From an optimization exercise on the open Yosys and OpenROAD flow, aimed at small area; shortcuts taken in it are not production practice. In this exercise RTL edits were held to simulation tests only and were not proved equivalent to the original. Not every run is shown, and edits may drop behaviour that the tests do not exercise.

`flow/config.mk`:
```
export PLATFORM = sky130hd
export DESIGN_NAME = top_iq_demod
export DESIGN_NICKNAME = top_iq_demod
export VERILOG_FILES = /design/flow/design.v
export SDC_FILE = /design/flow/constraint.sdc
export NUM_CORES = 4
export LEC_CHECK = 0
export ABC_AREA = 1
export CAP_MARGIN = 20
export CORE_MARGIN = 2
export CORE_UTILIZATION = 40
export SLEW_MARGIN = 20
```
`flow/constraint.sdc`:
```
create_clock -name core_clock -period 13.0 [get_ports {clk}]
set_input_delay 2.6000 -clock core_clock [delete_from_list [all_inputs] [get_ports {clk}]]
set_output_delay 2.6000 -clock core_clock [all_outputs]
set_load 0.01 [all_outputs]
```
`flow/design.v`:
```
module mux # (parameter SIZE = 8) (
	input logic [SIZE - 1 : 0] in_0, in_1, in_2, in_3, in_4, in_5, in_6, in_7, in_8, in_9,
	input logic [2:0] sel,
	output logic [SIZE - 1 : 0] out1, out2
);
	always_comb
	begin
		unique case (sel)
			0 : begin
				out1 = in_0;
				out2 = in_1;
			end
			1: begin
				out1 = in_2;
				out2 = in_3;	
			end
			2: begin
				out1 = in_4;
				out2 = in_5;
			end
			3: begin
				out1 = in_6;
				out2 = in_7;
			end
			4: begin
				out1 = in_8;
				out2 = in_9;
			end
			default: begin
				out1 = 0;
				out2 = 0;
			end
		endcase
	end
endmodule
module ADD_LOOKAHEAD # (
	parameter SIZE = 8
) (
	input wire [SIZE - 1 : 0] A,
	input wire [SIZE - 1 : 0] B,
	output logic [SIZE - 1 : 0] S
);
	wire [SIZE : 0] carries;
	logic [SIZE - 1 : 0] p_and;
	logic [SIZE - 1 : 0] p_xor;
	assign p_and = A & B;
	assign p_xor = A ^ B;
	assign carries[0] = 0;
	genvar i;
	generate
		for(i = 1; i < SIZE + 1; i++)
		begin
			assign carries[i] = p_and[i - 1] || (p_xor[i - 1] && carries[i - 1]);
		end 
	endgenerate
	assign S = p_xor ^ carries[SIZE - 1 : 0];
endmodule
module MULT_LOOKAHEAD # (
	parameter SIZE = 8
) (
	input wire [SIZE - 1 : 0] A,
	input wire [SIZE - 1 : 0] B,
	output logic [SIZE * 2 - 1 : 0] S,
	input wire clk,
	input wire resetn
);
	logic [SIZE - 1 : 0] register [SIZE : 0];
	logic [SIZE - 1 : 0] register_pipe [SIZE * 2: SIZE];
	logic [SIZE - 1 : 0] S_pipe;
	logic [SIZE - 1 : 0] A_pipe;
	logic B_pipe;
	assign register[0] = {SIZE {1'b0}};
	always @(posedge clk, negedge resetn)
	begin
		if(~resetn)
		begin
			register_pipe[SIZE] <= 0;
			A_pipe <= 0;
			B_pipe <= 0;
			S[SIZE - 1 : 0] <= 0;
		end
		else
		begin
			register_pipe[SIZE] <= register[SIZE];
			S[SIZE - 1 : 0] <= S_pipe[SIZE - 1 : 0];
			A_pipe <= A;
			B_pipe <= B[SIZE - 1];
		end
	end
	genvar i;
	generate
		for(i = 0; i < SIZE; i++)
		begin
			ADD_LOOKAHEAD # (.SIZE(SIZE + 1)) adder (
				.A({A[SIZE - 1], A[SIZE - 1 : 0]} & (B[i] ? {SIZE + 1 {1'b1}} : {SIZE{1'b0}})),
				.B({register[i][SIZE - 1], register[i][SIZE - 1 : 0]}),
				.S({register[i + 1][SIZE - 1 : 0], S_pipe[i]})
			);
		end		
		for(i = SIZE; i < SIZE * 2; i++)
		begin
			ADD_LOOKAHEAD # (.SIZE(SIZE + 1)) adder (
				.A({A_pipe[SIZE - 1], A_pipe[SIZE - 1 : 0]} & (B_pipe ? {SIZE + 1 {1'b1}} : {SIZE{1'b0}})),
				.B({register_pipe[i][SIZE - 1], register_pipe[i][SIZE - 1 : 0]}),
				.S({register_pipe[i + 1][SIZE - 1 : 0], S[i]})
			);
		end
	endgenerate
endmodule
module fsm (
  input  logic       clk,                
  input  logic       resetn,              
  output logic signed [1:0] cosine_out,        
  output logic signed [1:0] sine_out
);
logic [2:0] counter;
typedef enum  {
  INIT, ONE, TWO, THREE, FOUR
   } fsm_t;
  fsm_t current_state, next_state;
always_ff @(posedge clk, negedge resetn)
begin
     if(~resetn) begin
	current_state <= INIT;
	counter <= 0;
     end
     else if (counter==4) begin
	current_state <= next_state;
	counter <= 0;
	end
     else
	counter <= counter + 1;
end
always_comb
	begin
	     unique case(current_state)
		INIT:
		     begin
			sine_out = 0;
			cosine_out = 1;
			next_state = ONE;
			end
		ONE:
		     begin
			cosine_out = 0;
			sine_out = 1;
			next_state = TWO;
			end
		TWO:
		     begin
			cosine_out = -1;
			sine_out = 0;
			next_state = THREE;
		     end
		THREE:
		     begin
			cosine_out = 0;
			sine_out = -1;
			next_state = FOUR;
		     end
		FOUR:
		     begin
			cosine_out = 1;
			sine_out = 0;
			next_state = ONE;
		     end
		default :
			begin
			sine_out = 0;
			cosine_out = 1;
			next_state = INIT;
			end
		endcase
	end
endmodule
module shift_register_20 (
  input  logic                       clk,            
  input  logic                       reset,          
  input  logic                [4:0] data_in,        
  input  logic                       data_shift_en,  
  output  logic                 [2:0] cpt_shift,  
  output logic                 [4:0] data_out0, data_out1,  data_out2,  data_out3,  data_out4,  data_out5,  data_out6,  data_out7,  data_out8,  data_out9, data_out10, data_out11,  data_out12,  data_out13,  data_out14,  data_out15,  data_out16,  data_out17,  data_out18,  data_out19         
);
always_ff @(posedge clk, negedge reset) begin  
  if      (~reset)         begin  
                            data_out19<=10'b0;
			    data_out18<=10'b0;
                            data_out17<=10'b0;
			    data_out16<=10'b0;
                            data_out15<=10'b0;
			    data_out14<=10'b0;
                            data_out13<=10'b0;
			    data_out12<=10'b0;
                            data_out11<=10'b0;
			    data_out10<=10'b0;
                            data_out9<=10'b0;
			    data_out8<=10'b0;
                            data_out7<=10'b0;
			    data_out6<=10'b0;
                            data_out5<=10'b0;
			    data_out4<=10'b0;
                            data_out3<=10'b0;
			    data_out2<=10'b0;
                            data_out1<=10'b0;
			    data_out0<=10'b0;
			    cpt_shift<=3'b0;
			  end  
  else if ((data_shift_en) && ((cpt_shift == 3'b100))) begin  
		       data_out19<=data_out18;
		       data_out18<=data_out17;
		       data_out17<=data_out16;
		       data_out16<=data_out15;
		       data_out15<=data_out14;
		       data_out14<=data_out13;
		       data_out13<=data_out12;
	   	       data_out12<=data_out11;
		       data_out11<=data_out10;
		       data_out10<=data_out9;
		       data_out9<=data_out8;
		       data_out8<=data_out7;
		       data_out7<=data_out6;
		       data_out6<=data_out5;
		       data_out5<=data_out4;
		       data_out4<=data_out3;
		       data_out3<=data_out2;
	   	       data_out2<=data_out1;
		       data_out1<=data_out0;
		       data_out0<=data_in;
		       cpt_shift<=3'b0;
		         	     		    end 
 else cpt_shift<=cpt_shift+1;			   
end  
endmodule
module enable
	(input logic clk,
	input logic resetn,
	input logic ADC_rdy,
	output logic demod_rdy);
typedef enum {IDLE,S_ENABLE,WAIT}fsm_valid;
fsm_valid next_state_valid, current_state_valid;
always_ff @(posedge clk, negedge resetn)
	begin
		if(~resetn) begin
			current_state_valid <= IDLE;
		end
		else
		begin
			current_state_valid <= next_state_valid;
		end
	end  
always_comb
	begin
	unique case(current_state_valid)
		IDLE: 
			begin
				if (~ADC_rdy)
					next_state_valid <= IDLE;
				else 
					next_state_valid <= S_ENABLE;
			end
		S_ENABLE: 
		     	begin
				next_state_valid <= WAIT; 
			end
		WAIT: 
		     	begin
				if (ADC_rdy)
 					next_state_valid <= WAIT; 
				else
					next_state_valid <= IDLE; 
			end
		default:
			begin
				next_state_valid <= IDLE;
			end
		endcase
	end  
	assign demod_rdy = (current_state_valid == S_ENABLE) ? 1 : 0;
endmodule
module filter_20 (
	input logic clk,
	input logic resetn,
	input bit in_valid,
	input logic signed [4:0] data_in,
	output logic signed [4:0] data_out,
	output bit out_valid
);
logic signed [4:0] data_1_1, data_2_1, data_1_2, data_2_2;
logic signed [4:0] data_1_1_req, data_2_1_req, data_1_2_req, data_2_2_req;
logic signed [8:0] out_factor1, out_factor2;
logic signed [8:0] out_factor1_req, out_factor2_req;
logic signed [17:0] mult1,mult2;
logic signed [15:0] tot;
logic signed [17:0] temp, n_temp;
logic signed [5:0] sum1, sum2;
logic [2:0] sel;
logic signed [4:0] shift_reg0, shift_reg1, shift_reg2, shift_reg3, shift_reg4, shift_reg5, shift_reg6, shift_reg7, shift_reg8, shift_reg9,shift_reg10, shift_reg11, shift_reg12, shift_reg13, shift_reg14, shift_reg15, shift_reg16, shift_reg17, shift_reg18, shift_reg19;
logic [2:0] shift_count;
always @(posedge clk, negedge resetn)
begin
	if(~resetn)
	begin
		data_1_1 <= 0;
		data_2_1 <= 0;
		data_1_2 <= 0;
		data_2_2 <= 0;
		out_factor1 <= 0;
		out_factor2 <= 0;
	end
	else
	begin
		data_1_1 <= data_1_1_req;
		data_2_1 <= data_2_1_req;
		data_1_2 <= data_1_2_req;
		data_2_2 <= data_2_2_req;
		out_factor1 <= out_factor1_req;
		out_factor2 <= out_factor2_req;
	end
end
mux # (.SIZE(5)) data_reg1 (.in_0(shift_reg0),
	    .in_1(shift_reg1),
	    .in_2(shift_reg2),
	    .in_3(shift_reg3),
	    .in_4(shift_reg4),
	    .in_5(shift_reg5),
	    .in_6(shift_reg6),
	    .in_7(shift_reg7),
	    .in_8(shift_reg8),
	    .in_9(shift_reg9),
	    .sel(sel),
	    .out1(data_1_1_req),
	    .out2(data_2_1_req)
);
mux # (.SIZE(5)) data_reg2 (.in_0(shift_reg19),
	    .in_1(shift_reg18),
	    .in_2(shift_reg17),
	    .in_3(shift_reg16),
	    .in_4(shift_reg15),
	    .in_5(shift_reg14),
	    .in_6(shift_reg13),
	    .in_7(shift_reg12),
	    .in_8(shift_reg11),
	    .in_9(shift_reg10),
	    .sel(sel),
	    .out1(data_1_2_req),
	    .out2(data_2_2_req)
);
mux # (.SIZE(9)) factor (
	    .in_0(9'h001),
	    .in_1(9'h1F7),
	    .in_2(9'h1FE),
	    .in_3(9'h00D),
	    .in_4(9'h00E),
	    .in_5(9'h1F2),
	    .in_6(9'h1D9),
	    .in_7(9'h1FD),
	    .in_8(9'h063),
	    .in_9(9'h0C1),
	    .sel(sel),
	    .out1(out_factor1_req),
	    .out2(out_factor2_req)
);
shift_register_20 shift_r (.clk(clk),
			.reset(resetn),
			.data_in(data_in),
			.data_shift_en(in_valid),
			.data_out0(shift_reg0),
			.data_out1(shift_reg1),
			.data_out2(shift_reg2),
			.data_out3(shift_reg3),
			.data_out4(shift_reg4),
			.data_out5(shift_reg5),
			.data_out6(shift_reg6),
			.data_out7(shift_reg7),
			.data_out8(shift_reg8),
			.data_out9(shift_reg9),
			.data_out10(shift_reg10),
			.data_out11(shift_reg11),
			.data_out12(shift_reg12),
			.data_out13(shift_reg13),
			.data_out14(shift_reg14),
			.data_out15(shift_reg15),
			.data_out16(shift_reg16),
			.data_out17(shift_reg17),
			.data_out18(shift_reg18),
			.data_out19(shift_reg19),
			.cpt_shift(shift_count)
);
typedef enum  {
  INIT, ZERO, ONE, TWO, THREE, FOUR
   } fsm_t;
fsm_t current_state, next_state;
 always_ff @(posedge clk, negedge resetn)
	begin
	     if(~resetn) begin
		current_state <= INIT;
		out_valid <= 0;
		data_out <= 'b0;
		temp <= 'b0;
	     end
	     else 
		begin
			if (shift_count == 3'b010) begin 
				data_out <= temp[13:9];
				temp <= tot;
				out_valid <= 1'b1;
			end
			else begin
				temp <= n_temp;
				out_valid <= 1'b0;
			end
		current_state <= next_state;
		end
	end 
ADD_LOOKAHEAD #(.SIZE(18)) temp_adder (
		.A(temp),
		.B({tot[15] ? 2'b11 : 2'b00, tot}),
		.S(n_temp)
	);
always_comb
	begin
	     case(current_state)
		INIT:
		    begin
			sel = 3'b000;
			next_state = ZERO;
		    end
		ZERO:
		     begin
			sel = 3'b000;
			next_state = ONE;
			end
		ONE:
		     begin
			sel = 3'b001;
			next_state = TWO;			
			end
		TWO:
		     begin
			sel = 3'b010;
			next_state = THREE;		
			end
		THREE:
		     begin
			sel = 3'b011;
			next_state = FOUR;
			end
		FOUR:
		     begin
			sel = 3'b100;
			next_state = ZERO;
			end
		default:
			begin
			sel = 3'b100;
			next_state = ZERO;
			end
		endcase
	end
	ADD_LOOKAHEAD #(.SIZE(6)) sum1_adder (
		.A({data_1_1[4], data_1_1}),
		.B({data_2_1[4], data_2_1}),
		.S(sum1[5:0])
	);
	ADD_LOOKAHEAD #(.SIZE(6)) sum2_adder (
		.A({data_1_2[4], data_1_2}),
		.B({data_2_2[4], data_2_2}),
		.S(sum2[5:0])
	);
	MULT_LOOKAHEAD #(.SIZE(9)) mult1_multiplier (
		.A(out_factor1),
		.B({sum1[5] ? 3'b111 : 3'b000, sum1}),
		.S(mult1[17:0]),
		.clk(clk),
		.resetn(resetn)
	);
	MULT_LOOKAHEAD #(.SIZE(9)) mult2_multiplier (
		.A(out_factor2),
		.B({sum2[5] ? 3'b111 : 3'b000, sum2}),
		.S(mult2[17:0]),
		.clk(clk),
		.resetn(resetn)
	);
	ADD_LOOKAHEAD #(.SIZE(16)) tot_adder (
		.A({mult1[14], mult1[14:0]}),
		.B({mult2[14], mult2[14:0]}),
		.S(tot[15:0])
	);
endmodule
module demodulation(
	input logic clk,
	input logic resetn,
	input bit ADC_rdy,
	input logic signed [4:0] I_IF,
	input logic signed [4:0] Q_IF,
	input logic signed [1:0] sine_in,
	input logic signed [1:0] cosine_in,
	output logic signed [4:0] I_BB, 
	output logic signed [4:0] Q_BB,
	output bit demod_rdy
);
	logic signed [6:0] I_BB_f;
	logic signed [6:0] Q_BB_f;
	logic signed [6:0] IS;
	logic signed [6:0] IC;
	logic signed [6:0] QS;
	logic signed [6:0] QC;
	enable validation(	.clk(clk),
				.resetn(resetn),
				.ADC_rdy(ADC_rdy),
				.demod_rdy(demod_rdy)
	);
	always_comb
	begin
		unique case (sine_in)
			-2:
			begin
				IS <= 0;
				QS <= 0;
			end
			-1:
			begin
				IS <= -I_IF;
				QS <= -Q_IF;
			end
			0:
			begin
				IS <= 0;
				QS <= 0;
			end
			1:
			begin
				IS <= I_IF;
				QS <= Q_IF;
			end
			default:
			begin
				IS <= 0;
				QS <= 0;
			end
		endcase
		unique case (cosine_in)
			-2:
			begin
				IC <= 0;
				QC <= 0;
			end
			-1:
			begin
				IC <= -I_IF;
				QC <= -Q_IF;
			end
			0:
			begin
				IC <= 0;
				QC <= 0;
			end
			1:
			begin
				IC <= I_IF;
				QC <= Q_IF;
			end
			default:
			begin
				IC <= 0;
				QC <= 0;
			end
		endcase
	end  
	assign I_BB_f = (IC + QS) * -1;
	assign Q_BB_f = (QC - IS) * -1;
	assign I_BB[4:0] = I_BB_f[4:0];  
	assign Q_BB[4:0] = Q_BB_f[4:0];
endmodule
module top_iq_demod(
	input logic clk,
	input logic resetn,
	input bit ADC_rdy_i,  
	input logic signed [4:0] I_IF,
	input logic signed [4:0] Q_IF,
	output bit demod_iq_valid,  
	output logic signed [4:0] I_BB,
	output logic signed [4:0] Q_BB
);
logic signed [4:0] I_BB_IN, Q_BB_IN;
logic signed [1:0] sine_IN, cosine_IN; 
bit  filter_en, valid_out_I, valid_out_Q;  
demodulation demod(
	.clk(clk),
	.resetn(resetn),
	.ADC_rdy(ADC_rdy_i),
	.I_IF(I_IF),
	.Q_IF(Q_IF),
	.sine_in(sine_IN),
	.cosine_in(cosine_IN),
	.I_BB(I_BB_IN),
	.Q_BB(Q_BB_IN),
	.demod_rdy(filter_en)
);
filter_20 filtre_I (
	.clk(clk),
	.resetn(resetn),
	.in_valid(filter_en),
	.data_in(I_BB_IN),
	.data_out(I_BB),
	.out_valid(valid_out_I)
);
filter_20 filtre_Q (
	.clk(clk),
	.resetn(resetn),
	.in_valid(filter_en),
	.data_in(Q_BB_IN),
	.data_out(Q_BB),
	.out_valid(valid_out_Q)
);
fsm gen_sin(
	.clk(clk),                
  	.resetn(resetn),              
	.cosine_out(cosine_IN),        
  	.sine_out(sine_IN)
	);
always_comb
begin
	if (valid_out_I && valid_out_Q) begin
	for (integer i = 0; i < 100; i++)begin  
	demod_iq_valid = 1;
	end
	end 
	else demod_iq_valid = 0;
end
endmodule
```
`flow/run.sh`:
```
#!/bin/bash
# synth_recipe.tcl (not shown) runs the flow's synth.tcl, then flattens the netlist and writes it again
# the make line also repeats each setting of config.mk as NAME=value (left out here)
make -C /OpenROAD-flow-scripts/flow DESIGN_CONFIG=/design/flow/config.mk WORK_HOME=/design/flow/orfs CLKGATE_MAP_FILE= SYNTH_SCRIPT=/design/flow/synth_recipe.tcl finish
```
Run 1, pin map:
Bar = 100 um. Pins as bars across the die edge, other pins in gray.
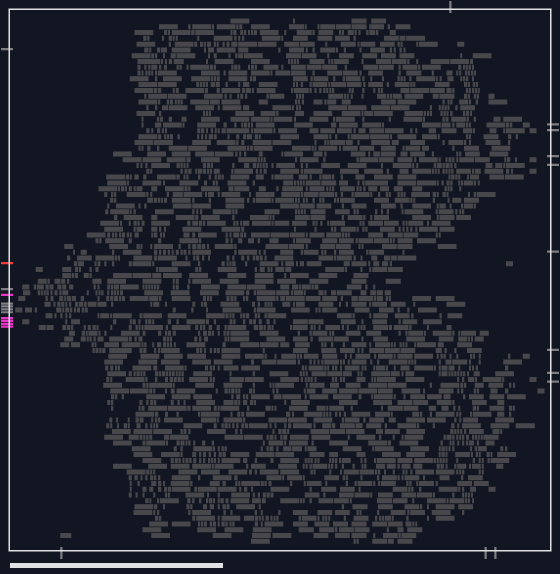
Key: `Q_IF` = magenta [pins 5, direction input, edge left]; `ADC_rdy_i` = red [pins 1, direction input, edge left]
All pins by edge: 12 left, 8 right, 3 bottom, 1 top.
Die X: 254.1 um
die height: 254.1 um

Run 1, finished layout with every layer on:
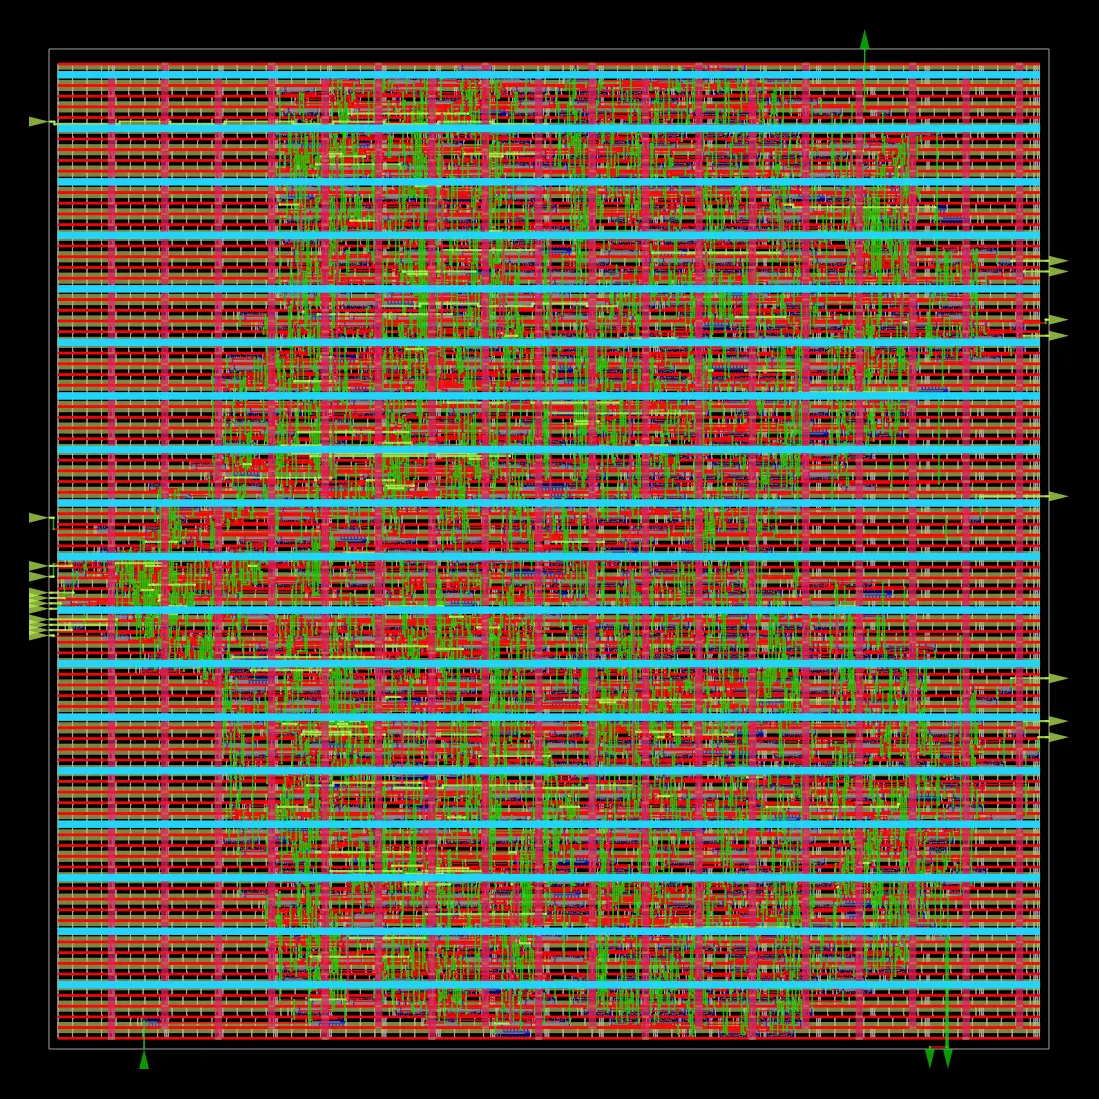
final instance area: 27710 sq um
final core occ: 44.90%
Routed WL: 44730 um

Run 1, gate families picked out:
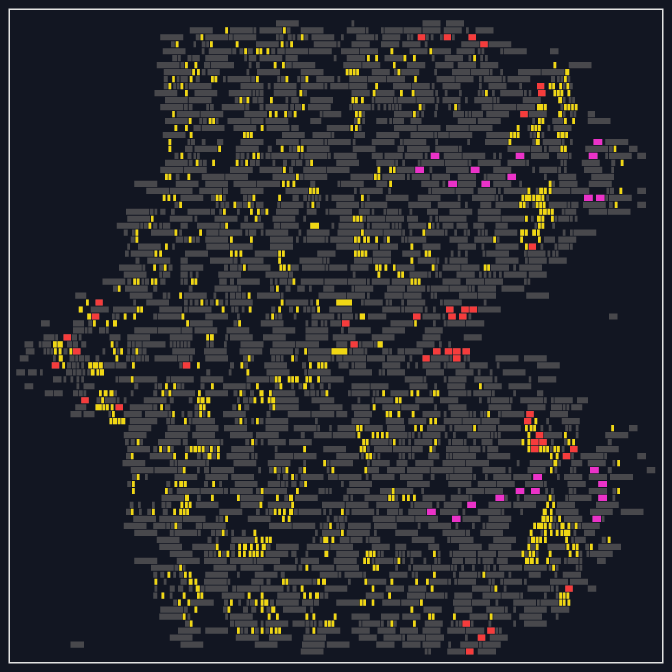
Key: multiplexers = magenta [cells 22, most used mux2i_1]; XOR/XNOR gates = red [cells 43, most used xnor2_1, where spread over the die]; NAND gates = yellow [cells 664, most used nand2_1]
fraction of area in multi-input gates: 44.56%
Final Non-Filler Cells: 3468
most common cell after layout, fill and taps aside: inv_1

[run 1: state kept, by name, indices dropped and copies added, names as in the netlist, 6 cells and up]
signal / count
filtre_I.temp: 14
filtre_I.mult1_multiplier.S: 9
filtre_Q.temp: 14
filtre_I.mult2_multiplier.S: 9
filtre_I.out_factor2: 6
filtre_Q.out_factor1: 6
filtre_Q.mult2_multiplier.S: 9
filtre_I.out_factor1: 6
filtre_Q.out_factor2: 6
filtre_Q.mult1_multiplier.S: 9
[run 1: worst reg2reg max path, delay by kind of cell (launching register included)]
kind | cells | cell delay (ns)
DFF | 1 | 0.36
buffers and inverters | 10 | 0.63
xor gates and xnor gates | 3 | 0.55
adders and majority gates | 21 | 8.27
and+or+nand+nor | 1 | 0.11
[run 1: final cells by class]
type / count / area, sq um / area share, %
Multi-Input combinational cell: 1492 / 12350 / 44.56
Tap cell: 837 / 1047 / 3.779
Inverter: 622 / 2335 / 8.426
Sequential cell: 402 / 10060 / 36.30
Timing Repair Buffer: 34 / 354.1 / 1.278
Clock buffer: 60 / 1281 / 4.624
Clock inverter: 21 / 285.3 / 1.030
[run 1: cell families (layout without fill, tap and decap cells)]
kind of cell | Yosys count | after routing
buf+inv | 689 | 737
mux | 22 | 22
flops | 402 | 402
fa+ha+maj | 385 | 385
compound gates | 309 | 309
simple gates | 733 | 733
xor+xnor | 43 | 43
[run 1: per-layer routing]
layer | vias to the layer above | share of wire (%)
li1 | 7744 | -
met5 | - | 0
met1 | 7953 | 45
met3 | 68 | 4.0
met4 | 0 | 2.0
met2 | 246 | 49
[run 1: layout by cell type (no fill, tap or decap), types with 22 or more instances in the layout]
cell type	n
inv_1	614
nand2_1	598
dfrtp_1	402
fa_1	308
o21ai_0	195
ha_1	77
nor2_1	59
nand3_1	52
clkbuf_16	44
o22ai_1	43
a21oi_1	40
xnor2_1	22
mux2i_1	22
clkdlybuf4s50_1	22
[run 1: per-stage QoR]
step                std cells  area (sq um)  worst slack, ns  utilization, %
global placement         3386         26110            3.046           42.30
CTS                      3467         27670            2.883           44.84
detailed placement       3386         26110            2.917           42.30
floorplan                2583         25010            3.323               -
finish                   3468         27710            2.958           44.90
global route             3468         27710            2.415           44.90
[run 1: final timing paths]
kind / startpoint / end / cells after the start
max in group asynchronous: resetn / filtre_Q.shift_r.data_out10[0] / 3
hold reg to reg: filtre_I.shift_r.cpt_shift[0] / filtre_I.shift_r.cpt_shift[0] / 1
hold / removal: filtre_I.shift_r.cpt_shift[0] / filtre_I.shift_r.cpt_shift[0] / 1
setup / recovery: filtre_I.data_2_2[0] / filtre_I.mult2_multiplier.register_pipe[9][4] / 35
setup reg to reg: filtre_I.data_2_2[0] / filtre_I.mult2_multiplier.register_pipe[9][4] / 35
min in group asynchronous: resetn / filtre_I.shift_r.data_out13[3] / 1
==> impl_metrics.tcl, run 1 <==
set metrics [dict create \
    cp_num_buf_inv 10 \
    synth_top_area_cell "dfrtp_1" \
    cts.clk_slew.worst_paths_ns 0.06 \
    dr.pass1.iters 6 \
    groute.usage.overall_pct 14.91 \
    critical_path_arrival_ns 10.52 \
    slowest_delay_ns 0.59 \
    core_sq_um 61710 \
    drtIter0Drc 1032 \
    antenna_left 0 \
    synth_edf_count 0 \
    antennaDiodeCount 0 \
    cpLargestDelayFamily "adder cells" \
    place_congestion 0.8052 \
    slew-limit-headroom_pct 37.96 \
    synth_xor_area_share_pct 1.506 \
    start_util_pct 40.53 \
    synth_top_family_by_area "adder cells" \
    nFillCells 5856 \
    synthMuxAreaShare_pct 0.8804 \
    drive_gt1_share_pct 4.105 \
    cpMostUsedCell "fa_1" \
    gr-usage-met2_pct 25.25 \
    ys_types 33 \
    crit_required_ns 13.48 \
    yosysSeqAreaShare_pct 40.22 \
    via_per_inst 4.617 \
    cts_hold_buf 0 \
    area_growth_pct 10.78 \
    post_cts_buffers 0 \
    fin_crit_sh_pct 77.25 \
    path_class "flip-flop to flip-flop" \
    max_cap_viol_count 0 \
    ys_ff_latch 402 \
    cts_buffer_depth 3 \
    cp-end-kind "flip-flop" \
    first_global_vias 16800 \
    grt_use_met1_pct 19.95 \
    port-buffer-count 23 \
    cts_root_buf "clkbuf_16" \
    rsz0062_at_grt "false" \
    cts_tree "yes" \
    num_io_pins 24 \
    synthSimpleGateAreaFrac_pct 11.56 \
    status "timing/DRC/antenna clean" \
    dpl.hpwl_um 32610 \
    synthTopCellsByCount "inv_1 (615), nand2_1 (598), dfrtp_1 (402)" \
    tns_ns 0 \
    antenna_found_initial 0 \
    hold_slack_ns 0.4634 \
    synth-main-ff-cell "dfrtp_1" \
    synth_most_common_cell "inv_1" \
    synthTopCellsByArea "dfrtp_1 (40%), fa_1 (25%), inv_1 (9.2%)" \
    drc 0 \
    use_met3_pct 2.499 \
    worstPathMaxFanout 6 \
    via_count 16010 \
    setup.worst_path.start_class "flip-flop" \
    synth_fp_nets 2981 \
    skew_ns 0.02944 \
    reg2reg_slack_ns 2.96 \
    grt_max_degree 137 \
    rows 91 \
    final_nets 2994 \
    syn_inst 2583 \
    fp.dieArea_sq_um 64550 \
    clock-sinks 402 \
    avgSynthCellArea_sq_um 9.684 \
    grt_pass1_wl_um 79120 \
    final_hold_viol_count 0 \
    grt_busiest_layer "met2" \
    h-tree-depth 2 \
    numCtsBuffers 44 \
    finalMaxSlewViolations 0 \
    clock_latency_ns 0.59 \
    tightest_slew_ns 0.9305 \
    synth-compound-area-share_pct 6.793 \
]
Run 1, routed metal per tile:
Bar = 100 um. The die is cut into 25 by 25 equal tiles; white is low, dark blue is high, scaled to the fullest tile. Values are wire area over tile area, all layers added.
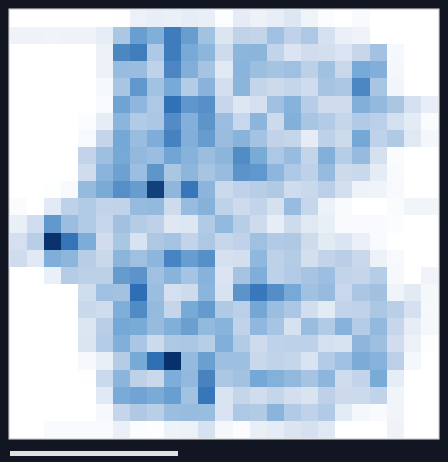

## Run 2: files that changed since run 1, shown whole
==> flow/design.v <==
module fa_cell (input logic a, b, ci, output logic s, co);
	assign s = a ^ b ^ ci;
	assign co = (a & b) | (a & ci) | (b & ci);
endmodule
module ha_cell (input logic a, b, output logic s, co);
	assign s = a ^ b;
	assign co = a & b;
endmodule
module fir_mac (
	input logic [4:0] sel,
	input logic [4:0] a, b, c, d,
	input logic start,
	input logic [13:0] acc,
	output logic [13:0] nacc
);
	wire hs1, hc1;
	ha_cell u1 (.a(a[0]), .b(b[0]), .s(hs1), .co(hc1));
	wire fs2, fc2;
	fa_cell u2 (.a(a[1]), .b(b[1]), .ci(hc1), .s(fs2), .co(fc2));
	wire fs3, fc3;
	fa_cell u3 (.a(a[2]), .b(b[2]), .ci(fc2), .s(fs3), .co(fc3));
	wire fs4, fc4;
	fa_cell u4 (.a(a[3]), .b(b[3]), .ci(fc3), .s(fs4), .co(fc4));
	wire fs5, fc5;
	fa_cell u5 (.a(a[4]), .b(b[4]), .ci(fc4), .s(fs5), .co(fc5));
	wire t6 = a[4] ^ b[4] ^ fc5;
	wire hs7, hc7;
	ha_cell u7 (.a(c[0]), .b(d[0]), .s(hs7), .co(hc7));
	wire fs8, fc8;
	fa_cell u8 (.a(c[1]), .b(d[1]), .ci(hc7), .s(fs8), .co(fc8));
	wire fs9, fc9;
	fa_cell u9 (.a(c[2]), .b(d[2]), .ci(fc8), .s(fs9), .co(fc9));
	wire fs10, fc10;
	fa_cell u10 (.a(c[3]), .b(d[3]), .ci(fc9), .s(fs10), .co(fc10));
	wire fs11, fc11;
	fa_cell u11 (.a(c[4]), .b(d[4]), .ci(fc10), .s(fs11), .co(fc11));
	wire t12 = c[4] ^ d[4] ^ fc11;
	wire hs13, hc13;
	ha_cell u13 (.a(hs1), .b(hs7), .s(hs13), .co(hc13));
	wire fs14, fc14;
	fa_cell u14 (.a(fs2), .b(fs8), .ci(hc13), .s(fs14), .co(fc14));
	wire fs15, fc15;
	fa_cell u15 (.a(fs3), .b(fs9), .ci(fc14), .s(fs15), .co(fc15));
	wire fs16, fc16;
	fa_cell u16 (.a(fs4), .b(fs10), .ci(fc15), .s(fs16), .co(fc16));
	wire fs17, fc17;
	fa_cell u17 (.a(fs5), .b(fs11), .ci(fc16), .s(fs17), .co(fc17));
	wire fs18, fc18;
	fa_cell u18 (.a(t6), .b(t12), .ci(fc17), .s(fs18), .co(fc18));
	wire t19 = t6 ^ t12 ^ fc18;
	wire hs20, hc20;
	ha_cell u20 (.a(hs13), .b(hs7), .s(hs20), .co(hc20));
	wire fs21, fc21;
	fa_cell u21 (.a(fs14), .b(fs8), .ci(hc20), .s(fs21), .co(fc21));
	wire fs22, fc22;
	fa_cell u22 (.a(fs15), .b(fs9), .ci(fc21), .s(fs22), .co(fc22));
	wire fs23, fc23;
	fa_cell u23 (.a(fs16), .b(fs10), .ci(fc22), .s(fs23), .co(fc23));
	wire fs24, fc24;
	fa_cell u24 (.a(fs17), .b(fs11), .ci(fc23), .s(fs24), .co(fc24));
	wire fs25, fc25;
	fa_cell u25 (.a(fs18), .b(t12), .ci(fc24), .s(fs25), .co(fc25));
	wire fs26, fc26;
	fa_cell u26 (.a(t19), .b(t12), .ci(fc25), .s(fs26), .co(fc26));
	wire t27 = t19 ^ t12 ^ fc26;
	wire [5:0] S1 = {t6, fs5, fs4, fs3, fs2, hs1};
	wire [5:0] S2 = {t12, fs11, fs10, fs9, fs8, hs7};
	wire [6:0] T = {t19, fs18, fs17, fs16, fs15, fs14, hs13};
	wire [7:0] E = {t27, fs26, fs25, fs24, fs23, fs22, fs21, hs20};
	wire t28 = (~S2[0] & (sel[0])) | (~T[1] & (sel[1])) | (~S1[0] & (sel[2])) | (T[1] & (sel[3] | sel[4]));
	wire t29 = (~S2[1] & (sel[0])) | (~T[2] & (sel[1])) | (~S1[1] & (sel[2])) | (T[2] & (sel[3] | sel[4]));
	wire t30 = (~S2[2] & (sel[0])) | (~T[3] & (sel[1])) | (~S1[2] & (sel[2])) | (T[3] & (sel[3] | sel[4]));
	wire t31 = (~S2[3] & (sel[0])) | (~T[4] & (sel[1])) | (~S1[3] & (sel[2])) | (T[4] & (sel[3] | sel[4]));
	wire t32 = (~S2[4] & (sel[0])) | (~T[5] & (sel[1])) | (~S1[4] & (sel[2])) | (T[5] & (sel[3] | sel[4]));
	wire t33 = (S2[5] & (sel[0])) | (T[6] & (sel[1])) | (S1[5] & (sel[2])) | (~T[6] & (sel[3] | sel[4]));
	wire t34 = (~T[0] & (sel[1])) | (T[0] & (sel[3] | sel[4]));
	wire t35 = (~S2[0] & (sel[0])) | (~T[0] & (sel[3]));
	wire t36 = (~S2[1] & (sel[0])) | (S2[0] & (sel[1])) | (S1[0] & (sel[2])) | (~T[1] & (sel[3]));
	wire t37 = (~S2[2] & (sel[0])) | (S2[1] & (sel[1])) | (S1[1] & (sel[2])) | (~T[2] & (sel[3]));
	wire t38 = (~S2[3] & (sel[0])) | (S2[2] & (sel[1])) | (S1[2] & (sel[2])) | (~T[3] & (sel[3]));
	wire t39 = (~S2[4] & (sel[0])) | (S2[3] & (sel[1])) | (S1[3] & (sel[2])) | (~T[4] & (sel[3])) | (E[0] & (sel[4]));
	wire t40 = (S2[5] & (sel[0])) | (S2[4] & (sel[1])) | (S1[4] & (sel[2])) | (~T[5] & (sel[3])) | (E[1] & (sel[4]));
	wire t41 = (~S2[5] & (sel[1])) | (~S1[5] & (sel[2])) | (T[6] & (sel[3])) | (E[2] & (sel[4]));
	wire t42 = (E[3] & (sel[4]));
	wire t43 = (E[4] & (sel[4]));
	wire t44 = (E[5] & (sel[4]));
	wire t45 = (E[6] & (sel[4]));
	wire t46 = (T[0] & (sel[0])) | (~E[0] & (sel[1]));
	wire t47 = (T[1] & (sel[0])) | (~E[1] & (sel[1])) | (S2[0] & (sel[2])) | (S1[0] & (sel[4]));
	wire t48 = (T[2] & (sel[0])) | (~E[2] & (sel[1])) | (S2[1] & (sel[2])) | (S2[0] & (sel[3])) | (S1[1] & (sel[4]));
	wire t49 = (T[3] & (sel[0])) | (~E[3] & (sel[1])) | (S2[2] & (sel[2])) | (S2[1] & (sel[3])) | (S1[2] & (sel[4]));
	wire t50 = (T[4] & (sel[0])) | (~E[4] & (sel[1])) | (S2[3] & (sel[2])) | (S2[2] & (sel[3])) | (S1[3] & (sel[4]));
	wire t51 = (T[5] & (sel[0])) | (~E[5] & (sel[1])) | (S2[4] & (sel[2])) | (S2[3] & (sel[3])) | (S1[4] & (sel[4]));
	wire t52 = (~T[6] & (sel[0])) | (~E[6] & (sel[1])) | (~S2[5] & (sel[2])) | (S2[4] & (sel[3])) | (~S1[5] & (sel[4]));
	wire t53 = (E[7] & (sel[1])) | (~S2[5] & (sel[3]));
	wire t54 = (~S2[0] & (sel[2]));
	wire t55 = (~S2[1] & (sel[2])) | (~S1[0] & (sel[3])) | (~E[0] & (sel[4]));
	wire t56 = (~S2[2] & (sel[2])) | (~S1[1] & (sel[3])) | (~E[1] & (sel[4]));
	wire t57 = (~S2[3] & (sel[2])) | (~S1[2] & (sel[3])) | (~E[2] & (sel[4]));
	wire t58 = (~S2[4] & (sel[2])) | (~S1[3] & (sel[3])) | (~E[3] & (sel[4]));
	wire t59 = (S2[5] & (sel[2])) | (~S1[4] & (sel[3])) | (~E[4] & (sel[4]));
	wire t60 = (S1[5] & (sel[3])) | (~E[5] & (sel[4]));
	wire t61 = (~E[6] & (sel[4]));
	wire t62 = (E[7] & (sel[4]));
	wire t63 = sel[0] | sel[1] | sel[2];
	wire t64 = sel[0] | sel[3];
	wire t65 = sel[2];
	wire t66 = sel[3] | sel[4];
	wire t67 = sel[1] | sel[3];
	wire t68 = sel[0] | sel[2] | sel[4];
	wire t69 = sel[1] | sel[2] | sel[3] | sel[4];
	wire t70 = sel[0] | sel[2] | sel[4];
	wire t71 = sel[0] | sel[1] | sel[4];
	wire t72 = sel[0] | sel[1] | sel[2] | sel[3];
	wire t73 = acc[0] & ~start;
	wire t74 = acc[1] & ~start;
	wire t75 = acc[2] & ~start;
	wire t76 = acc[3] & ~start;
	wire t77 = acc[4] & ~start;
	wire t78 = acc[5] & ~start;
	wire t79 = acc[6] & ~start;
	wire t80 = acc[7] & ~start;
	wire t81 = acc[8] & ~start;
	wire t82 = acc[9] & ~start;
	wire t83 = acc[10] & ~start;
	wire t84 = acc[11] & ~start;
	wire t85 = acc[12] & ~start;
	wire t86 = acc[13] & ~start;
	wire hs87, hc87;
	wire fs88, fc88;
	wire hs89, hc89;
	wire fs90, fc90;
	wire fs91, fc91;
	wire fs92, fc92;
	wire fs93, fc93;
	wire fs94, fc94;
	wire hs95, hc95;
	wire fs96, fc96;
	wire hs97, hc97;
	wire hs98, hc98;
	wire t99 = ~t84;
	wire hs100, hc100;
	wire hs101, hc101;
	wire hs102, hc102;
	wire fs103, fc103;
	wire fs104, fc104;
	wire fs105, fc105;
	wire fs106, fc106;
	wire fs107, fc107;
	wire fs108, fc108;
	wire fs109, fc109;
	wire fs110, fc110;
	wire fs111, fc111;
	wire fs112, fc112;
	wire t113 = ~(t86 ^ hc100);
	wire t114 = t86 | hc100;
	wire hs115, hc115;
	wire fs116, fc116;
	wire fs117, fc117;
	wire fs118, fc118;
	wire fs119, fc119;
	wire fs120, fc120;
	wire fs121, fc121;
	wire fs122, fc122;
	wire fs123, fc123;
	wire fs124, fc124;
	wire fs125, fc125;
	wire fs126, fc126;
	wire fs127, fc127;
	wire fs128, fc128;
	wire hs129, hc129;
	wire fs130, fc130;
	wire fs131, fc131;
	wire fs132, fc132;
	wire fs133, fc133;
	wire fs134, fc134;
	wire fs135, fc135;
	wire fs136, fc136;
	wire fs137, fc137;
	wire fs138, fc138;
	wire fs139, fc139;
	wire fs140, fc140;
	wire fs141, fc141;
	wire fs142, fc142;
	ha_cell u87 (.a(t76), .b(t64), .s(hs87), .co(hc87));
	fa_cell u88 (.a(t77), .b(t65), .ci(t54), .s(fs88), .co(fc88));
	ha_cell u89 (.a(t50), .b(t36), .s(hs89), .co(hc89));
	fa_cell u90 (.a(t78), .b(t66), .ci(t55), .s(fs90), .co(fc90));
	fa_cell u91 (.a(t51), .b(t37), .ci(t32), .s(fs91), .co(fc91));
	fa_cell u92 (.a(t79), .b(t67), .ci(t56), .s(fs92), .co(fc92));
	fa_cell u93 (.a(t52), .b(t38), .ci(t33), .s(fs93), .co(fc93));
	fa_cell u94 (.a(t80), .b(t68), .ci(t57), .s(fs94), .co(fc94));
	ha_cell u95 (.a(t53), .b(t39), .s(hs95), .co(hc95));
	fa_cell u96 (.a(t81), .b(t69), .ci(t58), .s(fs96), .co(fc96));
	ha_cell u97 (.a(t82), .b(t70), .s(hs97), .co(hc97));
	ha_cell u98 (.a(t83), .b(t71), .s(hs98), .co(hc98));
	ha_cell u100 (.a(t85), .b(t72), .s(hs100), .co(hc100));
	ha_cell u101 (.a(t74), .b(t63), .s(hs101), .co(hc101));
	ha_cell u102 (.a(t75), .b(t48), .s(hs102), .co(hc102));
	fa_cell u103 (.a(hs87), .b(t49), .ci(t35), .s(fs103), .co(fc103));
	fa_cell u104 (.a(hc87), .b(hs89), .ci(fs88), .s(fs104), .co(fc104));
	fa_cell u105 (.a(hc89), .b(fc88), .ci(fs91), .s(fs105), .co(fc105));
	fa_cell u106 (.a(fc91), .b(fc90), .ci(fs93), .s(fs106), .co(fc106));
	fa_cell u107 (.a(fc93), .b(fc92), .ci(hs95), .s(fs107), .co(fc107));
	fa_cell u108 (.a(hc95), .b(fc94), .ci(fs96), .s(fs108), .co(fc108));
	fa_cell u109 (.a(fc96), .b(hs97), .ci(t59), .s(fs109), .co(fc109));
	fa_cell u110 (.a(hc97), .b(hs98), .ci(t60), .s(fs110), .co(fc110));
	fa_cell u111 (.a(hc98), .b(t99), .ci(t61), .s(fs111), .co(fc111));
	fa_cell u112 (.a(t84), .b(hs100), .ci(t62), .s(fs112), .co(fc112));
	ha_cell u115 (.a(t73), .b(t46), .s(hs115), .co(hc115));
	fa_cell u116 (.a(hs101), .b(t47), .ci(t28), .s(fs116), .co(fc116));
	fa_cell u117 (.a(hc101), .b(hs102), .ci(t29), .s(fs117), .co(fc117));
	fa_cell u118 (.a(hc102), .b(fs103), .ci(t30), .s(fs118), .co(fc118));
	fa_cell u119 (.a(fc103), .b(fs104), .ci(t31), .s(fs119), .co(fc119));
	fa_cell u120 (.a(fc104), .b(fs105), .ci(fs90), .s(fs120), .co(fc120));
	fa_cell u121 (.a(fc105), .b(fs106), .ci(fs92), .s(fs121), .co(fc121));
	fa_cell u122 (.a(fc106), .b(fs107), .ci(fs94), .s(fs122), .co(fc122));
	fa_cell u123 (.a(fc107), .b(fs108), .ci(t40), .s(fs123), .co(fc123));
	fa_cell u124 (.a(fc108), .b(fs109), .ci(t41), .s(fs124), .co(fc124));
	fa_cell u125 (.a(fc109), .b(fs110), .ci(t42), .s(fs125), .co(fc125));
	fa_cell u126 (.a(fc110), .b(fs111), .ci(t43), .s(fs126), .co(fc126));
	fa_cell u127 (.a(fc111), .b(fs112), .ci(t44), .s(fs127), .co(fc127));
	fa_cell u128 (.a(fc112), .b(t113), .ci(t45), .s(fs128), .co(fc128));
	ha_cell u129 (.a(t34), .b(hs115), .s(hs129), .co(hc129));
	fa_cell u130 (.a(fs116), .b(hc115), .ci(hc129), .s(fs130), .co(fc130));
	fa_cell u131 (.a(fs117), .b(fc116), .ci(fc130), .s(fs131), .co(fc131));
	fa_cell u132 (.a(fs118), .b(fc117), .ci(fc131), .s(fs132), .co(fc132));
	fa_cell u133 (.a(fs119), .b(fc118), .ci(fc132), .s(fs133), .co(fc133));
	fa_cell u134 (.a(fs120), .b(fc119), .ci(fc133), .s(fs134), .co(fc134));
	fa_cell u135 (.a(fs121), .b(fc120), .ci(fc134), .s(fs135), .co(fc135));
	fa_cell u136 (.a(fs122), .b(fc121), .ci(fc135), .s(fs136), .co(fc136));
	fa_cell u137 (.a(fs123), .b(fc122), .ci(fc136), .s(fs137), .co(fc137));
	fa_cell u138 (.a(fs124), .b(fc123), .ci(fc137), .s(fs138), .co(fc138));
	fa_cell u139 (.a(fs125), .b(fc124), .ci(fc138), .s(fs139), .co(fc139));
	fa_cell u140 (.a(fs126), .b(fc125), .ci(fc139), .s(fs140), .co(fc140));
	fa_cell u141 (.a(fs127), .b(fc126), .ci(fc140), .s(fs141), .co(fc141));
	fa_cell u142 (.a(fs128), .b(fc127), .ci(fc141), .s(fs142), .co(fc142));
	assign nacc = {fs142, fs141, fs140, fs139, fs138, fs137, fs136, fs135, fs134, fs133, fs132, fs131, fs130, hs129};
endmodule
module top_iq_demod(
	input logic clk,
	input logic resetn,
	input bit ADC_rdy_i,
	input logic signed [4:0] I_IF,
	input logic signed [4:0] Q_IF,
	output bit demod_iq_valid,
	output logic signed [4:0] I_BB,
	output logic signed [4:0] Q_BB
);
logic [2:0] cnt;
logic [1:0] ph;
logic [2:0] cpt;
logic e, w;
logic [4:0] n;
wire shift = e & (cpt == 3'd4);
always_ff @(posedge clk, negedge resetn)
	if (~resetn) begin
		cnt <= 0; ph <= 0; cpt <= 0; e <= 0; w <= 0; n <= 0;
	end else begin
		cnt <= (cnt == 3'd4) ? 3'd0 : cnt + 3'd1;
		if (cnt == 3'd4) ph <= ph + 2'd1;
		cpt <= shift ? 3'd0 : cpt + 3'd1;
		e <= ~e & ~w & ADC_rdy_i;
		w <= e | (w & ADC_rdy_i);
		if (shift && n != 5'd20) n <= n + 5'd1;
	end
wire [4:0] sel = {cnt == 3'd0, cnt == 3'd4, cnt == 3'd3, cnt == 3'd2, cnt == 3'd1};
wire [4:0] xi = ph[0] ? Q_IF : I_IF;
wire [4:0] xq = ph[0] ? I_IF : Q_IF;
wire [4:0] in_i = ph[1] ? xi : -xi;
wire [4:0] in_q = (ph[0] ^ ph[1]) ? xq : -xq;
logic [4:0] sr_i [0:19];
logic [4:0] sr_q [0:19];
always_ff @(posedge clk)
	if (shift) begin
		sr_i[0] <= in_i; sr_q[0] <= in_q;
		for (int k = 1; k < 20; k++) begin sr_i[k] <= sr_i[k-1]; sr_q[k] <= sr_q[k-1]; end
	end
logic [4:0] ga, gb, gc, gd;
always_comb
	for (int s = 0; s < 5; s++) begin
		ga[s] = sel[s] & (n > 2*s);
		gb[s] = sel[s] & (n > 2*s+1);
		gc[s] = sel[s] & (n > 18-2*s);
		gd[s] = sel[s] & (n > 19-2*s);
	end
logic [4:0] ai, bi, ci, di, aq, bq, cq, dq;
always_comb begin
	ai = 0; bi = 0; ci = 0; di = 0; aq = 0; bq = 0; cq = 0; dq = 0;
	for (int s = 0; s < 5; s++) begin
		ai = ai | ({5{ga[s]}} & sr_i[2*s]);
		bi = bi | ({5{gb[s]}} & sr_i[2*s+1]);
		ci = ci | ({5{gc[s]}} & sr_i[18-2*s]);
		di = di | ({5{gd[s]}} & sr_i[19-2*s]);
		aq = aq | ({5{ga[s]}} & sr_q[2*s]);
		bq = bq | ({5{gb[s]}} & sr_q[2*s+1]);
		cq = cq | ({5{gc[s]}} & sr_q[18-2*s]);
		dq = dq | ({5{gd[s]}} & sr_q[19-2*s]);
	end
end
logic [13:9] acc_i_h, acc_q_h;
logic [8:0] acc_i_l, acc_q_l;
logic [4:0] h_i, h_q;
wire start = (cpt == 3'd0);
wire [13:0] acc_i = {acc_i_h, acc_i_l};
wire [13:0] acc_q = {acc_q_h, acc_q_l};
wire [13:0] nacc_i, nacc_q;
fir_mac mac_i (.sel(sel), .a(ai), .b(bi), .c(ci), .d(di), .start(start), .acc(acc_i), .nacc(nacc_i));
fir_mac mac_q (.sel(sel), .a(aq), .b(bq), .c(cq), .d(dq), .start(start), .acc(acc_q), .nacc(nacc_q));
always_ff @(posedge clk, negedge resetn)
	if (~resetn) begin
		acc_i_h <= 0; acc_q_h <= 0; I_BB <= 0; Q_BB <= 0;
	end else begin
		acc_i_h <= nacc_i[13:9];
		acc_q_h <= nacc_q[13:9];
		if (cpt == 3'd2) begin I_BB <= h_i; Q_BB <= h_q; end
	end
always_ff @(posedge clk) begin
	acc_i_l <= nacc_i[8:0];
	acc_q_l <= nacc_q[8:0];
	if (start) begin h_i <= acc_i[13:9]; h_q <= acc_q[13:9]; end
end
assign demod_iq_valid = (cpt == 3'd3);
endmodule
==> flow/config.mk <==
export PLATFORM = sky130hd
export DESIGN_NAME = top_iq_demod
export DESIGN_NICKNAME = top_iq_demod
export VERILOG_FILES = /design/flow/design.v
export SDC_FILE = /design/flow/constraint.sdc
export NUM_CORES = 4
export LEC_CHECK = 0
export ABC_AREA = 1
export CAP_MARGIN = 20
export CORE_MARGIN = 2
export CORE_UTILIZATION = 60
export CTS_BUF_LIST = sky130_fd_sc_hd__clkbuf_4
export SLEW_MARGIN = 20
Run 2, routed metal per tile:
Bar = 50 um. The die is cut into 33 by 33 equal tiles; white is low, dark blue is high, scaled to the fullest tile. Values are wire area over tile area, all layers added.
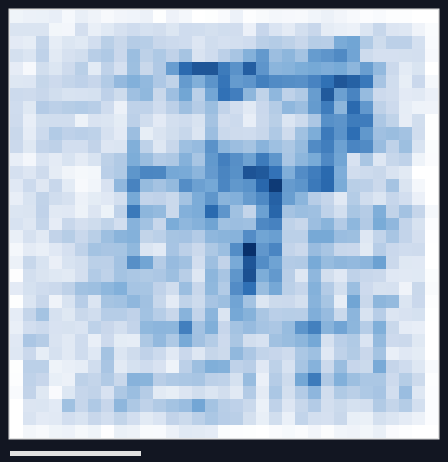
The densest ninth of the die: center. The fullest tile reaches 0.77. 4.0% of the tiles are nearly empty. 13% of the tiles are over half the peak.

Run 2, pin map:
Bar = 50 um. Pins as bars across the die edge, other pins in gray.
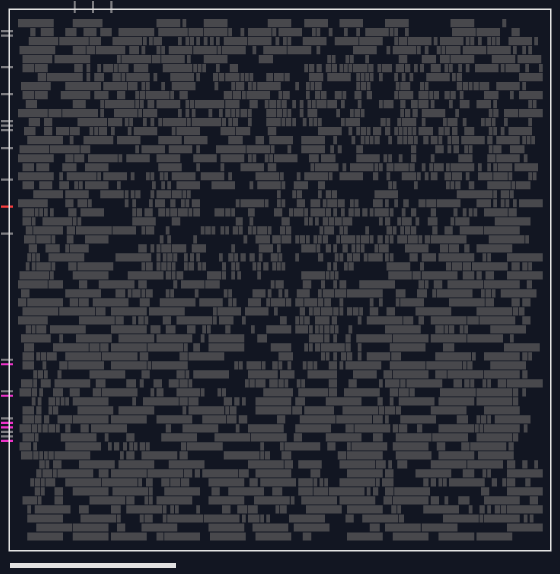
Die X: 163.1 um
number of port buffers: 23
die height: 163.1 um

Run 2, register map, names as in the netlist:
Other sequential cells in the stronger gray, the rest of the logic in the fainter gray.
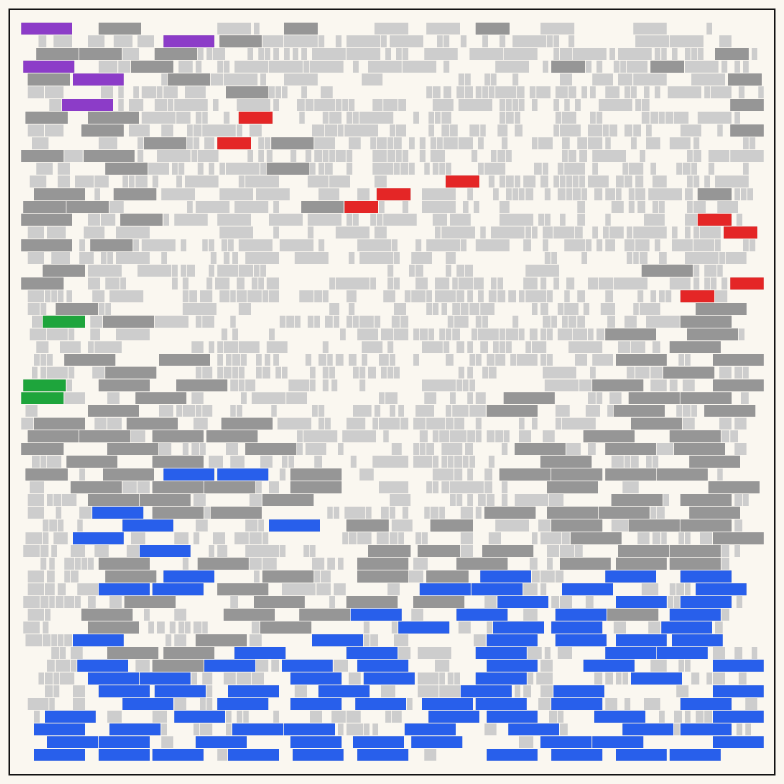
Key: `h_i` = purple [flops 5, where upper left]; `sr_q` = blue [flops 100, where a horizontal strip, bottom]; `cpt` = green [flops 3]; `acc_q_l` = red [flops 9]
Another 146 sequential cells are not colored.

==> impl_metrics.tcl, run 2 <==
set metrics [dict create \
    routed.top_layer "met4" \
    core_sq_um 25040 \
    clock_latency_ns 0.67 \
    ys_ff_latch 263 \
    routed-wl-met3_um 3047 \
    clock-sinks 263 \
    cts_root_buf "clkbuf_4" \
    area_growth_pct 9.500 \
    dr.pass1.iters 7 \
    start_util_pct 60.65 \
    final_nets 1668 \
    antenna_left 0 \
    cpLargestDelayFamily "adder cells" \
    dpl.hpwl_um 25310 \
    hold_slack_ns 0.4081 \
    layout_setup_ws_ns 2.143 \
    via_count 10490 \
    slowest_delay_ns 0.68 \
    synth_most_common_cell "nand2_1" \
    synthTopCellsByArea "edfxtp_1 (42%), fa_1 (13%), nand2_1 (6.6%)" \
    wl_met1_um 15940 \
    cp-end-kind "flip-flop" \
    first_global_vias 10640 \
    tightest_slew_ns 1.185 \
    dp_cells 1747 \
    syn_inst 1415 \
    pre_cts_slack_ns 2.143 \
    num_io_pins 24 \
    finalCriticalPeriod_ns 10.86 \
    final_hold_viol_count 0 \
    finalNonFillerCells 1864 \
    worstPathMaxFanout 13 \
    groute.usage.overall_pct 28.79 \
    critical_path_arrival_ns 11.37 \
    grt_max_degree 204 \
    mostFrequentLayoutCells "nand2_1 (269), inv_1 (246), edfxtp_1 (210)" \
    fin_crit_sh_pct 83.52 \
    setup_viol 0 \
    numCtsBuffers 70 \
    final_common_cell "nand2_1" \
    drive_gt1_share_pct 11.09 \
    h-tree-depth 3 \
    synth_fp_nets 1594 \
    cpMostUsedCell "fa_1" \
    grt_pass1_wl_um 58110 \
    cts_buffer_depth 3 \
    finalMaxSlewViolations 0 \
    cts_hold_buf 0 \
    slew-limit-headroom_pct 20.98 \
    max_cap_viol_count 0 \
    yosysSeqAreaShare_pct 49.67 \
    synth_edf_count 210 \
    place_congestion 0.9389 \
    dr_wl_met2_um 16200 \
    ys_types 50 \
    ys_async_sr_fraction_pct 13.31 \
    antenna_found_initial 1 \
    cts.clk_slew.worst_paths_ns 0.06 \
    skew_ns 0.07085 \
    post_cts_buffers 0 \
    max_freq_mhz 92.10 \
    avgSynthCellArea_sq_um 10.73 \
    synthTopCellsByCount "nand2_1 (269), inv_1 (246), edfxtp_1 (210)" \
    crit_required_ns 13.51 \
    synth-main-ff-cell "edfxtp_1" \
    via_per_inst 5.628 \
    reg_top3 "sr_i (100), sr_q (100)" \
    fp.dieArea_sq_um 26600 \
    wire_per_inst_um 19.35 \
    rsz0062_at_grt "false" \
    tns_ns 0 \
    totalWireLength_um 36060 \
    drtIter0Drc 1085 \
    rows 58 \
    path_class "flip-flop to flip-flop" \
    status "timing/DRC/antenna clean" \
    drc 0 \
    synth_top_area_cell "edfxtp_1" \
    cts_tree "yes" \
    setup.worst_path.start_class "flip-flop" \
    cp_num_buf_inv 10 \
]
-- run 2: cell count changes in the layout (fill, tap and decap cells not counted), sizes merged, moves of 40 or more --
cell	delta
edfxtp	+210
dfrtp	-367
clkbuf	+40
inv	-355
o21ai	-142
nand2	-327
fa	-208
-- run 2: final timing paths --
kind                             start  depth (start not counted)  slack (ns)     endpoint
setup reg to reg                cnt[0]                         41        2.14  acc_i_h[12]
min in group asynchronous       resetn                          1        2.04       cpt[0]
hold / removal             sr_i[14][3]                          0        0.41  sr_i[15][3]
hold reg to reg            sr_i[14][3]                          0        0.41  sr_i[15][3]
setup / recovery                cnt[0]                         41        2.14  acc_i_h[12]
max in group asynchronous       resetn                          1       10.41         n[3]
-- run 2: kinds of logic after synthesis --
group	synth area share, %
adders and majority gates	18.62
DFF	49.67
buffers and inverters	7.498
muxes	0.7415
AOI/OAI and AO/OA	9.113
and+or+nand+nor	12.46
xor gates and xnor gates	1.903
-- run 2: stage by stage --
step,utilization (%),cell area (sq um)
after floorplan,-,15190
after global placement,63.06,15790
after detailed placement,63.06,15790
after CTS,66.41,16630
after global routing,66.42,16630
final,66.42,16630
-- run 2: final cells by class --
cell class                      instances  area, sq um
Antenna cell                            1        2.502
Clock inverter                         16        87.58
Multi-Input combinational cell        854         6519
Clock buffer                          100        750.7
Tap cell                              330        412.9
Fill cell                            2000         8408
Timing Repair Buffer                   32        305.3
Inverter                              268         1008
Sequential cell                       263         7542
-- run 2: routing by layer --
| metal | vias up | track usage, % |
|---|---|---|
| met2 | 479 | 43.43 |
| met3 | 70 | 6.247 |
| met5 | - | 0 |
| met4 | 0 | 9.895 |
| met1 | 5019 | 41.88 |
| li1 | 4922 | - |
Run 2, finished layout with every layer on:
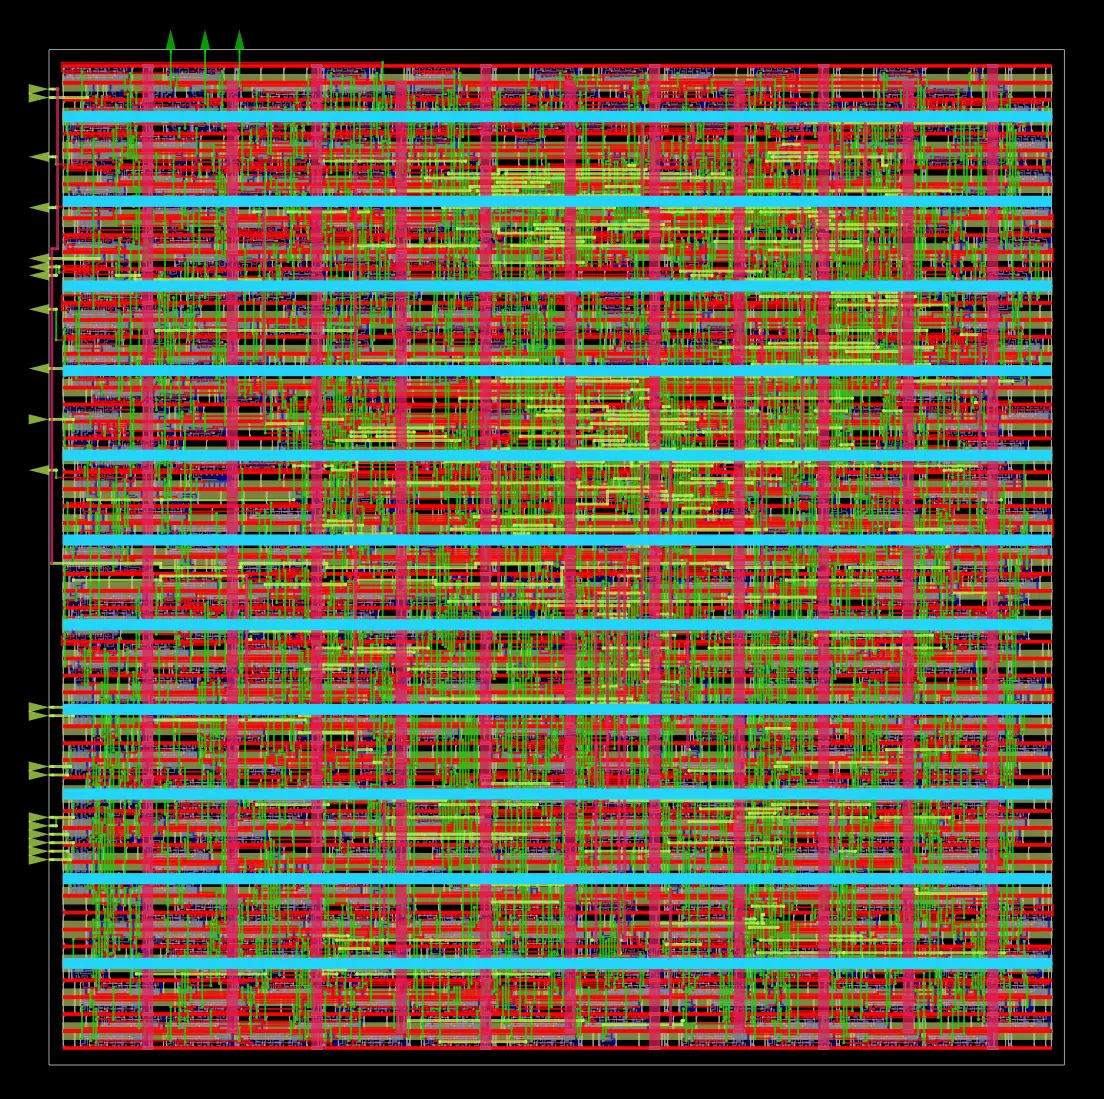

==> run 3: changes to the inputs <==
--- a/flow/config.mk
+++ b/flow/config.mk
@@ -10,4 +10,3 @@
 export CORE_MARGIN = 2
-export CORE_UTILIZATION = 60
-export CTS_BUF_LIST = sky130_fd_sc_hd__clkbuf_4
+export CORE_UTILIZATION = 40
 export SLEW_MARGIN = 20
Run 3, finished layout with every layer on:
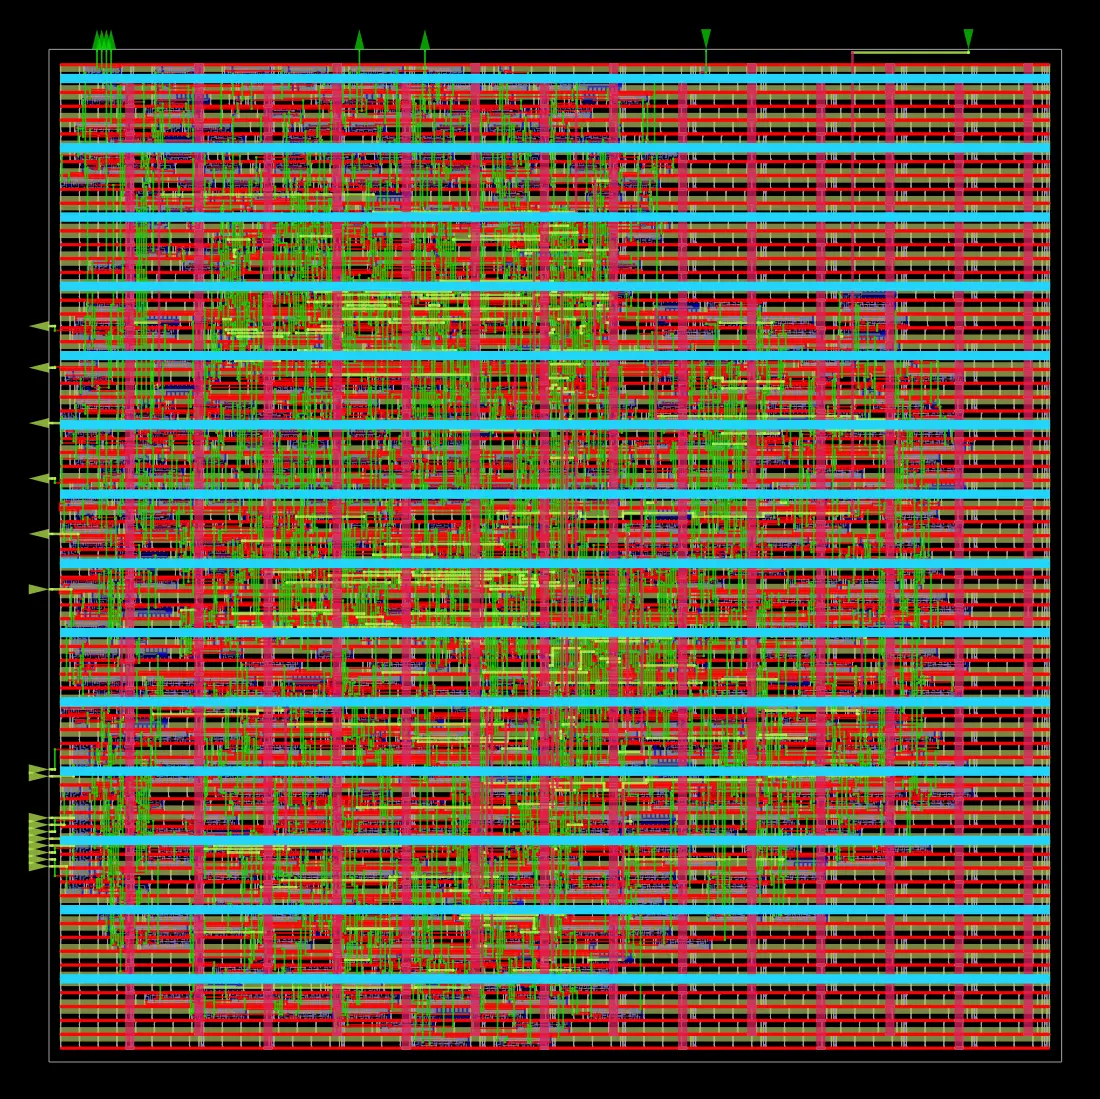
number of I/O pins: 24
Rows: 71
final core occ: 45.35%
Die X: 198.8 um

Run 3, gate families picked out:
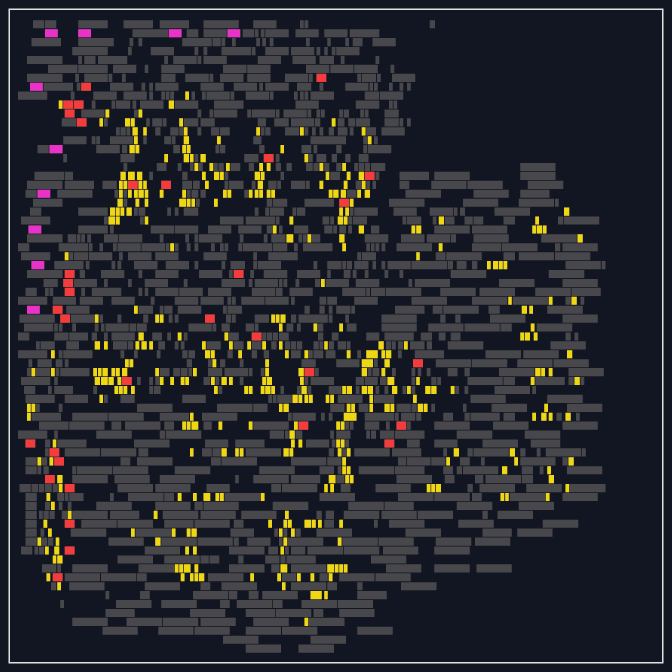
fraction of area in multi-input gates: 38.37%
most common cell after layout, fill and taps aside: nand2_1
Final Non-Filler Cells: 1982

==> impl_metrics.tcl, run 3 <==
set metrics [dict create \
    synth_edf_count 210 \
    crit_required_ns 13.44 \
    grt_max_degree 202 \
    final_hold_viol_count 0 \
    grt_pass1_wl_um 57620 \
    tightest_slew_ns 1.143 \
    fin_crit_sh_pct 87.29 \
    hold_slack_ns 0.4293 \
    cpMostUsedCell "fa_1" \
    ys_async_sr_fraction_pct 13.31 \
    totalWireLength_um 35750 \
    reg_top3 "sr_i (100), sr_q (100)" \
    port-buffer-count 23 \
    avgSynthCellArea_sq_um 10.73 \
    synthTopCellsByArea "edfxtp_1 (42%), fa_1 (13%), nand2_1 (6.6%)" \
    synthTopCellsByCount "nand2_1 (269), inv_1 (246), edfxtp_1 (210)" \
    yosysSeqAreaShare_pct 49.67 \
    ys_types 50 \
    numCtsBuffers 30 \
    wire_per_inst_um 18.04 \
    cts_tree "yes" \
    via_count 10300 \
    core_sq_um 37490 \
    fp.dieArea_sq_um 39540 \
    dpl.hpwl_um 24980 \
    rsz0062_at_grt "false" \
    antennaDiodeCount 0 \
    final_nets 1626 \
    skew_ns 0.02874 \
    finalMaxSlewViolations 0 \
    post_cts_buffers 0 \
    cts_buffer_depth 3 \
    antenna_found_initial 0 \
    setup_viol 0 \
    clock-sinks 263 \
    drtIter0Drc 941 \
    worstPathMaxFanout 16 \
    synth_top_area_cell "edfxtp_1" \
    antenna_left 0 \
    groute.usage.overall_pct 18.80 \
    clock_latency_ns 0.59 \
    first_global_vias 10410 \
    status "timing/DRC/antenna clean" \
    max_freq_mhz 88.12 \
    h-tree-depth 1 \
    ys_ff_latch 263 \
    multiInputGateArea_sq_um 6524 \
    area_growth_pct 11.96 \
    cts_root_buf "clkbuf_16" \
    tns_ns 0 \
    register_area_sq_um 7542 \
    finalCriticalPeriod_ns 11.35 \
    synth-main-ff-cell "edfxtp_1" \
    drc 0 \
    cts_hold_buf 0 \
    start_util_pct 40.51 \
    syn_inst 1415 \
    via_per_inst 5.198 \
    slowest_delay_ns 0.68 \
    slew-limit-headroom_pct 23.82 \
    place_congestion 0.8877 \
    path_class "flip-flop to flip-flop" \
    synth_fp_nets 1594 \
    cts.clk_slew.worst_paths_ns 0.07 \
    critical_path_arrival_ns 11.79 \
]
Run 3, pin map:
Bar = 50 um. Pins as bars across the die edge, other pins in gray.
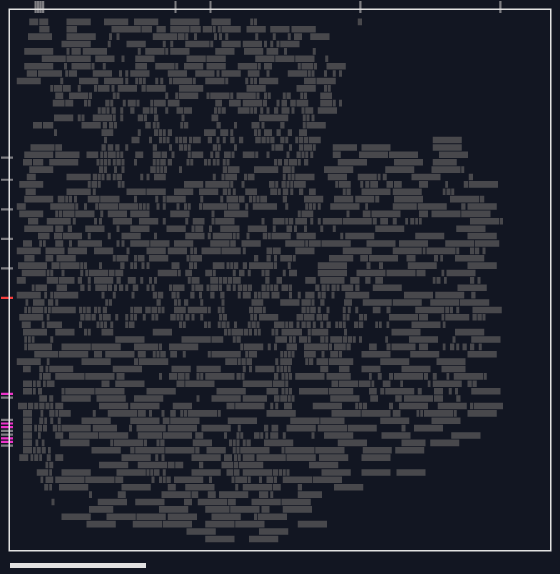
die height: 198.8 um

[run 3: cell counts after synthesis]
Identical to the previous run, type by type.
[run 3: layout make-up]
cell class | count | area share, %
Clock inverter | 19 | 1.303
Sequential cell | 263 | 44.36
Inverter | 268 | 5.931
Timing Repair Buffer | 30 | 1.707
Clock buffer | 37 | 4.570
Multi-Input combinational cell | 854 | 38.37
Tap cell | 511 | 3.760
[run 3: cells by family (layout without fill, tap and decap cells)]
group,after synthesis,in the layout,synth area share [%]
buffers and inverters,298,354,7.498
AOI/OAI and AO/OA,203,203,9.113
and+or+nand+nor,442,442,12.46
muxes,10,10,0.7415
adders and majority gates,166,166,18.62
xor gates and xnor gates,33,33,1.903
DFF,263,263,49.67
[run 3: path summary, 6_finish.rpt]
check                        from  cells after the start  slack (ns)           to
max                        cnt[0]                     38        1.65  acc_i_h[12]
min                             w                      1        0.43            e
max reg2reg                cnt[0]                     38        1.65  acc_i_h[12]
min reg2reg                     w                      1        0.43            e
max in group asynchronous  resetn                      1       10.21  acc_q_h[10]
min in group asynchronous  resetn                      1        2.16         n[2]
[run 3: through the flow]
step / utilization, % / instances / setup slack [ns] / instance area (sq um)
CTS: 45.35 / 1982 / 1.684 / 17000
global route: 45.35 / 1982 / 1.108 / 17000
detailed placement: 42.69 / 1926 / 1.686 / 16000
global placement: 42.69 / 1926 / 2.019 / 16000
floorplan: - / 1415 / 2.609 / 15190
finish: 45.35 / 1982 / 1.652 / 17000
[run 3: metal layers]
| metal | track usage, % | part of all wire [%] | up-vias |
|---|---|---|---|
| li1 | - | - | 4789 |
| met1 | 26.52 | 45 | 5109 |
| met2 | 30.46 | 46 | 334 |
| met3 | 2.323 | 5.6 | 71 |
| met4 | 5.694 | 2.8 | 0 |
| met5 | 0 | 0 | - |
[run 3: critical path: cells and delay by family, from the launching register on]
kind | cells | cell delay, ns
fa+ha+maj | 18 | 7.31
compound gates | 6 | 1.46
buf+inv | 7 | 1.10
simple gates | 7 | 0.90
flops | 1 | 0.42
==> run 4: changes to the inputs <==
--- a/flow/design.v
+++ b/flow/design.v
@@ -253,3 +253,3 @@
 logic e, w;
-logic [4:0] n;
+logic first;
 wire shift = e & (cpt == 3'd4);
@@ -257,6 +257,6 @@
 	if (~resetn) begin
-		cnt <= 0; ph <= 0; cpt <= 0; e <= 0; w <= 0; n <= 0;
+		cnt <= 0; ph <= 0; cpt <= 0; e <= 0; w <= 0; first <= 1;
 	end else begin
 		cnt <= (cnt == 3'd4) ? 3'd0 : cnt + 3'd1;
-		if (cnt == 3'd4) ph <= ph + 2'd1;
+		if (cnt == 3'd4) begin ph <= ph + 2'd1; first <= 0; end
 		cpt <= shift ? 3'd0 : cpt + 3'd1;
@@ -264,3 +264,2 @@
 		w <= e | (w & ADC_rdy_i);
-		if (shift && n != 5'd20) n <= n + 5'd1;
 	end
@@ -271,31 +270,35 @@
 wire [4:0] in_q = (ph[0] ^ ph[1]) ? xq : -xq;
-logic [4:0] sr_i [0:19];
-logic [4:0] sr_q [0:19];
-always_ff @(posedge clk)
-	if (shift) begin
-		sr_i[0] <= in_i; sr_q[0] <= in_q;
-		for (int k = 1; k < 20; k++) begin sr_i[k] <= sr_i[k-1]; sr_q[k] <= sr_q[k-1]; end
-	end
-logic [4:0] ga, gb, gc, gd;
+wire [4:0] z = {sel[0], sel[1], sel[2], sel[3], sel[4]};
+wire [4:0] f = {sel[4], sel[0], sel[1], sel[2], sel[3]};
+logic [4:0] ra_i [0:4], rb_i [0:4], rc_i [0:4], rd_i [0:4];
+logic [4:0] ra_q [0:4], rb_q [0:4], rc_q [0:4], rd_q [0:4];
+logic [4:0] pa_i [0:4], pb_i [0:4], pc_i [0:4], pd_i [0:4];
+logic [4:0] pa_q [0:4], pb_q [0:4], pc_q [0:4], pd_q [0:4];
 always_comb
-	for (int s = 0; s < 5; s++) begin
-		ga[s] = sel[s] & (n > 2*s);
-		gb[s] = sel[s] & (n > 2*s+1);
-		gc[s] = sel[s] & (n > 18-2*s);
-		gd[s] = sel[s] & (n > 19-2*s);
+	for (int j = 0; j < 5; j++) begin
+		pa_i[j] = ra_i[j]; pb_i[j] = rb_i[j]; pc_i[j] = rc_i[j]; pd_i[j] = rd_i[j];
+		pa_q[j] = ra_q[j]; pb_q[j] = rb_q[j]; pc_q[j] = rc_q[j]; pd_q[j] = rd_q[j];
+		if (j == 0 && first) begin
+			pa_i[j] = 0; pb_i[j] = 0; pc_i[j] = 0; pd_i[j] = 0;
+			pa_q[j] = 0; pb_q[j] = 0; pc_q[j] = 0; pd_q[j] = 0;
+		end
 	end
-logic [4:0] ai, bi, ci, di, aq, bq, cq, dq;
-always_comb begin
-	ai = 0; bi = 0; ci = 0; di = 0; aq = 0; bq = 0; cq = 0; dq = 0;
-	for (int s = 0; s < 5; s++) begin
-		ai = ai | ({5{ga[s]}} & sr_i[2*s]);
-		bi = bi | ({5{gb[s]}} & sr_i[2*s+1]);
-		ci = ci | ({5{gc[s]}} & sr_i[18-2*s]);
-		di = di | ({5{gd[s]}} & sr_i[19-2*s]);
-		aq = aq | ({5{ga[s]}} & sr_q[2*s]);
-		bq = bq | ({5{gb[s]}} & sr_q[2*s+1]);
-		cq = cq | ({5{gc[s]}} & sr_q[18-2*s]);
-		dq = dq | ({5{gd[s]}} & sr_q[19-2*s]);
+always_ff @(posedge clk)
+	for (int j = 0; j < 5; j++) begin
+		if (shift) begin
+			ra_i[j] <= z[j] ? in_i : pb_i[j];
+			rb_i[j] <= pa_i[(j+1)%5];
+			rc_i[j] <= f[j] ? pb_i[(j+1)%5] : pd_i[(j+2)%5];
+			rd_i[j] <= pc_i[(j+1)%5];
+			ra_q[j] <= z[j] ? in_q : pb_q[j];
+			rb_q[j] <= pa_q[(j+1)%5];
+			rc_q[j] <= f[j] ? pb_q[(j+1)%5] : pd_q[(j+2)%5];
+			rd_q[j] <= pc_q[(j+1)%5];
+		end else begin
+			ra_i[j] <= pa_i[(j+1)%5]; rb_i[j] <= pb_i[(j+1)%5];
+			rc_i[j] <= pc_i[(j+1)%5]; rd_i[j] <= pd_i[(j+1)%5];
+			ra_q[j] <= pa_q[(j+1)%5]; rb_q[j] <= pb_q[(j+1)%5];
+			rc_q[j] <= pc_q[(j+1)%5]; rd_q[j] <= pd_q[(j+1)%5];
+		end
 	end
-end
 logic [13:9] acc_i_h, acc_q_h;
@@ -307,4 +310,4 @@
 wire [13:0] nacc_i, nacc_q;
-fir_mac mac_i (.sel(sel), .a(ai), .b(bi), .c(ci), .d(di), .start(start), .acc(acc_i), .nacc(nacc_i));
-fir_mac mac_q (.sel(sel), .a(aq), .b(bq), .c(cq), .d(dq), .start(start), .acc(acc_q), .nacc(nacc_q));
+fir_mac mac_i (.sel(sel), .a(pa_i[0]), .b(pb_i[0]), .c(pc_i[0]), .d(pd_i[0]), .start(start), .acc(acc_i), .nacc(nacc_i));
+fir_mac mac_q (.sel(sel), .a(pa_q[0]), .b(pb_q[0]), .c(pc_q[0]), .d(pd_q[0]), .start(start), .acc(acc_q), .nacc(nacc_q));
 always_ff @(posedge clk, negedge resetn)
--- a/flow/config.mk
+++ b/flow/config.mk
@@ -10,3 +10,6 @@
 export CORE_MARGIN = 2
-export CORE_UTILIZATION = 40
+export CORE_UTILIZATION = 60
+export CTS_BUF_LIST = sky130_fd_sc_hd__clkbuf_8
+export CTS_CLUSTER_DIAMETER = 50
+export CTS_CLUSTER_SIZE = 20
 export SLEW_MARGIN = 20
Run 4, pin map:
Bar = 50 um. Pins as bars across the die edge, other pins in gray.
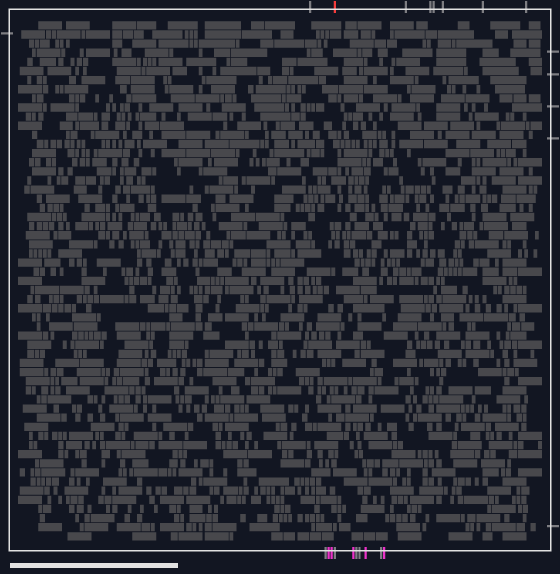
die height: 161.0 um
Die X: 161.0 um

Run 4, routed metal per tile:
Bar = 50 um. The die is cut into 32 by 32 equal tiles; white is low, dark blue is high, scaled to the fullest tile. Values are wire area over tile area, all layers added.
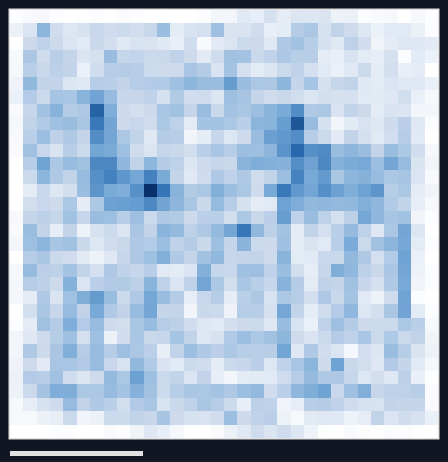
The fullest tile reaches 0.81. 4.8% of the tiles are nearly empty. 6.9% of the tiles are over half the peak. The emptiest ninth of the die: upper right. The mean over all tiles is 0.21.

Run 4, finished layout with every layer on:
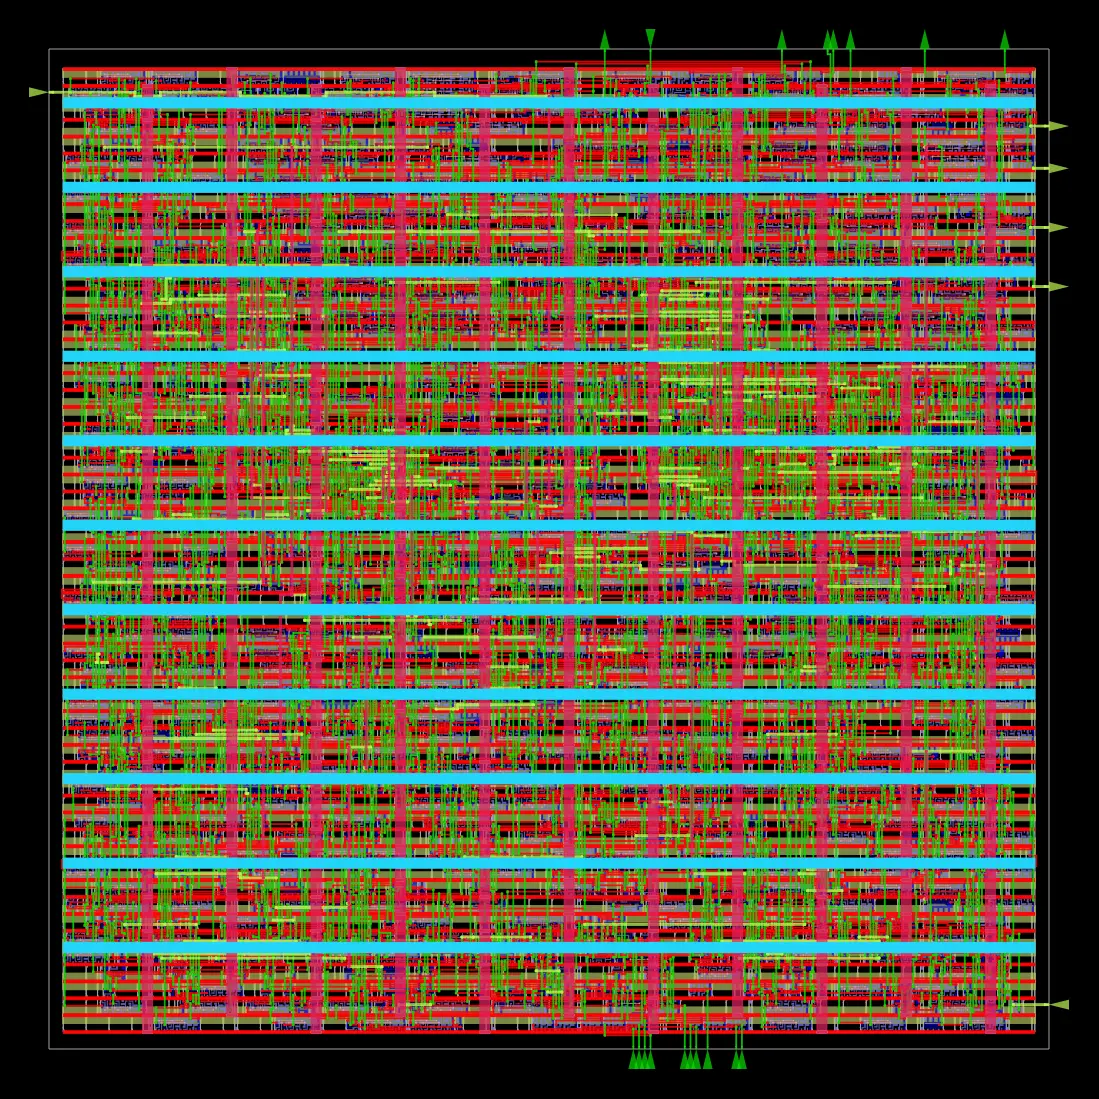
final core occ: 65.22%
die area: 25920 sq um
Routed WL: 34840 um
Rows: 57
final instance area: 15810 sq um

==> impl_metrics.tcl, run 4 <==
set metrics [dict create \
    cts_resized 0 \
    synth_top_area_cell "dfxtp_1" \
    slew-limit-headroom_pct 29.55 \
    via_per_inst 5.415 \
    synth_top_area_share_pct 29.51 \
    clock_latency_ns 0.61 \
    avgSynthCellArea_sq_um 8.071 \
    synthTopCellsByArea "dfxtp_1 (30%), fa_1 (14%), nand2_1 (8.9%)" \
    cts_hold_buf 0 \
    cts_tree "yes" \
    drc 0 \
    ys_types 45 \
    status "timing/DRC/antenna clean" \
    setup_viol 0 \
    synth_fp_nets 2004 \
    antennaDiodeCount 0 \
    ys_async_sr_fraction_pct 11.97 \
    final_nets 1971 \
    drive_gt1_share_pct 7.798 \
    start_util_pct 60.98 \
    first_global_vias 11330 \
    skew_ns 0.03054 \
    drtIter0Drc 834 \
    core_sq_um 24250 \
    critical_path_arrival_ns 9.94 \
    cts_root_buf "clkbuf_8" \
    nFillCells 2104 \
    port-buffer-count 23 \
    rsz0062_at_grt "false" \
    worstPathMaxFanout 55 \
    syn_inst 1832 \
    cts_buffer_depth 3 \
    max_freq_mhz 105.6 \
    hold_class "flip-flop to flip-flop" \
    num_io_pins 24 \
    finalCriticalPeriod_ns 9.469 \
    grt_remaining_overflow 0 \
    syn_area_sq_um 14790 \
    final_common_cell "nand2_1" \
    synth-main-ff-cell "dfxtp_1" \
    crit_slowest_cell "inv_2" \
    yosysSeqAreaShare_pct 36.80 \
    fin_crit_sh_pct 72.84 \
    numCtsBuffers 28 \
    area_growth_pct 6.947 \
    max_cap_viol_count 0 \
    tns_ns 0 \
    cp-end-kind "flip-flop" \
    cts.clk_slew.worst_paths_ns 0.10 \
    grt_max_degree 210 \
    antenna_found_initial 0 \
    post_cts_buffers 0 \
    cpMostUsedCell "fa_1" \
    ys_ff_latch 259 \
    synth_edf_count 10 \
    groute.usage.overall_pct 27.43 \
    crit_required_ns 13.47 \
    dr.pass1.iters 5 \
    clock-sinks 259 \
    synthTopCellsByCount "nand2_1 (352), inv_1 (295), o21ai_0 (238)" \
    slowest_delay_ns 0.66 \
    finalMaxSlewViolations 0 \
    setup.worst_path.start_class "flip-flop" \
    via_count 11620 \
    wire_per_inst_um 16.24 \
    h-tree-depth 1 \
    synth_most_common_cell "nand2_1" \
    mostFrequentLayoutCells "nand2_1 (351), inv_1 (295), o21ai_0 (238)" \
    yosysWarnings 33 \
    tightest_slew_ns 1.057 \
    dpl.hpwl_um 23150 \
    final_hold_viol_count 0 \
    place_congestion 0.9035 \
    grt_pass1_wl_um 57290 \
    antenna_left 0 \
    path_class "flip-flop to flip-flop" \
]
==> run 4: cell count changes after synthesis, moves of 36 or more <==
cell / delta
dfxtp_1: +200
edfxtp_1: -200
o21ai_0: +185
nand2_1: +83
inv_1: +49
clkbuf_1: +46
nor2_1: +43
nand3_1: -36
==> run 4: cells by family (layout without fill, tap and decap cells) <==
family	count (synthesis)	in the layout	synth area share, %
simple gates	544	544	15.28
compound gates	424	424	15.96
buf+inv	404	393	10.55
flops	259	259	36.80
fa+ha+maj	159	159	18.53
xor+xnor	30	30	1.929
mux	12	12	0.9477
==> run 4: final cells by class <==
class | instances | area (sq um) | area share [%]
Multi-Input combinational cell | 1169 | 7805 | 49.36
Sequential cell | 259 | 5441 | 34.41
Inverter | 306 | 1151 | 7.279
Tap cell | 324 | 405.4 | 2.563
Clock buffer | 29 | 399.1 | 2.524
Timing Repair Buffer | 35 | 327.8 | 2.073
Clock inverter | 23 | 284.0 | 1.796
==> run 4: final timing paths <==
check | from | to | slack, ns | cells past startpoint
setup / recovery | first | acc_i_h[12] | 3.53 | 34
hold / removal | w | e | 0.43 | 1
setup reg to reg | first | acc_i_h[12] | 3.53 | 34
hold reg to reg | w | e | 0.43 | 1
max in group asynchronous | resetn | acc_i_h[12] | 10.30 | 1
min in group asynchronous | resetn | ph[1] | 2.09 | 1
==> run 4: through the flow <==
stage	hold slack (ns)	setup slack, ns	instances	cell area, sq um	util (%)
5_1_grt	0.4495	2.943	2145	15810	65.22
3_3_place_gp	0.4040	3.744	2093	15130	62.40
2_1_floorplan	0.4005	4.357	1832	14790	-
6_report	0.4260	3.531	2145	15810	65.22
3_5_place_dp	0.4188	3.568	2093	15130	62.40
4_1_cts	0.4321	3.537	2145	15810	65.22
==> run 4: routing by layer <==
layer | GRT usage (%) | wire length [um]
met1 | 36.79 | 15520
met3 | 3.775 | 1689
met4 | 7.021 | 852
met2 | 47.23 | 16780
met5 | 0 | 0
==> run 4: critical path, delay by kind of cell, from the launching register on <==
kind                     cells  cell delay (ns)
flip-flops                   1             0.38
AND/OR/NAND/NOR              4             0.51
adder cells (fa/ha/maj)     18             6.54
buffers and inverters        8             1.26
AO/OA/AOI/OAI                4             0.65
==> run 5: changes to the inputs <==
--- a/flow/config.mk
+++ b/flow/config.mk
@@ -11,5 +11,5 @@
 export CORE_UTILIZATION = 60
-export CTS_BUF_LIST = sky130_fd_sc_hd__clkbuf_8
-export CTS_CLUSTER_DIAMETER = 50
-export CTS_CLUSTER_SIZE = 20
+export CTS_BUF_LIST = sky130_fd_sc_hd__clkbuf_8 sky130_fd_sc_hd__clkbuf_16
+export CTS_CLUSTER_DIAMETER = 60
+export CTS_CLUSTER_SIZE = 25
 export SLEW_MARGIN = 20
==> impl_metrics.tcl, run 5 <==
set metrics [dict create \
    status "timing/DRC/antenna clean" \
    grt_pass1_wl_um 57440 \
    rr_startpoint "first" \
    skew_ns 0.03094 \
    post_cts_buffers 0 \
    pre_cts_slack_ns 3.568 \
    ys_async_sr_fraction_pct 11.97 \
    min_path_cells 1 \
    antenna_found_initial 0 \
    dieHeight_um 161.0 \
    via_per_inst 5.449 \
    hold_slack_ns 0.4230 \
    rows 57 \
    layout_setup_ws_ns 3.520 \
    cts_root_buf "clkbuf_16" \
    hold_class "flip-flop to flip-flop" \
    synthTopCellsByCount "nand2_1 (352), inv_1 (295), o21ai_0 (238)" \
    area_growth_pct 7.717 \
    clock_latency_ns 0.54 \
    drive_gt1_share_pct 7.186 \
    reg2reg_depth 34 \
    h-tree-depth 1 \
    drc 0 \
    worstHoldStart "w" \
    max_freq_mhz 105.5 \
    synth_top_area_share_pct 29.51 \
    cts_resized 0 \
    numCtsBuffers 22 \
    nFillCells 2068 \
    cts_tree "yes" \
    syn_area_sq_um 14790 \
    cp-end-kind "flip-flop" \
    totalWireLength_um 34850 \
    setup.worst_path.start_class "flip-flop" \
    syn_inst 1832 \
    drtIter0Drc 932 \
    cpMostUsedCell "fa_1" \
    final_nets 1965 \
    tns_ns 0 \
    grt_max_degree 210 \
    start_util_pct 60.98 \
    first_global_vias 11380 \
    antennaDiodeCount 0 \
    reg2reg_to "acc_i_h[12]" \
    groute.usage.overall_pct 27.52 \
    crit_slowest_cell "inv_2" \
    dr.pass1.iters 8 \
    synth_most_common_cell "nand2_1" \
    slew-limit-headroom_pct 29.33 \
    grt_remaining_overflow 0 \
    clock-sinks 259 \
    reg2reg_slack_ns 3.52 \
    synth_edf_count 10 \
    finalMaxSlewViolations 0 \
    synth_top_area_cell "dfxtp_1" \
    cts_hold_buf 0 \
    critical_path_arrival_ns 9.88 \
    fin_crit_sh_pct 72.93 \
    core_sq_um 24250 \
    tightest_slew_ns 1.060 \
    whs_endpoint "e" \
    via_count 11620 \
    final_area_sq_um 15930 \
    yosysSeqAreaShare_pct 36.80 \
    fp.dieArea_sq_um 25920 \
    port-buffer-count 23 \
    final_common_cell "nand2_1" \
    die_w_um 161.0 \
    finalCriticalPeriod_ns 9.480 \
    rsz0062_at_grt "false" \
    ys_types 45 \
    antenna_left 0 \
    slowest_delay_ns 0.66 \
    ys_ff_latch 259 \
    place_congestion 0.9035 \
    path_class "flip-flop to flip-flop" \
    mostFrequentLayoutCells "nand2_1 (351), inv_1 (295), o21ai_0 (238)" \
    dpl-instance-area_sq_um 15130 \
    cts_buffer_depth 3 \
    avgSynthCellArea_sq_um 8.071 \
    yosysWarnings 33 \
    wire_per_inst_um 16.34 \
    final_hold_viol_count 0 \
    setup_viol 0 \
    worstPathMaxFanout 55 \
    num_io_pins 24 \
    crit_required_ns 13.40 \
    synth-main-ff-cell "dfxtp_1" \
    synthTopCellsByArea "dfxtp_1 (30%), fa_1 (14%), nand2_1 (8.9%)" \
    cts.clk_slew.worst_paths_ns 0.08 \
    synth_fp_nets 2004 \
    max_cap_viol_count 0 \
    dpl.hpwl_um 23150 \
]
==> run 5: cell families (layout without fill, tap and decap cells) <==
kind of cell	after synthesis	in the layout	synth area share, %
AO/OA/AOI/OAI	424	424	15.96
XOR/XNOR	30	30	1.929
adder cells (fa/ha/maj)	159	159	18.53
buffers and inverters	404	381	10.55
flip-flops	259	259	36.80
multiplexers	12	12	0.9477
AND/OR/NAND/NOR	544	544	15.28
==> run 5: worst max-delay path by stage <==
stage / from / to / slack (ns) / depth (start not counted)
3_3_place_gp: first / acc_i_h[12] / 3.74 / 34
2_1_floorplan: first / acc_q_h[12] / 4.36 / 31
5_1_grt: first / acc_i_h[12] / 2.95 / 34
6_report: first / acc_i_h[12] / 3.52 / 34
4_1_cts: first / acc_i_h[12] / 3.53 / 34
3_5_place_dp: first / acc_i_h[12] / 3.57 / 34
==> run 5: area by class of cell <==
cell class	count	area (sq um)	area share [%]
multi-input cells	1169	7805	49.00
flip-flops and latches	259	5441	34.16
inverters	306	1151	7.227
clock buffers	24	589.3	3.700
well taps	324	405.4	2.545
repair buffers	35	327.8	2.058
clock inverters	16	207.7	1.304
==> run 5: per-stage QoR <==
| step | instances | util (%) |
|---|---|---|
| 4_1_cts | 2133 | 65.69 |
| 3_3_place_gp | 2093 | 62.40 |
| 2_1_floorplan | 1832 | - |
| 5_1_grt | 2133 | 65.69 |
| 3_5_place_dp | 2093 | 62.40 |
| 6_report | 2133 | 65.69 |
==> run 5: critical path, delay by kind of cell, from the launching register on <==
kind	cells	cell delay (ns)
flops	1	0.37
compound gates	4	0.66
fa+ha+maj	18	6.51
buf+inv	8	1.28
simple gates	4	0.50
==> run 5: per-layer routing <==
| metal | GRT usage (%) | wire length [um] | vias to the layer above |
|---|---|---|---|
| met1 | 36.83 | 15290 | 5509 |
| met2 | 47.44 | 16910 | 308 |
| met5 | 0 | 0 | - |
| li1 | - | - | 5749 |
| met3 | 4.006 | 1927 | 56 |
| met4 | 6.737 | 729 | 0 |
Run 5, the metal 2 layer:
Bar = 50 um. Cells faint in the background.
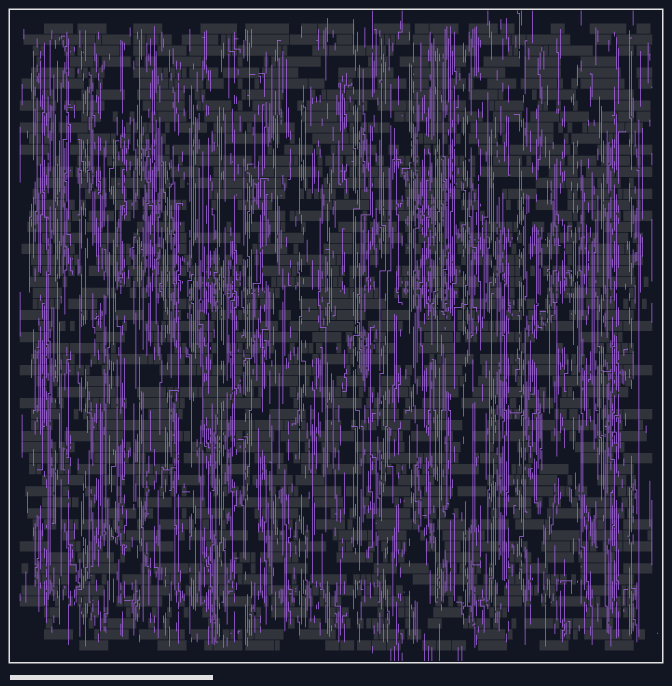
The longest straight run is 115 um. The layer carries 16900 um of wire.

Run 5, gate families picked out:
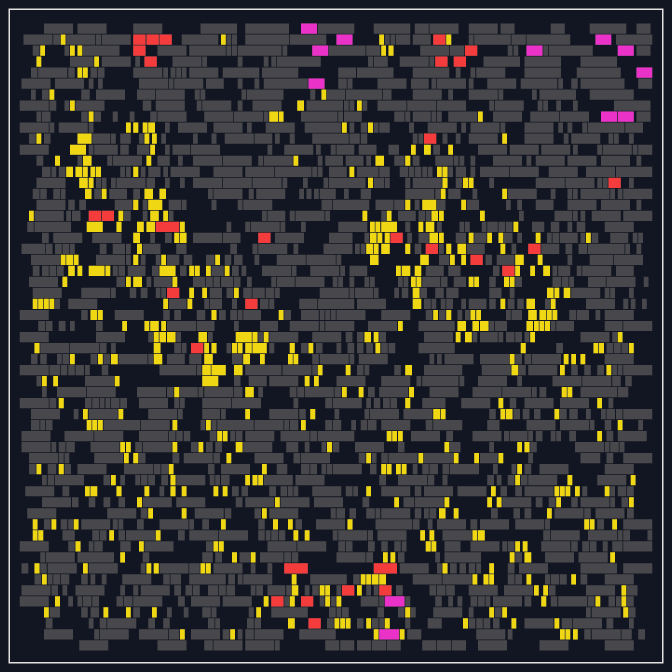
Key: multiplexers = magenta [cells 12, most used mux2_2]; XOR/XNOR gates = red [cells 30, most used xnor2_1]; NAND gates = yellow [cells 436, most used nand2_1, where spread over the die]

Run 5, routed metal per tile:
Bar = 50 um. The die is cut into 32 by 32 equal tiles; white is low, dark blue is high, scaled to the fullest tile. Values are wire area over tile area, all layers added.
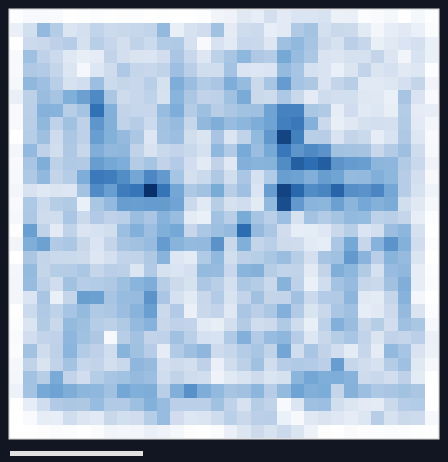
The fullest tile reaches 0.75. 4.6% of the tiles are nearly empty. The emptiest ninth of the die: upper right. 8.6% of the tiles are over half the peak. The mean over all tiles is 0.21.

==> run 6: changes to the inputs <==
--- a/flow/config.mk
+++ b/flow/config.mk
@@ -11,5 +11,5 @@
 export CORE_UTILIZATION = 60
-export CTS_BUF_LIST = sky130_fd_sc_hd__clkbuf_8 sky130_fd_sc_hd__clkbuf_16
-export CTS_CLUSTER_DIAMETER = 60
-export CTS_CLUSTER_SIZE = 25
+export CTS_BUF_LIST = sky130_fd_sc_hd__clkbuf_16
+export CTS_CLUSTER_DIAMETER = 80
+export CTS_CLUSTER_SIZE = 35
 export SLEW_MARGIN = 20
==> impl_metrics.tcl, run 6 <==
set metrics [dict create \
    path_class "flip-flop to flip-flop" \
    final_common_cell "nand2_1" \
    ys_types 45 \
    layout_setup_ws_ns 3.519 \
    slowest_delay_ns 0.66 \
    via_per_inst 5.450 \
    drive_gt1_share_pct 6.518 \
    cts_buffer_depth 3 \
    clock_latency_ns 0.53 \
    synth_top_area_cell "dfxtp_1" \
    cp-end-kind "flip-flop" \
    numCtsBuffers 15 \
    fp.dieArea_sq_um 25920 \
    yosysSeqAreaShare_pct 36.80 \
    yosysWarnings 33 \
    dieHeight_um 161.0 \
    cpLargestDelayFamily "adder cells" \
    place_congestion 0.9035 \
    synth_edf_count 10 \
    cts_tree "yes" \
    cts_root_buf "clkbuf_16" \
    rsz0062_at_grt "false" \
    cts_hold_buf 0 \
    post_cts_buffers 0 \
    antenna_found_initial 0 \
    syn_area_sq_um 14790 \
    h-tree-depth 1 \
    max_freq_mhz 105.5 \
    setup_viol 0 \
    drtIter0Drc 814 \
    critical_path_arrival_ns 9.88 \
    max_cap_viol_count 0 \
    skew_ns 0.03180 \
    synth_top_area_share_pct 29.51 \
    core_sq_um 24250 \
    final_hold_viol_count 0 \
    fin_crit_sh_pct 72.93 \
    mostFrequentLayoutCells "nand2_1 (351), inv_1 (294), o21ai_0 (238)" \
    num_io_pins 24 \
    avgSynthCellArea_sq_um 8.071 \
    syn_inst 1832 \
    grt_max_degree 210 \
    grt_remaining_overflow 0 \
    finalMaxSlewViolations 0 \
    dpl.hpwl_um 23150 \
    cp_num_buf_inv 8 \
    hold_class "flip-flop to flip-flop" \
    ys_async_sr_fraction_pct 11.97 \
    setup.worst_path.start_class "flip-flop" \
    grt_pass1_wl_um 57100 \
    crit_slowest_cell "inv_2" \
    cts_resized 0 \
    tightest_slew_ns 1.063 \
    synthTopCellsByCount "nand2_1 (352), inv_1 (295), o21ai_0 (238)" \
    cts.clk_slew.worst_paths_ns 0.11 \
    drc 0 \
    crit_required_ns 13.40 \
    area_growth_pct 6.092 \
    slew-limit-headroom_pct 29.13 \
    clock-sinks 259 \
    final_nets 1958 \
    ys_ff_latch 259 \
    synth_fp_nets 2004 \
    start_util_pct 60.98 \
    antennaDiodeCount 0 \
    pre_cts_slack_ns 3.568 \
    die_w_um 161.0 \
    first_global_vias 11280 \
    rows 57 \
    synthTopCellsByArea "dfxtp_1 (30%), fa_1 (14%), nand2_1 (8.9%)" \
    cpMostUsedCell "fa_1" \
    synth_most_common_cell "nand2_1" \
    finalCriticalPeriod_ns 9.481 \
    worstPathMaxFanout 55 \
    synth-main-ff-cell "dfxtp_1" \
    port-buffer-count 23 \
    status "timing/DRC/antenna clean" \
    dr.pass1.iters 5 \
    antenna_left 0 \
    tns_ns 0 \
]
==> run 6: final timing paths <==
path	start	endpoint	slack, ns	depth (start not counted)
max	first	acc_i_h[12]	3.52	34
min reg2reg	w	e	0.40	1
min in group asynchronous	resetn	ph[0]	2.17	1
max reg2reg	first	acc_i_h[12]	3.52	34
min	w	e	0.40	1
max in group asynchronous	resetn	w	10.23	1
==> run 6: layout make-up <==
cell class                      instances  area [sq um]
Sequential cell                       259          5441
Clock buffer                           15         375.4
Multi-Input combinational cell       1169          7805
Fill cell                            2091          8561
Inverter                              306          1151
Timing Repair Buffer                   35         327.8
Tap cell                              324         405.4
Clock inverter                         11         181.4
==> run 6: cells by family after synthesis <==
family	count (synthesis)	synth area share, %
compound gates	424	15.96
xor+xnor	30	1.929
fa+ha+maj	159	18.53
buf+inv	404	10.55
flops	259	36.80
mux	12	0.9477
simple gates	544	15.28
==> run 6: routing by layer <==
metal / global-route usage (%) / part of all wire, % / up-vias
met4: 7.508 / 2.7 / 0
met2: 47.05 / 48 / 293
li1: - / - / 5723
met1: 36.80 / 44 / 5468
met5: 0 / 0 / -
met3: 3.287 / 5.0 / 64
==> run 6: stage by stage <==
step           cell area, sq um  hold slack [ns]  instances
6_report                  15690           0.3988       2119
5_1_grt                   15690           0.4187       2119
4_1_cts                   15690           0.4057       2119
3_5_place_dp              15130           0.4188       2093
3_3_place_gp              15130           0.4040       2093
2_1_floorplan             14790           0.4005       1832
Run 6, the metal 2 layer:
Bar = 50 um. Cells faint in the background.
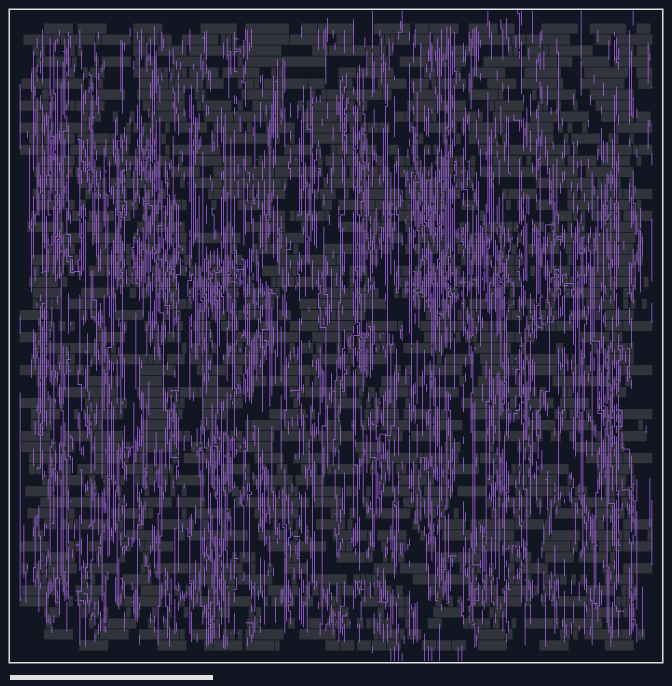
M2 GR Usage: 47.05%
Routed WL: 34600 um
Vias: 11.55k

Run 6, routed metal per tile:
Bar = 50 um. The die is cut into 32 by 32 equal tiles; white is low, dark blue is high, scaled to the fullest tile. Values are wire area over tile area, all layers added.
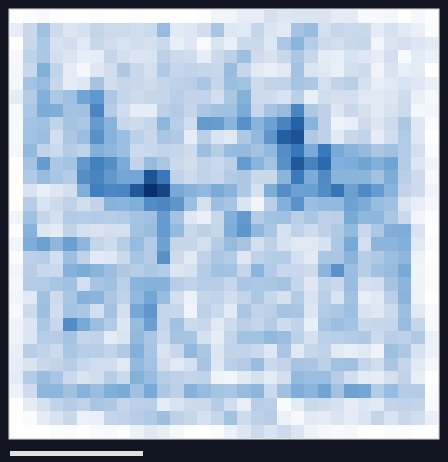
post-DR wirelength/cell: 16.33 um
Total GRT Usage: 27.35%

Run 6, finished layout with every layer on:
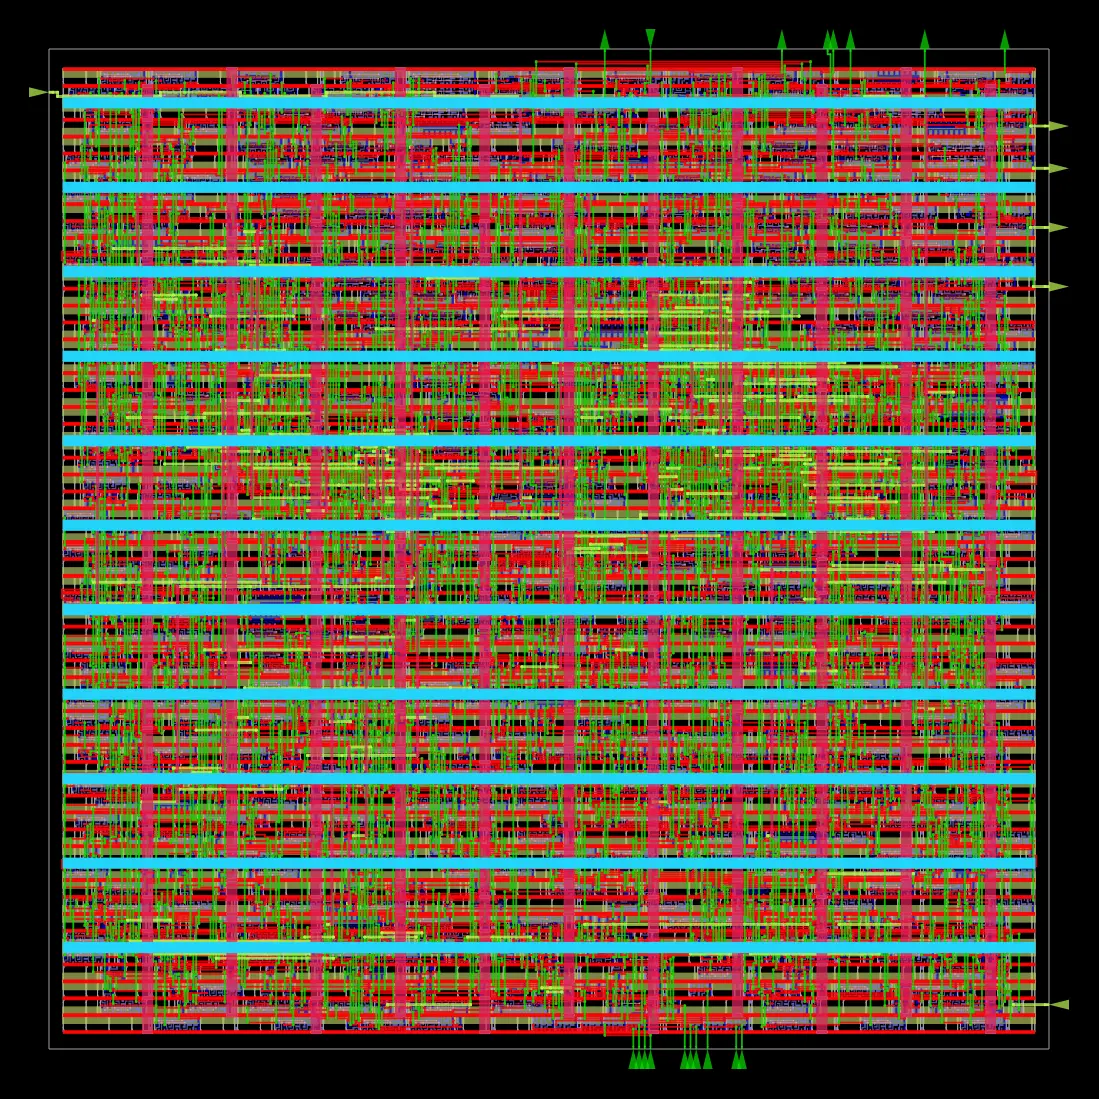
Final Non-Filler Cells: 2119
final instance area: 15690 sq um
final core occ: 64.70%

==> run 7: changes to the inputs <==
==> flow/flow/run.sh (new file) <==
#!/bin/bash
# Layout flow: the standard ORFS flow (standard.sh) with two changes in how the
# layout is made:
#  - synthesis maps the combinational logic with an area-oriented ABC script
#    (abc_area.script in this folder) instead of ORFS's default one; registers are
#    mapped by the unchanged standard synthesis (ABC never touches them);
#  - the port buffers are the smallest buffer, sky130_fd_sc_hd__buf_1.
# Every tool's full output goes to the ORFS logs (orfs/logs/...) and to flow.log here.
set -euo pipefail
here=$(pwd)
rm -rf "$here/scripts"
cp -r "$FLOW_HOME/scripts" "$here/scripts"
cp "$here/flow/abc_area.script" "$here/scripts/abc_area.script"
bash standard.sh "SCRIPTS_DIR=$here/scripts" "BUFFER_PORTS_ARGS=-buffer_cell sky130_fd_sc_hd__buf_1" finish > "$here/flow.log" 2>&1
==> flow/flow/abc_area.script (new file) <==
strash
dc2
dch
amap -F 3 -A 8
topo
==> flow/standard.sh (new file) <==
#!/bin/bash
# synth_recipe.tcl (not shown) runs the flow's synth.tcl, then flattens the netlist and writes it again
# the make line also repeats each setting of config.mk as NAME=value (left out here)
make -C /OpenROAD-flow-scripts/flow DESIGN_CONFIG=/design/flow/config.mk WORK_HOME=/design/flow/orfs CLKGATE_MAP_FILE= SYNTH_SCRIPT=/design/flow/synth_recipe.tcl "${@:-finish}"
--- a/flow/config.mk
+++ b/flow/config.mk
@@ -11,5 +11,5 @@
 export CORE_UTILIZATION = 60
-export CTS_BUF_LIST = sky130_fd_sc_hd__clkbuf_16
-export CTS_CLUSTER_DIAMETER = 80
-export CTS_CLUSTER_SIZE = 35
+export CTS_BUF_LIST = sky130_fd_sc_hd__clkbuf_8
+export CTS_CLUSTER_DIAMETER = 50
+export CTS_CLUSTER_SIZE = 20
 export SLEW_MARGIN = 20
removed: flow/run.sh
Run 7, gate families picked out:
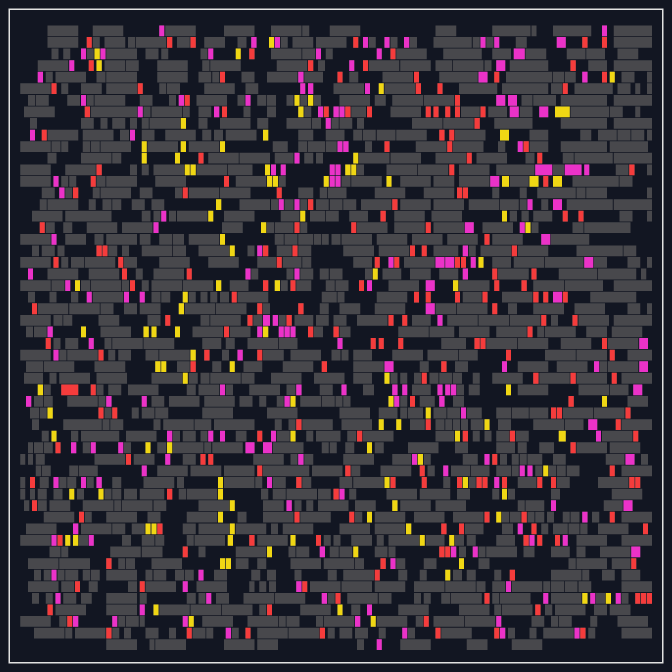
Key: NOR gates = magenta [cells 183, most used nor2_1, where spread over the die]; NAND gates = yellow [cells 111, most used nand2_1]; inverters = red [cells 218, most used clkinv_1, where spread over the die]

Run 7, the metal 2 layer:
Bar = 50 um. Cells faint in the background.
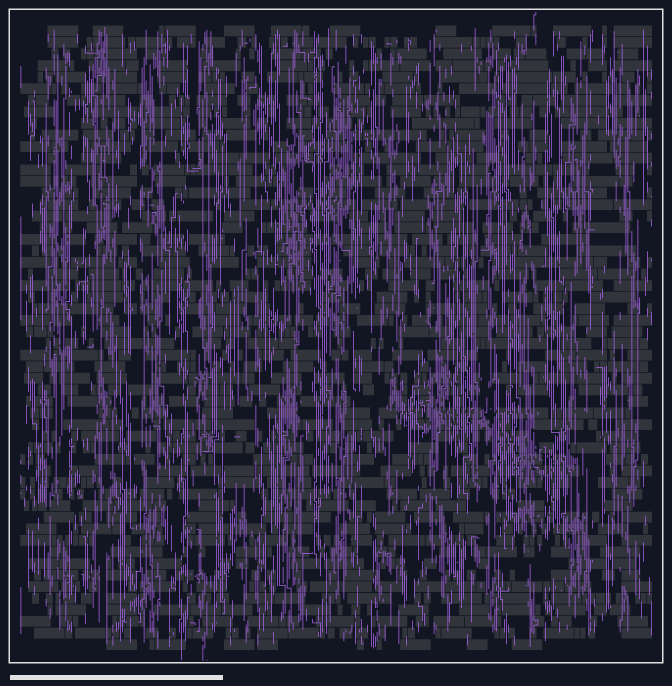
Vias: 10.72k
M2 GR Usage: 43.60%
Routed WL: 32470 um

==> impl_metrics.tcl, run 7 <==
set metrics [dict create \
    dr.pass1.iters 5 \
    ys_ff_latch 259 \
    area_growth_pct 10.12 \
    path_class "flip-flop to flip-flop" \
    cts_hold_buf 0 \
    cts_root_buf "clkbuf_8" \
    place_congestion 0.8639 \
    dpl.hpwl_um 21220 \
    yosysSeqAreaShare_pct 40.78 \
    postLayoutCoreUtil_pct 67.33 \
    setup.worst_path.start_class "flip-flop" \
    final_common_cell "dfxtp_1" \
    cts_tree "yes" \
    fin_crit_sh_pct 73.00 \
    rows 54 \
    antenna_found_initial 0 \
    grt_max_degree 204 \
    synth_top_area_cell "dfxtp_1" \
    synth-main-ff-cell "dfxtp_1" \
    grt_remaining_overflow 0 \
    setup_viol 0 \
    mostFrequentLayoutCells "dfxtp_1 (218), clkinv_1 (217), nor2_1 (152)" \
    finalMaxSlewViolations 0 \
    start_util_pct 61.14 \
    max_cap_viol_count 0 \
    wire_per_inst_um 18.10 \
    syn_inst 1422 \
    dp_cells 1738 \
    final_hold_viol_count 0 \
    tightest_slew_ns 0.9408 \
    use_met3_pct 3.799 \
    groute.usage.overall_pct 27.96 \
    avgSynthCellArea_sq_um 9.383 \
    h-tree-depth 1 \
    synth_fp_nets 1594 \
    cts_buffer_depth 3 \
    crit_slowest_cell "o21ai_0" \
    post_cts_buffers 0 \
    num_io_pins 24 \
    status "timing/DRC/antenna clean" \
    ys_types 30 \
    skew_ns 0.02708 \
    critical_path_arrival_ns 9.96 \
    antenna_left 0 \
    clock_latency_ns 0.62 \
    numCtsBuffers 30 \
    die_w_um 153.1 \
    grt_pass1_wl_um 53130 \
    synthTopCellsByArea "dfxtp_1 (33%), fa_1 (15%), clkinv_1 (6.1%)" \
    crit_required_ns 13.48 \
    clock-sinks 259 \
    drive_gt1_share_pct 5.218 \
    hold_slack_ns 0.4202 \
    finalCriticalPeriod_ns 9.489 \
    hold_class "flip-flop to flip-flop" \
    ys_async_sr_fraction_pct 11.97 \
    antennaDiodeCount 0 \
    worstPathMaxFanout 20 \
    grt_busiest_layer "met2" \
    drc 0 \
    core_sq_um 21820 \
    grt_use_met1_pct 41.13 \
    slew-limit-headroom_pct 37.28 \
    port-buffer-count 23 \
    cts.clk_slew.worst_paths_ns 0.10 \
    first_global_vias 10300 \
    cts_resized 0 \
    yosysWarnings 33 \
    rsz0062_at_grt "false" \
    synth_edf_count 10 \
    slowest_delay_ns 0.55 \
    tns_ns 0 \
    final_nets 1662 \
    via_per_inst 5.973 \
    cpMostUsedCell "fa_1" \
    synth_top_area_share_pct 32.71 \
    cp-end-kind "flip-flop" \
    syn_area_sq_um 13340 \
    drtIter0Drc 1052 \
    synthTopCellsByCount "clkinv_1 (218), dfxtp_1 (218), nor2_1 (155)" \
    max_freq_mhz 105.4 \
]
Run 7, finished layout with every layer on:
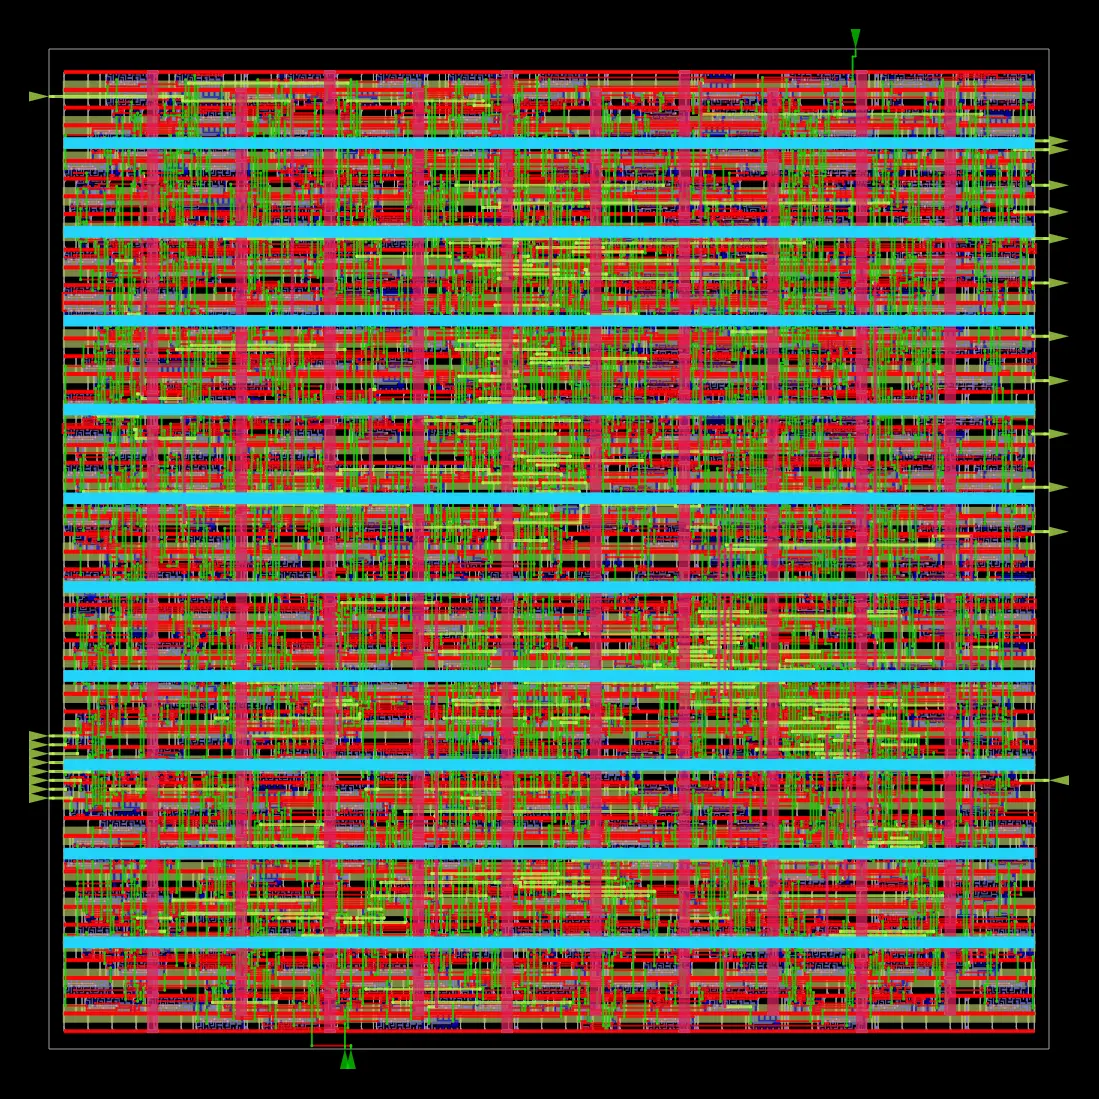
die area: 23450 sq um
die height: 153.1 um
Final Non-Filler Cells: 1794

-- run 7: cell count changes after synthesis, sizes merged, moves of 29 or more --
cell	change
o221ai	+61
nand3	-46
inv	-305
buf	-29
clkbuf	-68
nor2	+51
nand2	-279
clkinv	+217
o21ai	-142
a21oi	+51
o22ai	+44
-- run 7: cell families after synthesis --
kind of cell / Yosys count / synth area share [%]
compound gates: 489 / 23.58
simple gates: 296 / 8.937
flops: 259 / 40.78
buf+inv: 219 / 6.161
fa+ha+maj: 159 / 20.54
-- run 7: routing by layer --
metal	vias up	routed length, um
li1	5212	-
met3	57	2215
met1	5065	15360
met5	-	0
met2	381	14130
met4	0	764
-- run 7: layout make-up --
class	count	area, sq um
clock buffer	32	440.4
clock inverter	24	329.1
fill	1829	7131
inverter	218	825.8
multi-input combinational	944	7109
sequential	259	5441
tap	280	350.3
timing repair buffer	37	196.4
-- run 7: critical path, delay by kind of cell, from the launching register on --
family,cells,cell delay (ns)
fa+ha+maj,19,7.04
compound gates,3,1.09
buf+inv,6,0.63
flops,1,0.38
simple gates,1,0.17
-- run 7: worst paths after layout --
path / depth (start not counted) / slack (ns) / end / startpoint
worst min-delay path: 2 / 0.42 / rb_i[0][3] / ra_i[1][3]
max in group asynchronous: 1 / 10.31 / cnt[1] / resetn
worst max-delay path: 29 / 3.51 / acc_q_h[12] / first
worst min register to register: 2 / 0.42 / rb_i[0][3] / ra_i[1][3]
min in group asynchronous: 1 / 2.11 / ph[0] / resetn
worst max register to register: 29 / 3.51 / acc_q_h[12] / first
-- run 7: per-stage QoR --
step	setup slack [ns]	cell area (sq um)
after floorplan	3.895	13340
after global placement	3.739	13920
after detailed placement	3.584	13920
after CTS	3.570	14690
after global routing	2.935	14690
final	3.511	14690
==> run 8: changes to the inputs <==
==> flow/flow/run.sh (replaced) <==
#!/bin/bash
# Layout flow: the standard ORFS flow (standard.sh) with these changes in how the
# layout is made:
#  - synthesis maps the combinational logic with an area-oriented ABC script
#    (abc_area.script in this folder) instead of ORFS's default one; registers are
#    mapped by the unchanged standard synthesis (ABC never touches them);
#  - the port buffers are the smallest buffer, sky130_fd_sc_hd__buf_1;
#  - clock tree synthesis inserts no dummy loads.
# Every tool's full output goes to the ORFS logs (orfs/logs/...) and to flow.log here.
set -euo pipefail
here=$(pwd)
rm -rf "$here/scripts"
cp -r "$FLOW_HOME/scripts" "$here/scripts"
cp "$here/flow/abc_area.script" "$here/scripts/abc_area.script"
bash standard.sh "SCRIPTS_DIR=$here/scripts" \
	"BUFFER_PORTS_ARGS=-buffer_cell sky130_fd_sc_hd__buf_1" \
	"CTS_ARGS=-sink_clustering_enable -repair_clock_nets -buf_list sky130_fd_sc_hd__clkbuf_8 -sink_clustering_size 20 -sink_clustering_max_diameter 50 -dont_use_dummy_load" \
	finish > "$here/flow.log" 2>&1
==> flow/flow/abc_area.script (replaced) <==
strash
dc2
&get -n
&deepsyn -T 60 -S 7
&put
dch
amap -F 3 -A 8
topo
Run 8, gate families picked out:
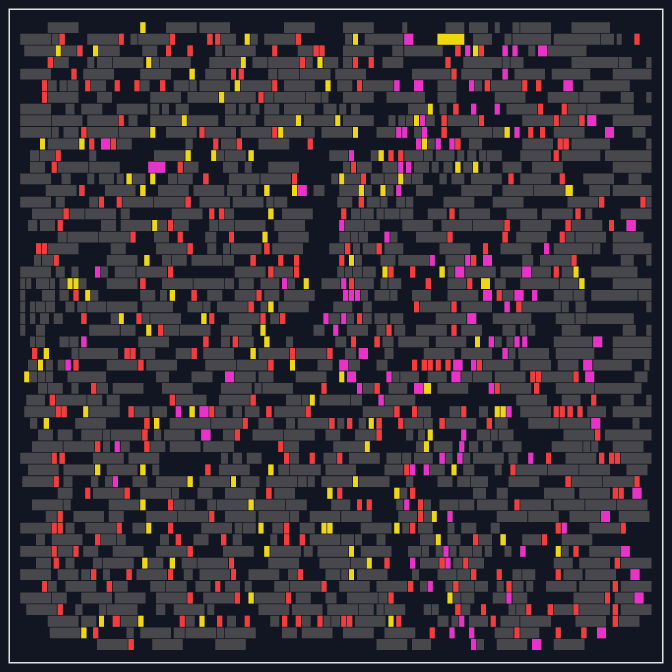
Key: NOR gates = magenta [cells 107, most used nor2_1]; NAND gates = yellow [cells 115, most used nand2_1]; inverters = red [cells 295, most used clkinv_1, where spread over the die]
Final Non-Filler Cells: 1708
fraction of area in multi-input gates: 47.13%
most common cell after layout, fill and taps aside: clkinv_1

Run 8, the metal 2 layer:
Bar = 50 um. Cells faint in the background.
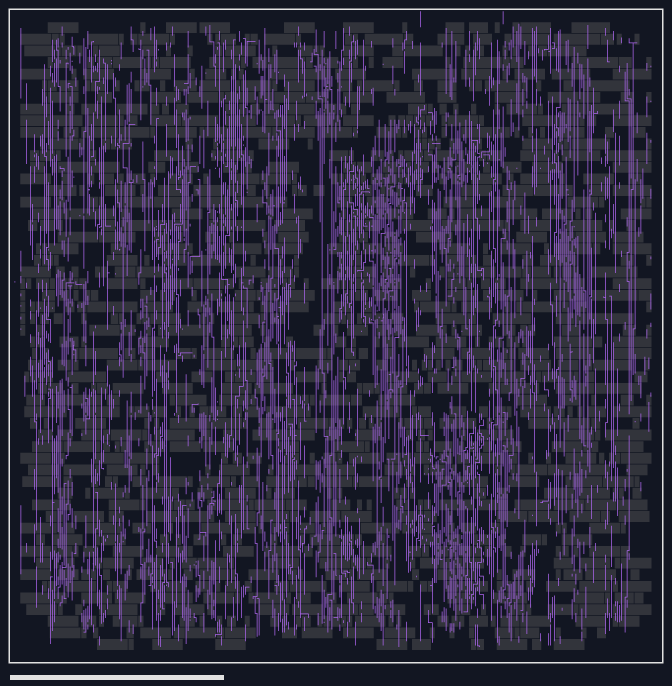
The longest straight run is 90.8 um. The wires run mostly vertical.

==> impl_metrics.tcl, run 8 <==
set metrics [dict create \
    status "timing/DRC/antenna clean" \
    ys_async_sr_fraction_pct 11.97 \
    area_growth_pct 7.486 \
    post_cts_buffers 0 \
    critical_path_arrival_ns 10.64 \
    dieHeight_um 152.3 \
    grt_remaining_overflow 0 \
    avgSynthCellArea_sq_um 9.723 \
    cts_resized 0 \
    synthTopCellsByArea "dfxtp_1 (33%), fa_1 (15%), clkinv_1 (8.4%)" \
    mostFrequentLayoutCells "clkinv_1 (294), dfxtp_1 (218), nand2_1 (111)" \
    crit_required_ns 13.45 \
    rsz0062_at_grt "false" \
    via_count 10440 \
    groute.usage.overall_pct 28.42 \
    num_io_pins 24 \
    cts_hold_buf 0 \
    dr.pass1.iters 6 \
    totalWireLength_um 32780 \
    cts_tree "yes" \
    antenna_found_initial 1 \
    synth_most_common_cell "clkinv_1" \
    synth_top_area_cell "dfxtp_1" \
    ys_types 30 \
    max_freq_mhz 98.13 \
    start_util_pct 60.88 \
    cts.clk_slew.worst_paths_ns 0.10 \
    final_nets 1601 \
    synthTopCellsByCount "clkinv_1 (295), dfxtp_1 (218), nand2_1 (111)" \
    rows 54 \
    skew_ns 0.09568 \
    die_w_um 152.3 \
    numCtsBuffers 25 \
    tns_ns 0 \
    yosysWarnings 33 \
    grt_max_degree 114 \
    max_cap_viol_count 0 \
    slowest_delay_ns 0.54 \
    worstPathMaxFanout 46 \
    hold_class "flip-flop to flip-flop" \
    synth_fp_nets 1530 \
    grt_pass1_wl_um 53740 \
    finalMaxSlewViolations 0 \
    synth-main-ff-cell "dfxtp_1" \
    slew-limit-headroom_pct 23.04 \
    clock_latency_ns 0.59 \
    crit_slowest_cell "fa_1" \
    core_sq_um 21690 \
    layout_setup_ws_ns 2.810 \
    setup.worst_path.start_class "flip-flop" \
]
Run 8, routed metal per tile:
Bar = 50 um. The die is cut into 30 by 30 equal tiles; white is low, dark blue is high, scaled to the fullest tile. Values are wire area over tile area, all layers added.
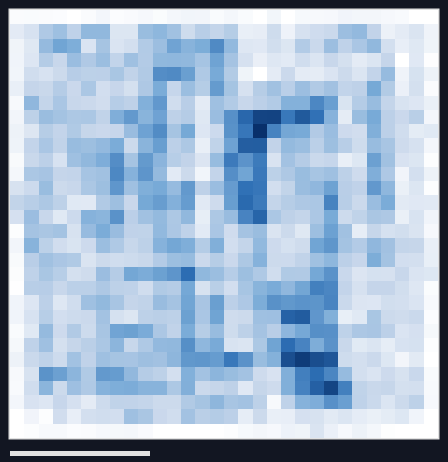
3.7% of the tiles are nearly empty. The mean over all tiles is 0.23. The fullest tile reaches 0.77.

run 8: changes by cell type after synthesis, sizes merged, moves of 8 or more:
cell    delta
o221ai    -60
a32oi      +8
a31oi     -11
a222oi    +84
a21oi     -73
nor2      -76
o22a      -15
clkinv    +77
a22oi     +11
o21ai     -12
run 8: routing by layer:
| metal | vias up | wire length, um | track usage, % |
|---|---|---|---|
| li1 | 4977 | - | - |
| met1 | 4939 | 14820 | 41.29 |
| met2 | 462 | 14390 | 44.32 |
| met3 | 65 | 2678 | 4.778 |
| met4 | 0 | 889 | 8.144 |
| met5 | - | 0 | 0 |
run 8: final cells by class:
class | count | area share, %
multi-input cells | 803 | 47.13
clock buffers | 25 | 2.424
repair buffers | 45 | 1.807
inverters | 295 | 7.811
well taps | 280 | 2.468
flip-flops and latches | 259 | 38.34
diodes | 1 | 0.01763
run 8: critical path, delay by kind of cell, from the launching register on:
kind,cells,cell delay (ns)
simple gates,3,0.28
xor+xnor,1,0.20
fa+ha+maj,19,6.99
buf+inv,7,0.83
flops,1,0.40
compound gates,5,1.34
run 8: final timing paths:
path,startpoint,endpoint,slack (ns),cells past startpoint
max in group asynchronous,resetn,I_BB[2],10.23,1
worst min register to register,rc_i[1][4],rc_i[0][4],0.38,2
worst max-delay path,first,acc_q_h[13],2.81,35
min in group asynchronous,resetn,ph[1],2.12,1
worst max register to register,first,acc_q_h[13],2.81,35
worst min-delay path,rc_i[1][4],rc_i[0][4],0.38,2
run 8: cell families after synthesis:
group | after synthesis | share of synthesized area, %
simple gates | 225 | 7.031
fa+ha+maj | 159 | 20.75
compound gates | 417 | 22.46
xor+xnor | 2 | 0.1327
buf+inv | 296 | 8.415
flops | 259 | 41.21
run 8: per-stage QoR:
stage          area [sq um]  instances  utilization (%)
5_1_grt               14190       1707            65.43
6_report              14190       1708            65.44
3_5_place_dp          13840       1682            63.80
4_1_cts               14180       1707            65.39
3_3_place_gp          13840       1682            63.80
2_1_floorplan         13200       1358                -

==> static timing again, ports no longer ideal <==
Ports are ideal in the flow. The routed layouts listed here were re-timed in OpenROAD.
Step 1 sets driving cells, clkbuf_16 on the clock port and buf_2 on the other inputs (assumed; they add their load-dependent delay and slew).
Step 2 also shifts input and output timing later by t, the mid clock arrival at the registers, as if the neighbouring blocks saw the same clock.
a / b / c = no drivers / after step 1 / after step 2; a / b = the first two.
run | t (ns) | setup slack, ns | hold WS [ns]
run 1 | 0.631 | 2.958 / 2.958 / 2.958 | 0.463 / 0.463 / 0.463
run 2 | 0.682 | 2.143 / 2.143 / 2.143 | 0.408 / 0.408 / 0.408
run 3 | 0.625 | 1.652 / 1.652 / 1.652 | 0.429 / 0.429 / 0.429
run 4 | 0.641 | 3.531 / 3.531 / 3.531 | 0.426 / 0.426 / 0.426
run 5 | 0.576 | 3.520 / 3.520 / 3.520 | 0.423 / 0.423 / 0.423
run 6 | 0.562 | 3.519 / 3.519 / 3.519 | 0.399 / 0.399 / 0.399
run 7 | 0.646 | 3.511 / 3.511 / 3.511 | 0.420 / 0.420 / 0.420
run 8 | 0.594 | 2.810 / 2.810 / 2.810 | 0.381 / 0.381 / 0.381
After both steps setup and hold are still met in every run listed.
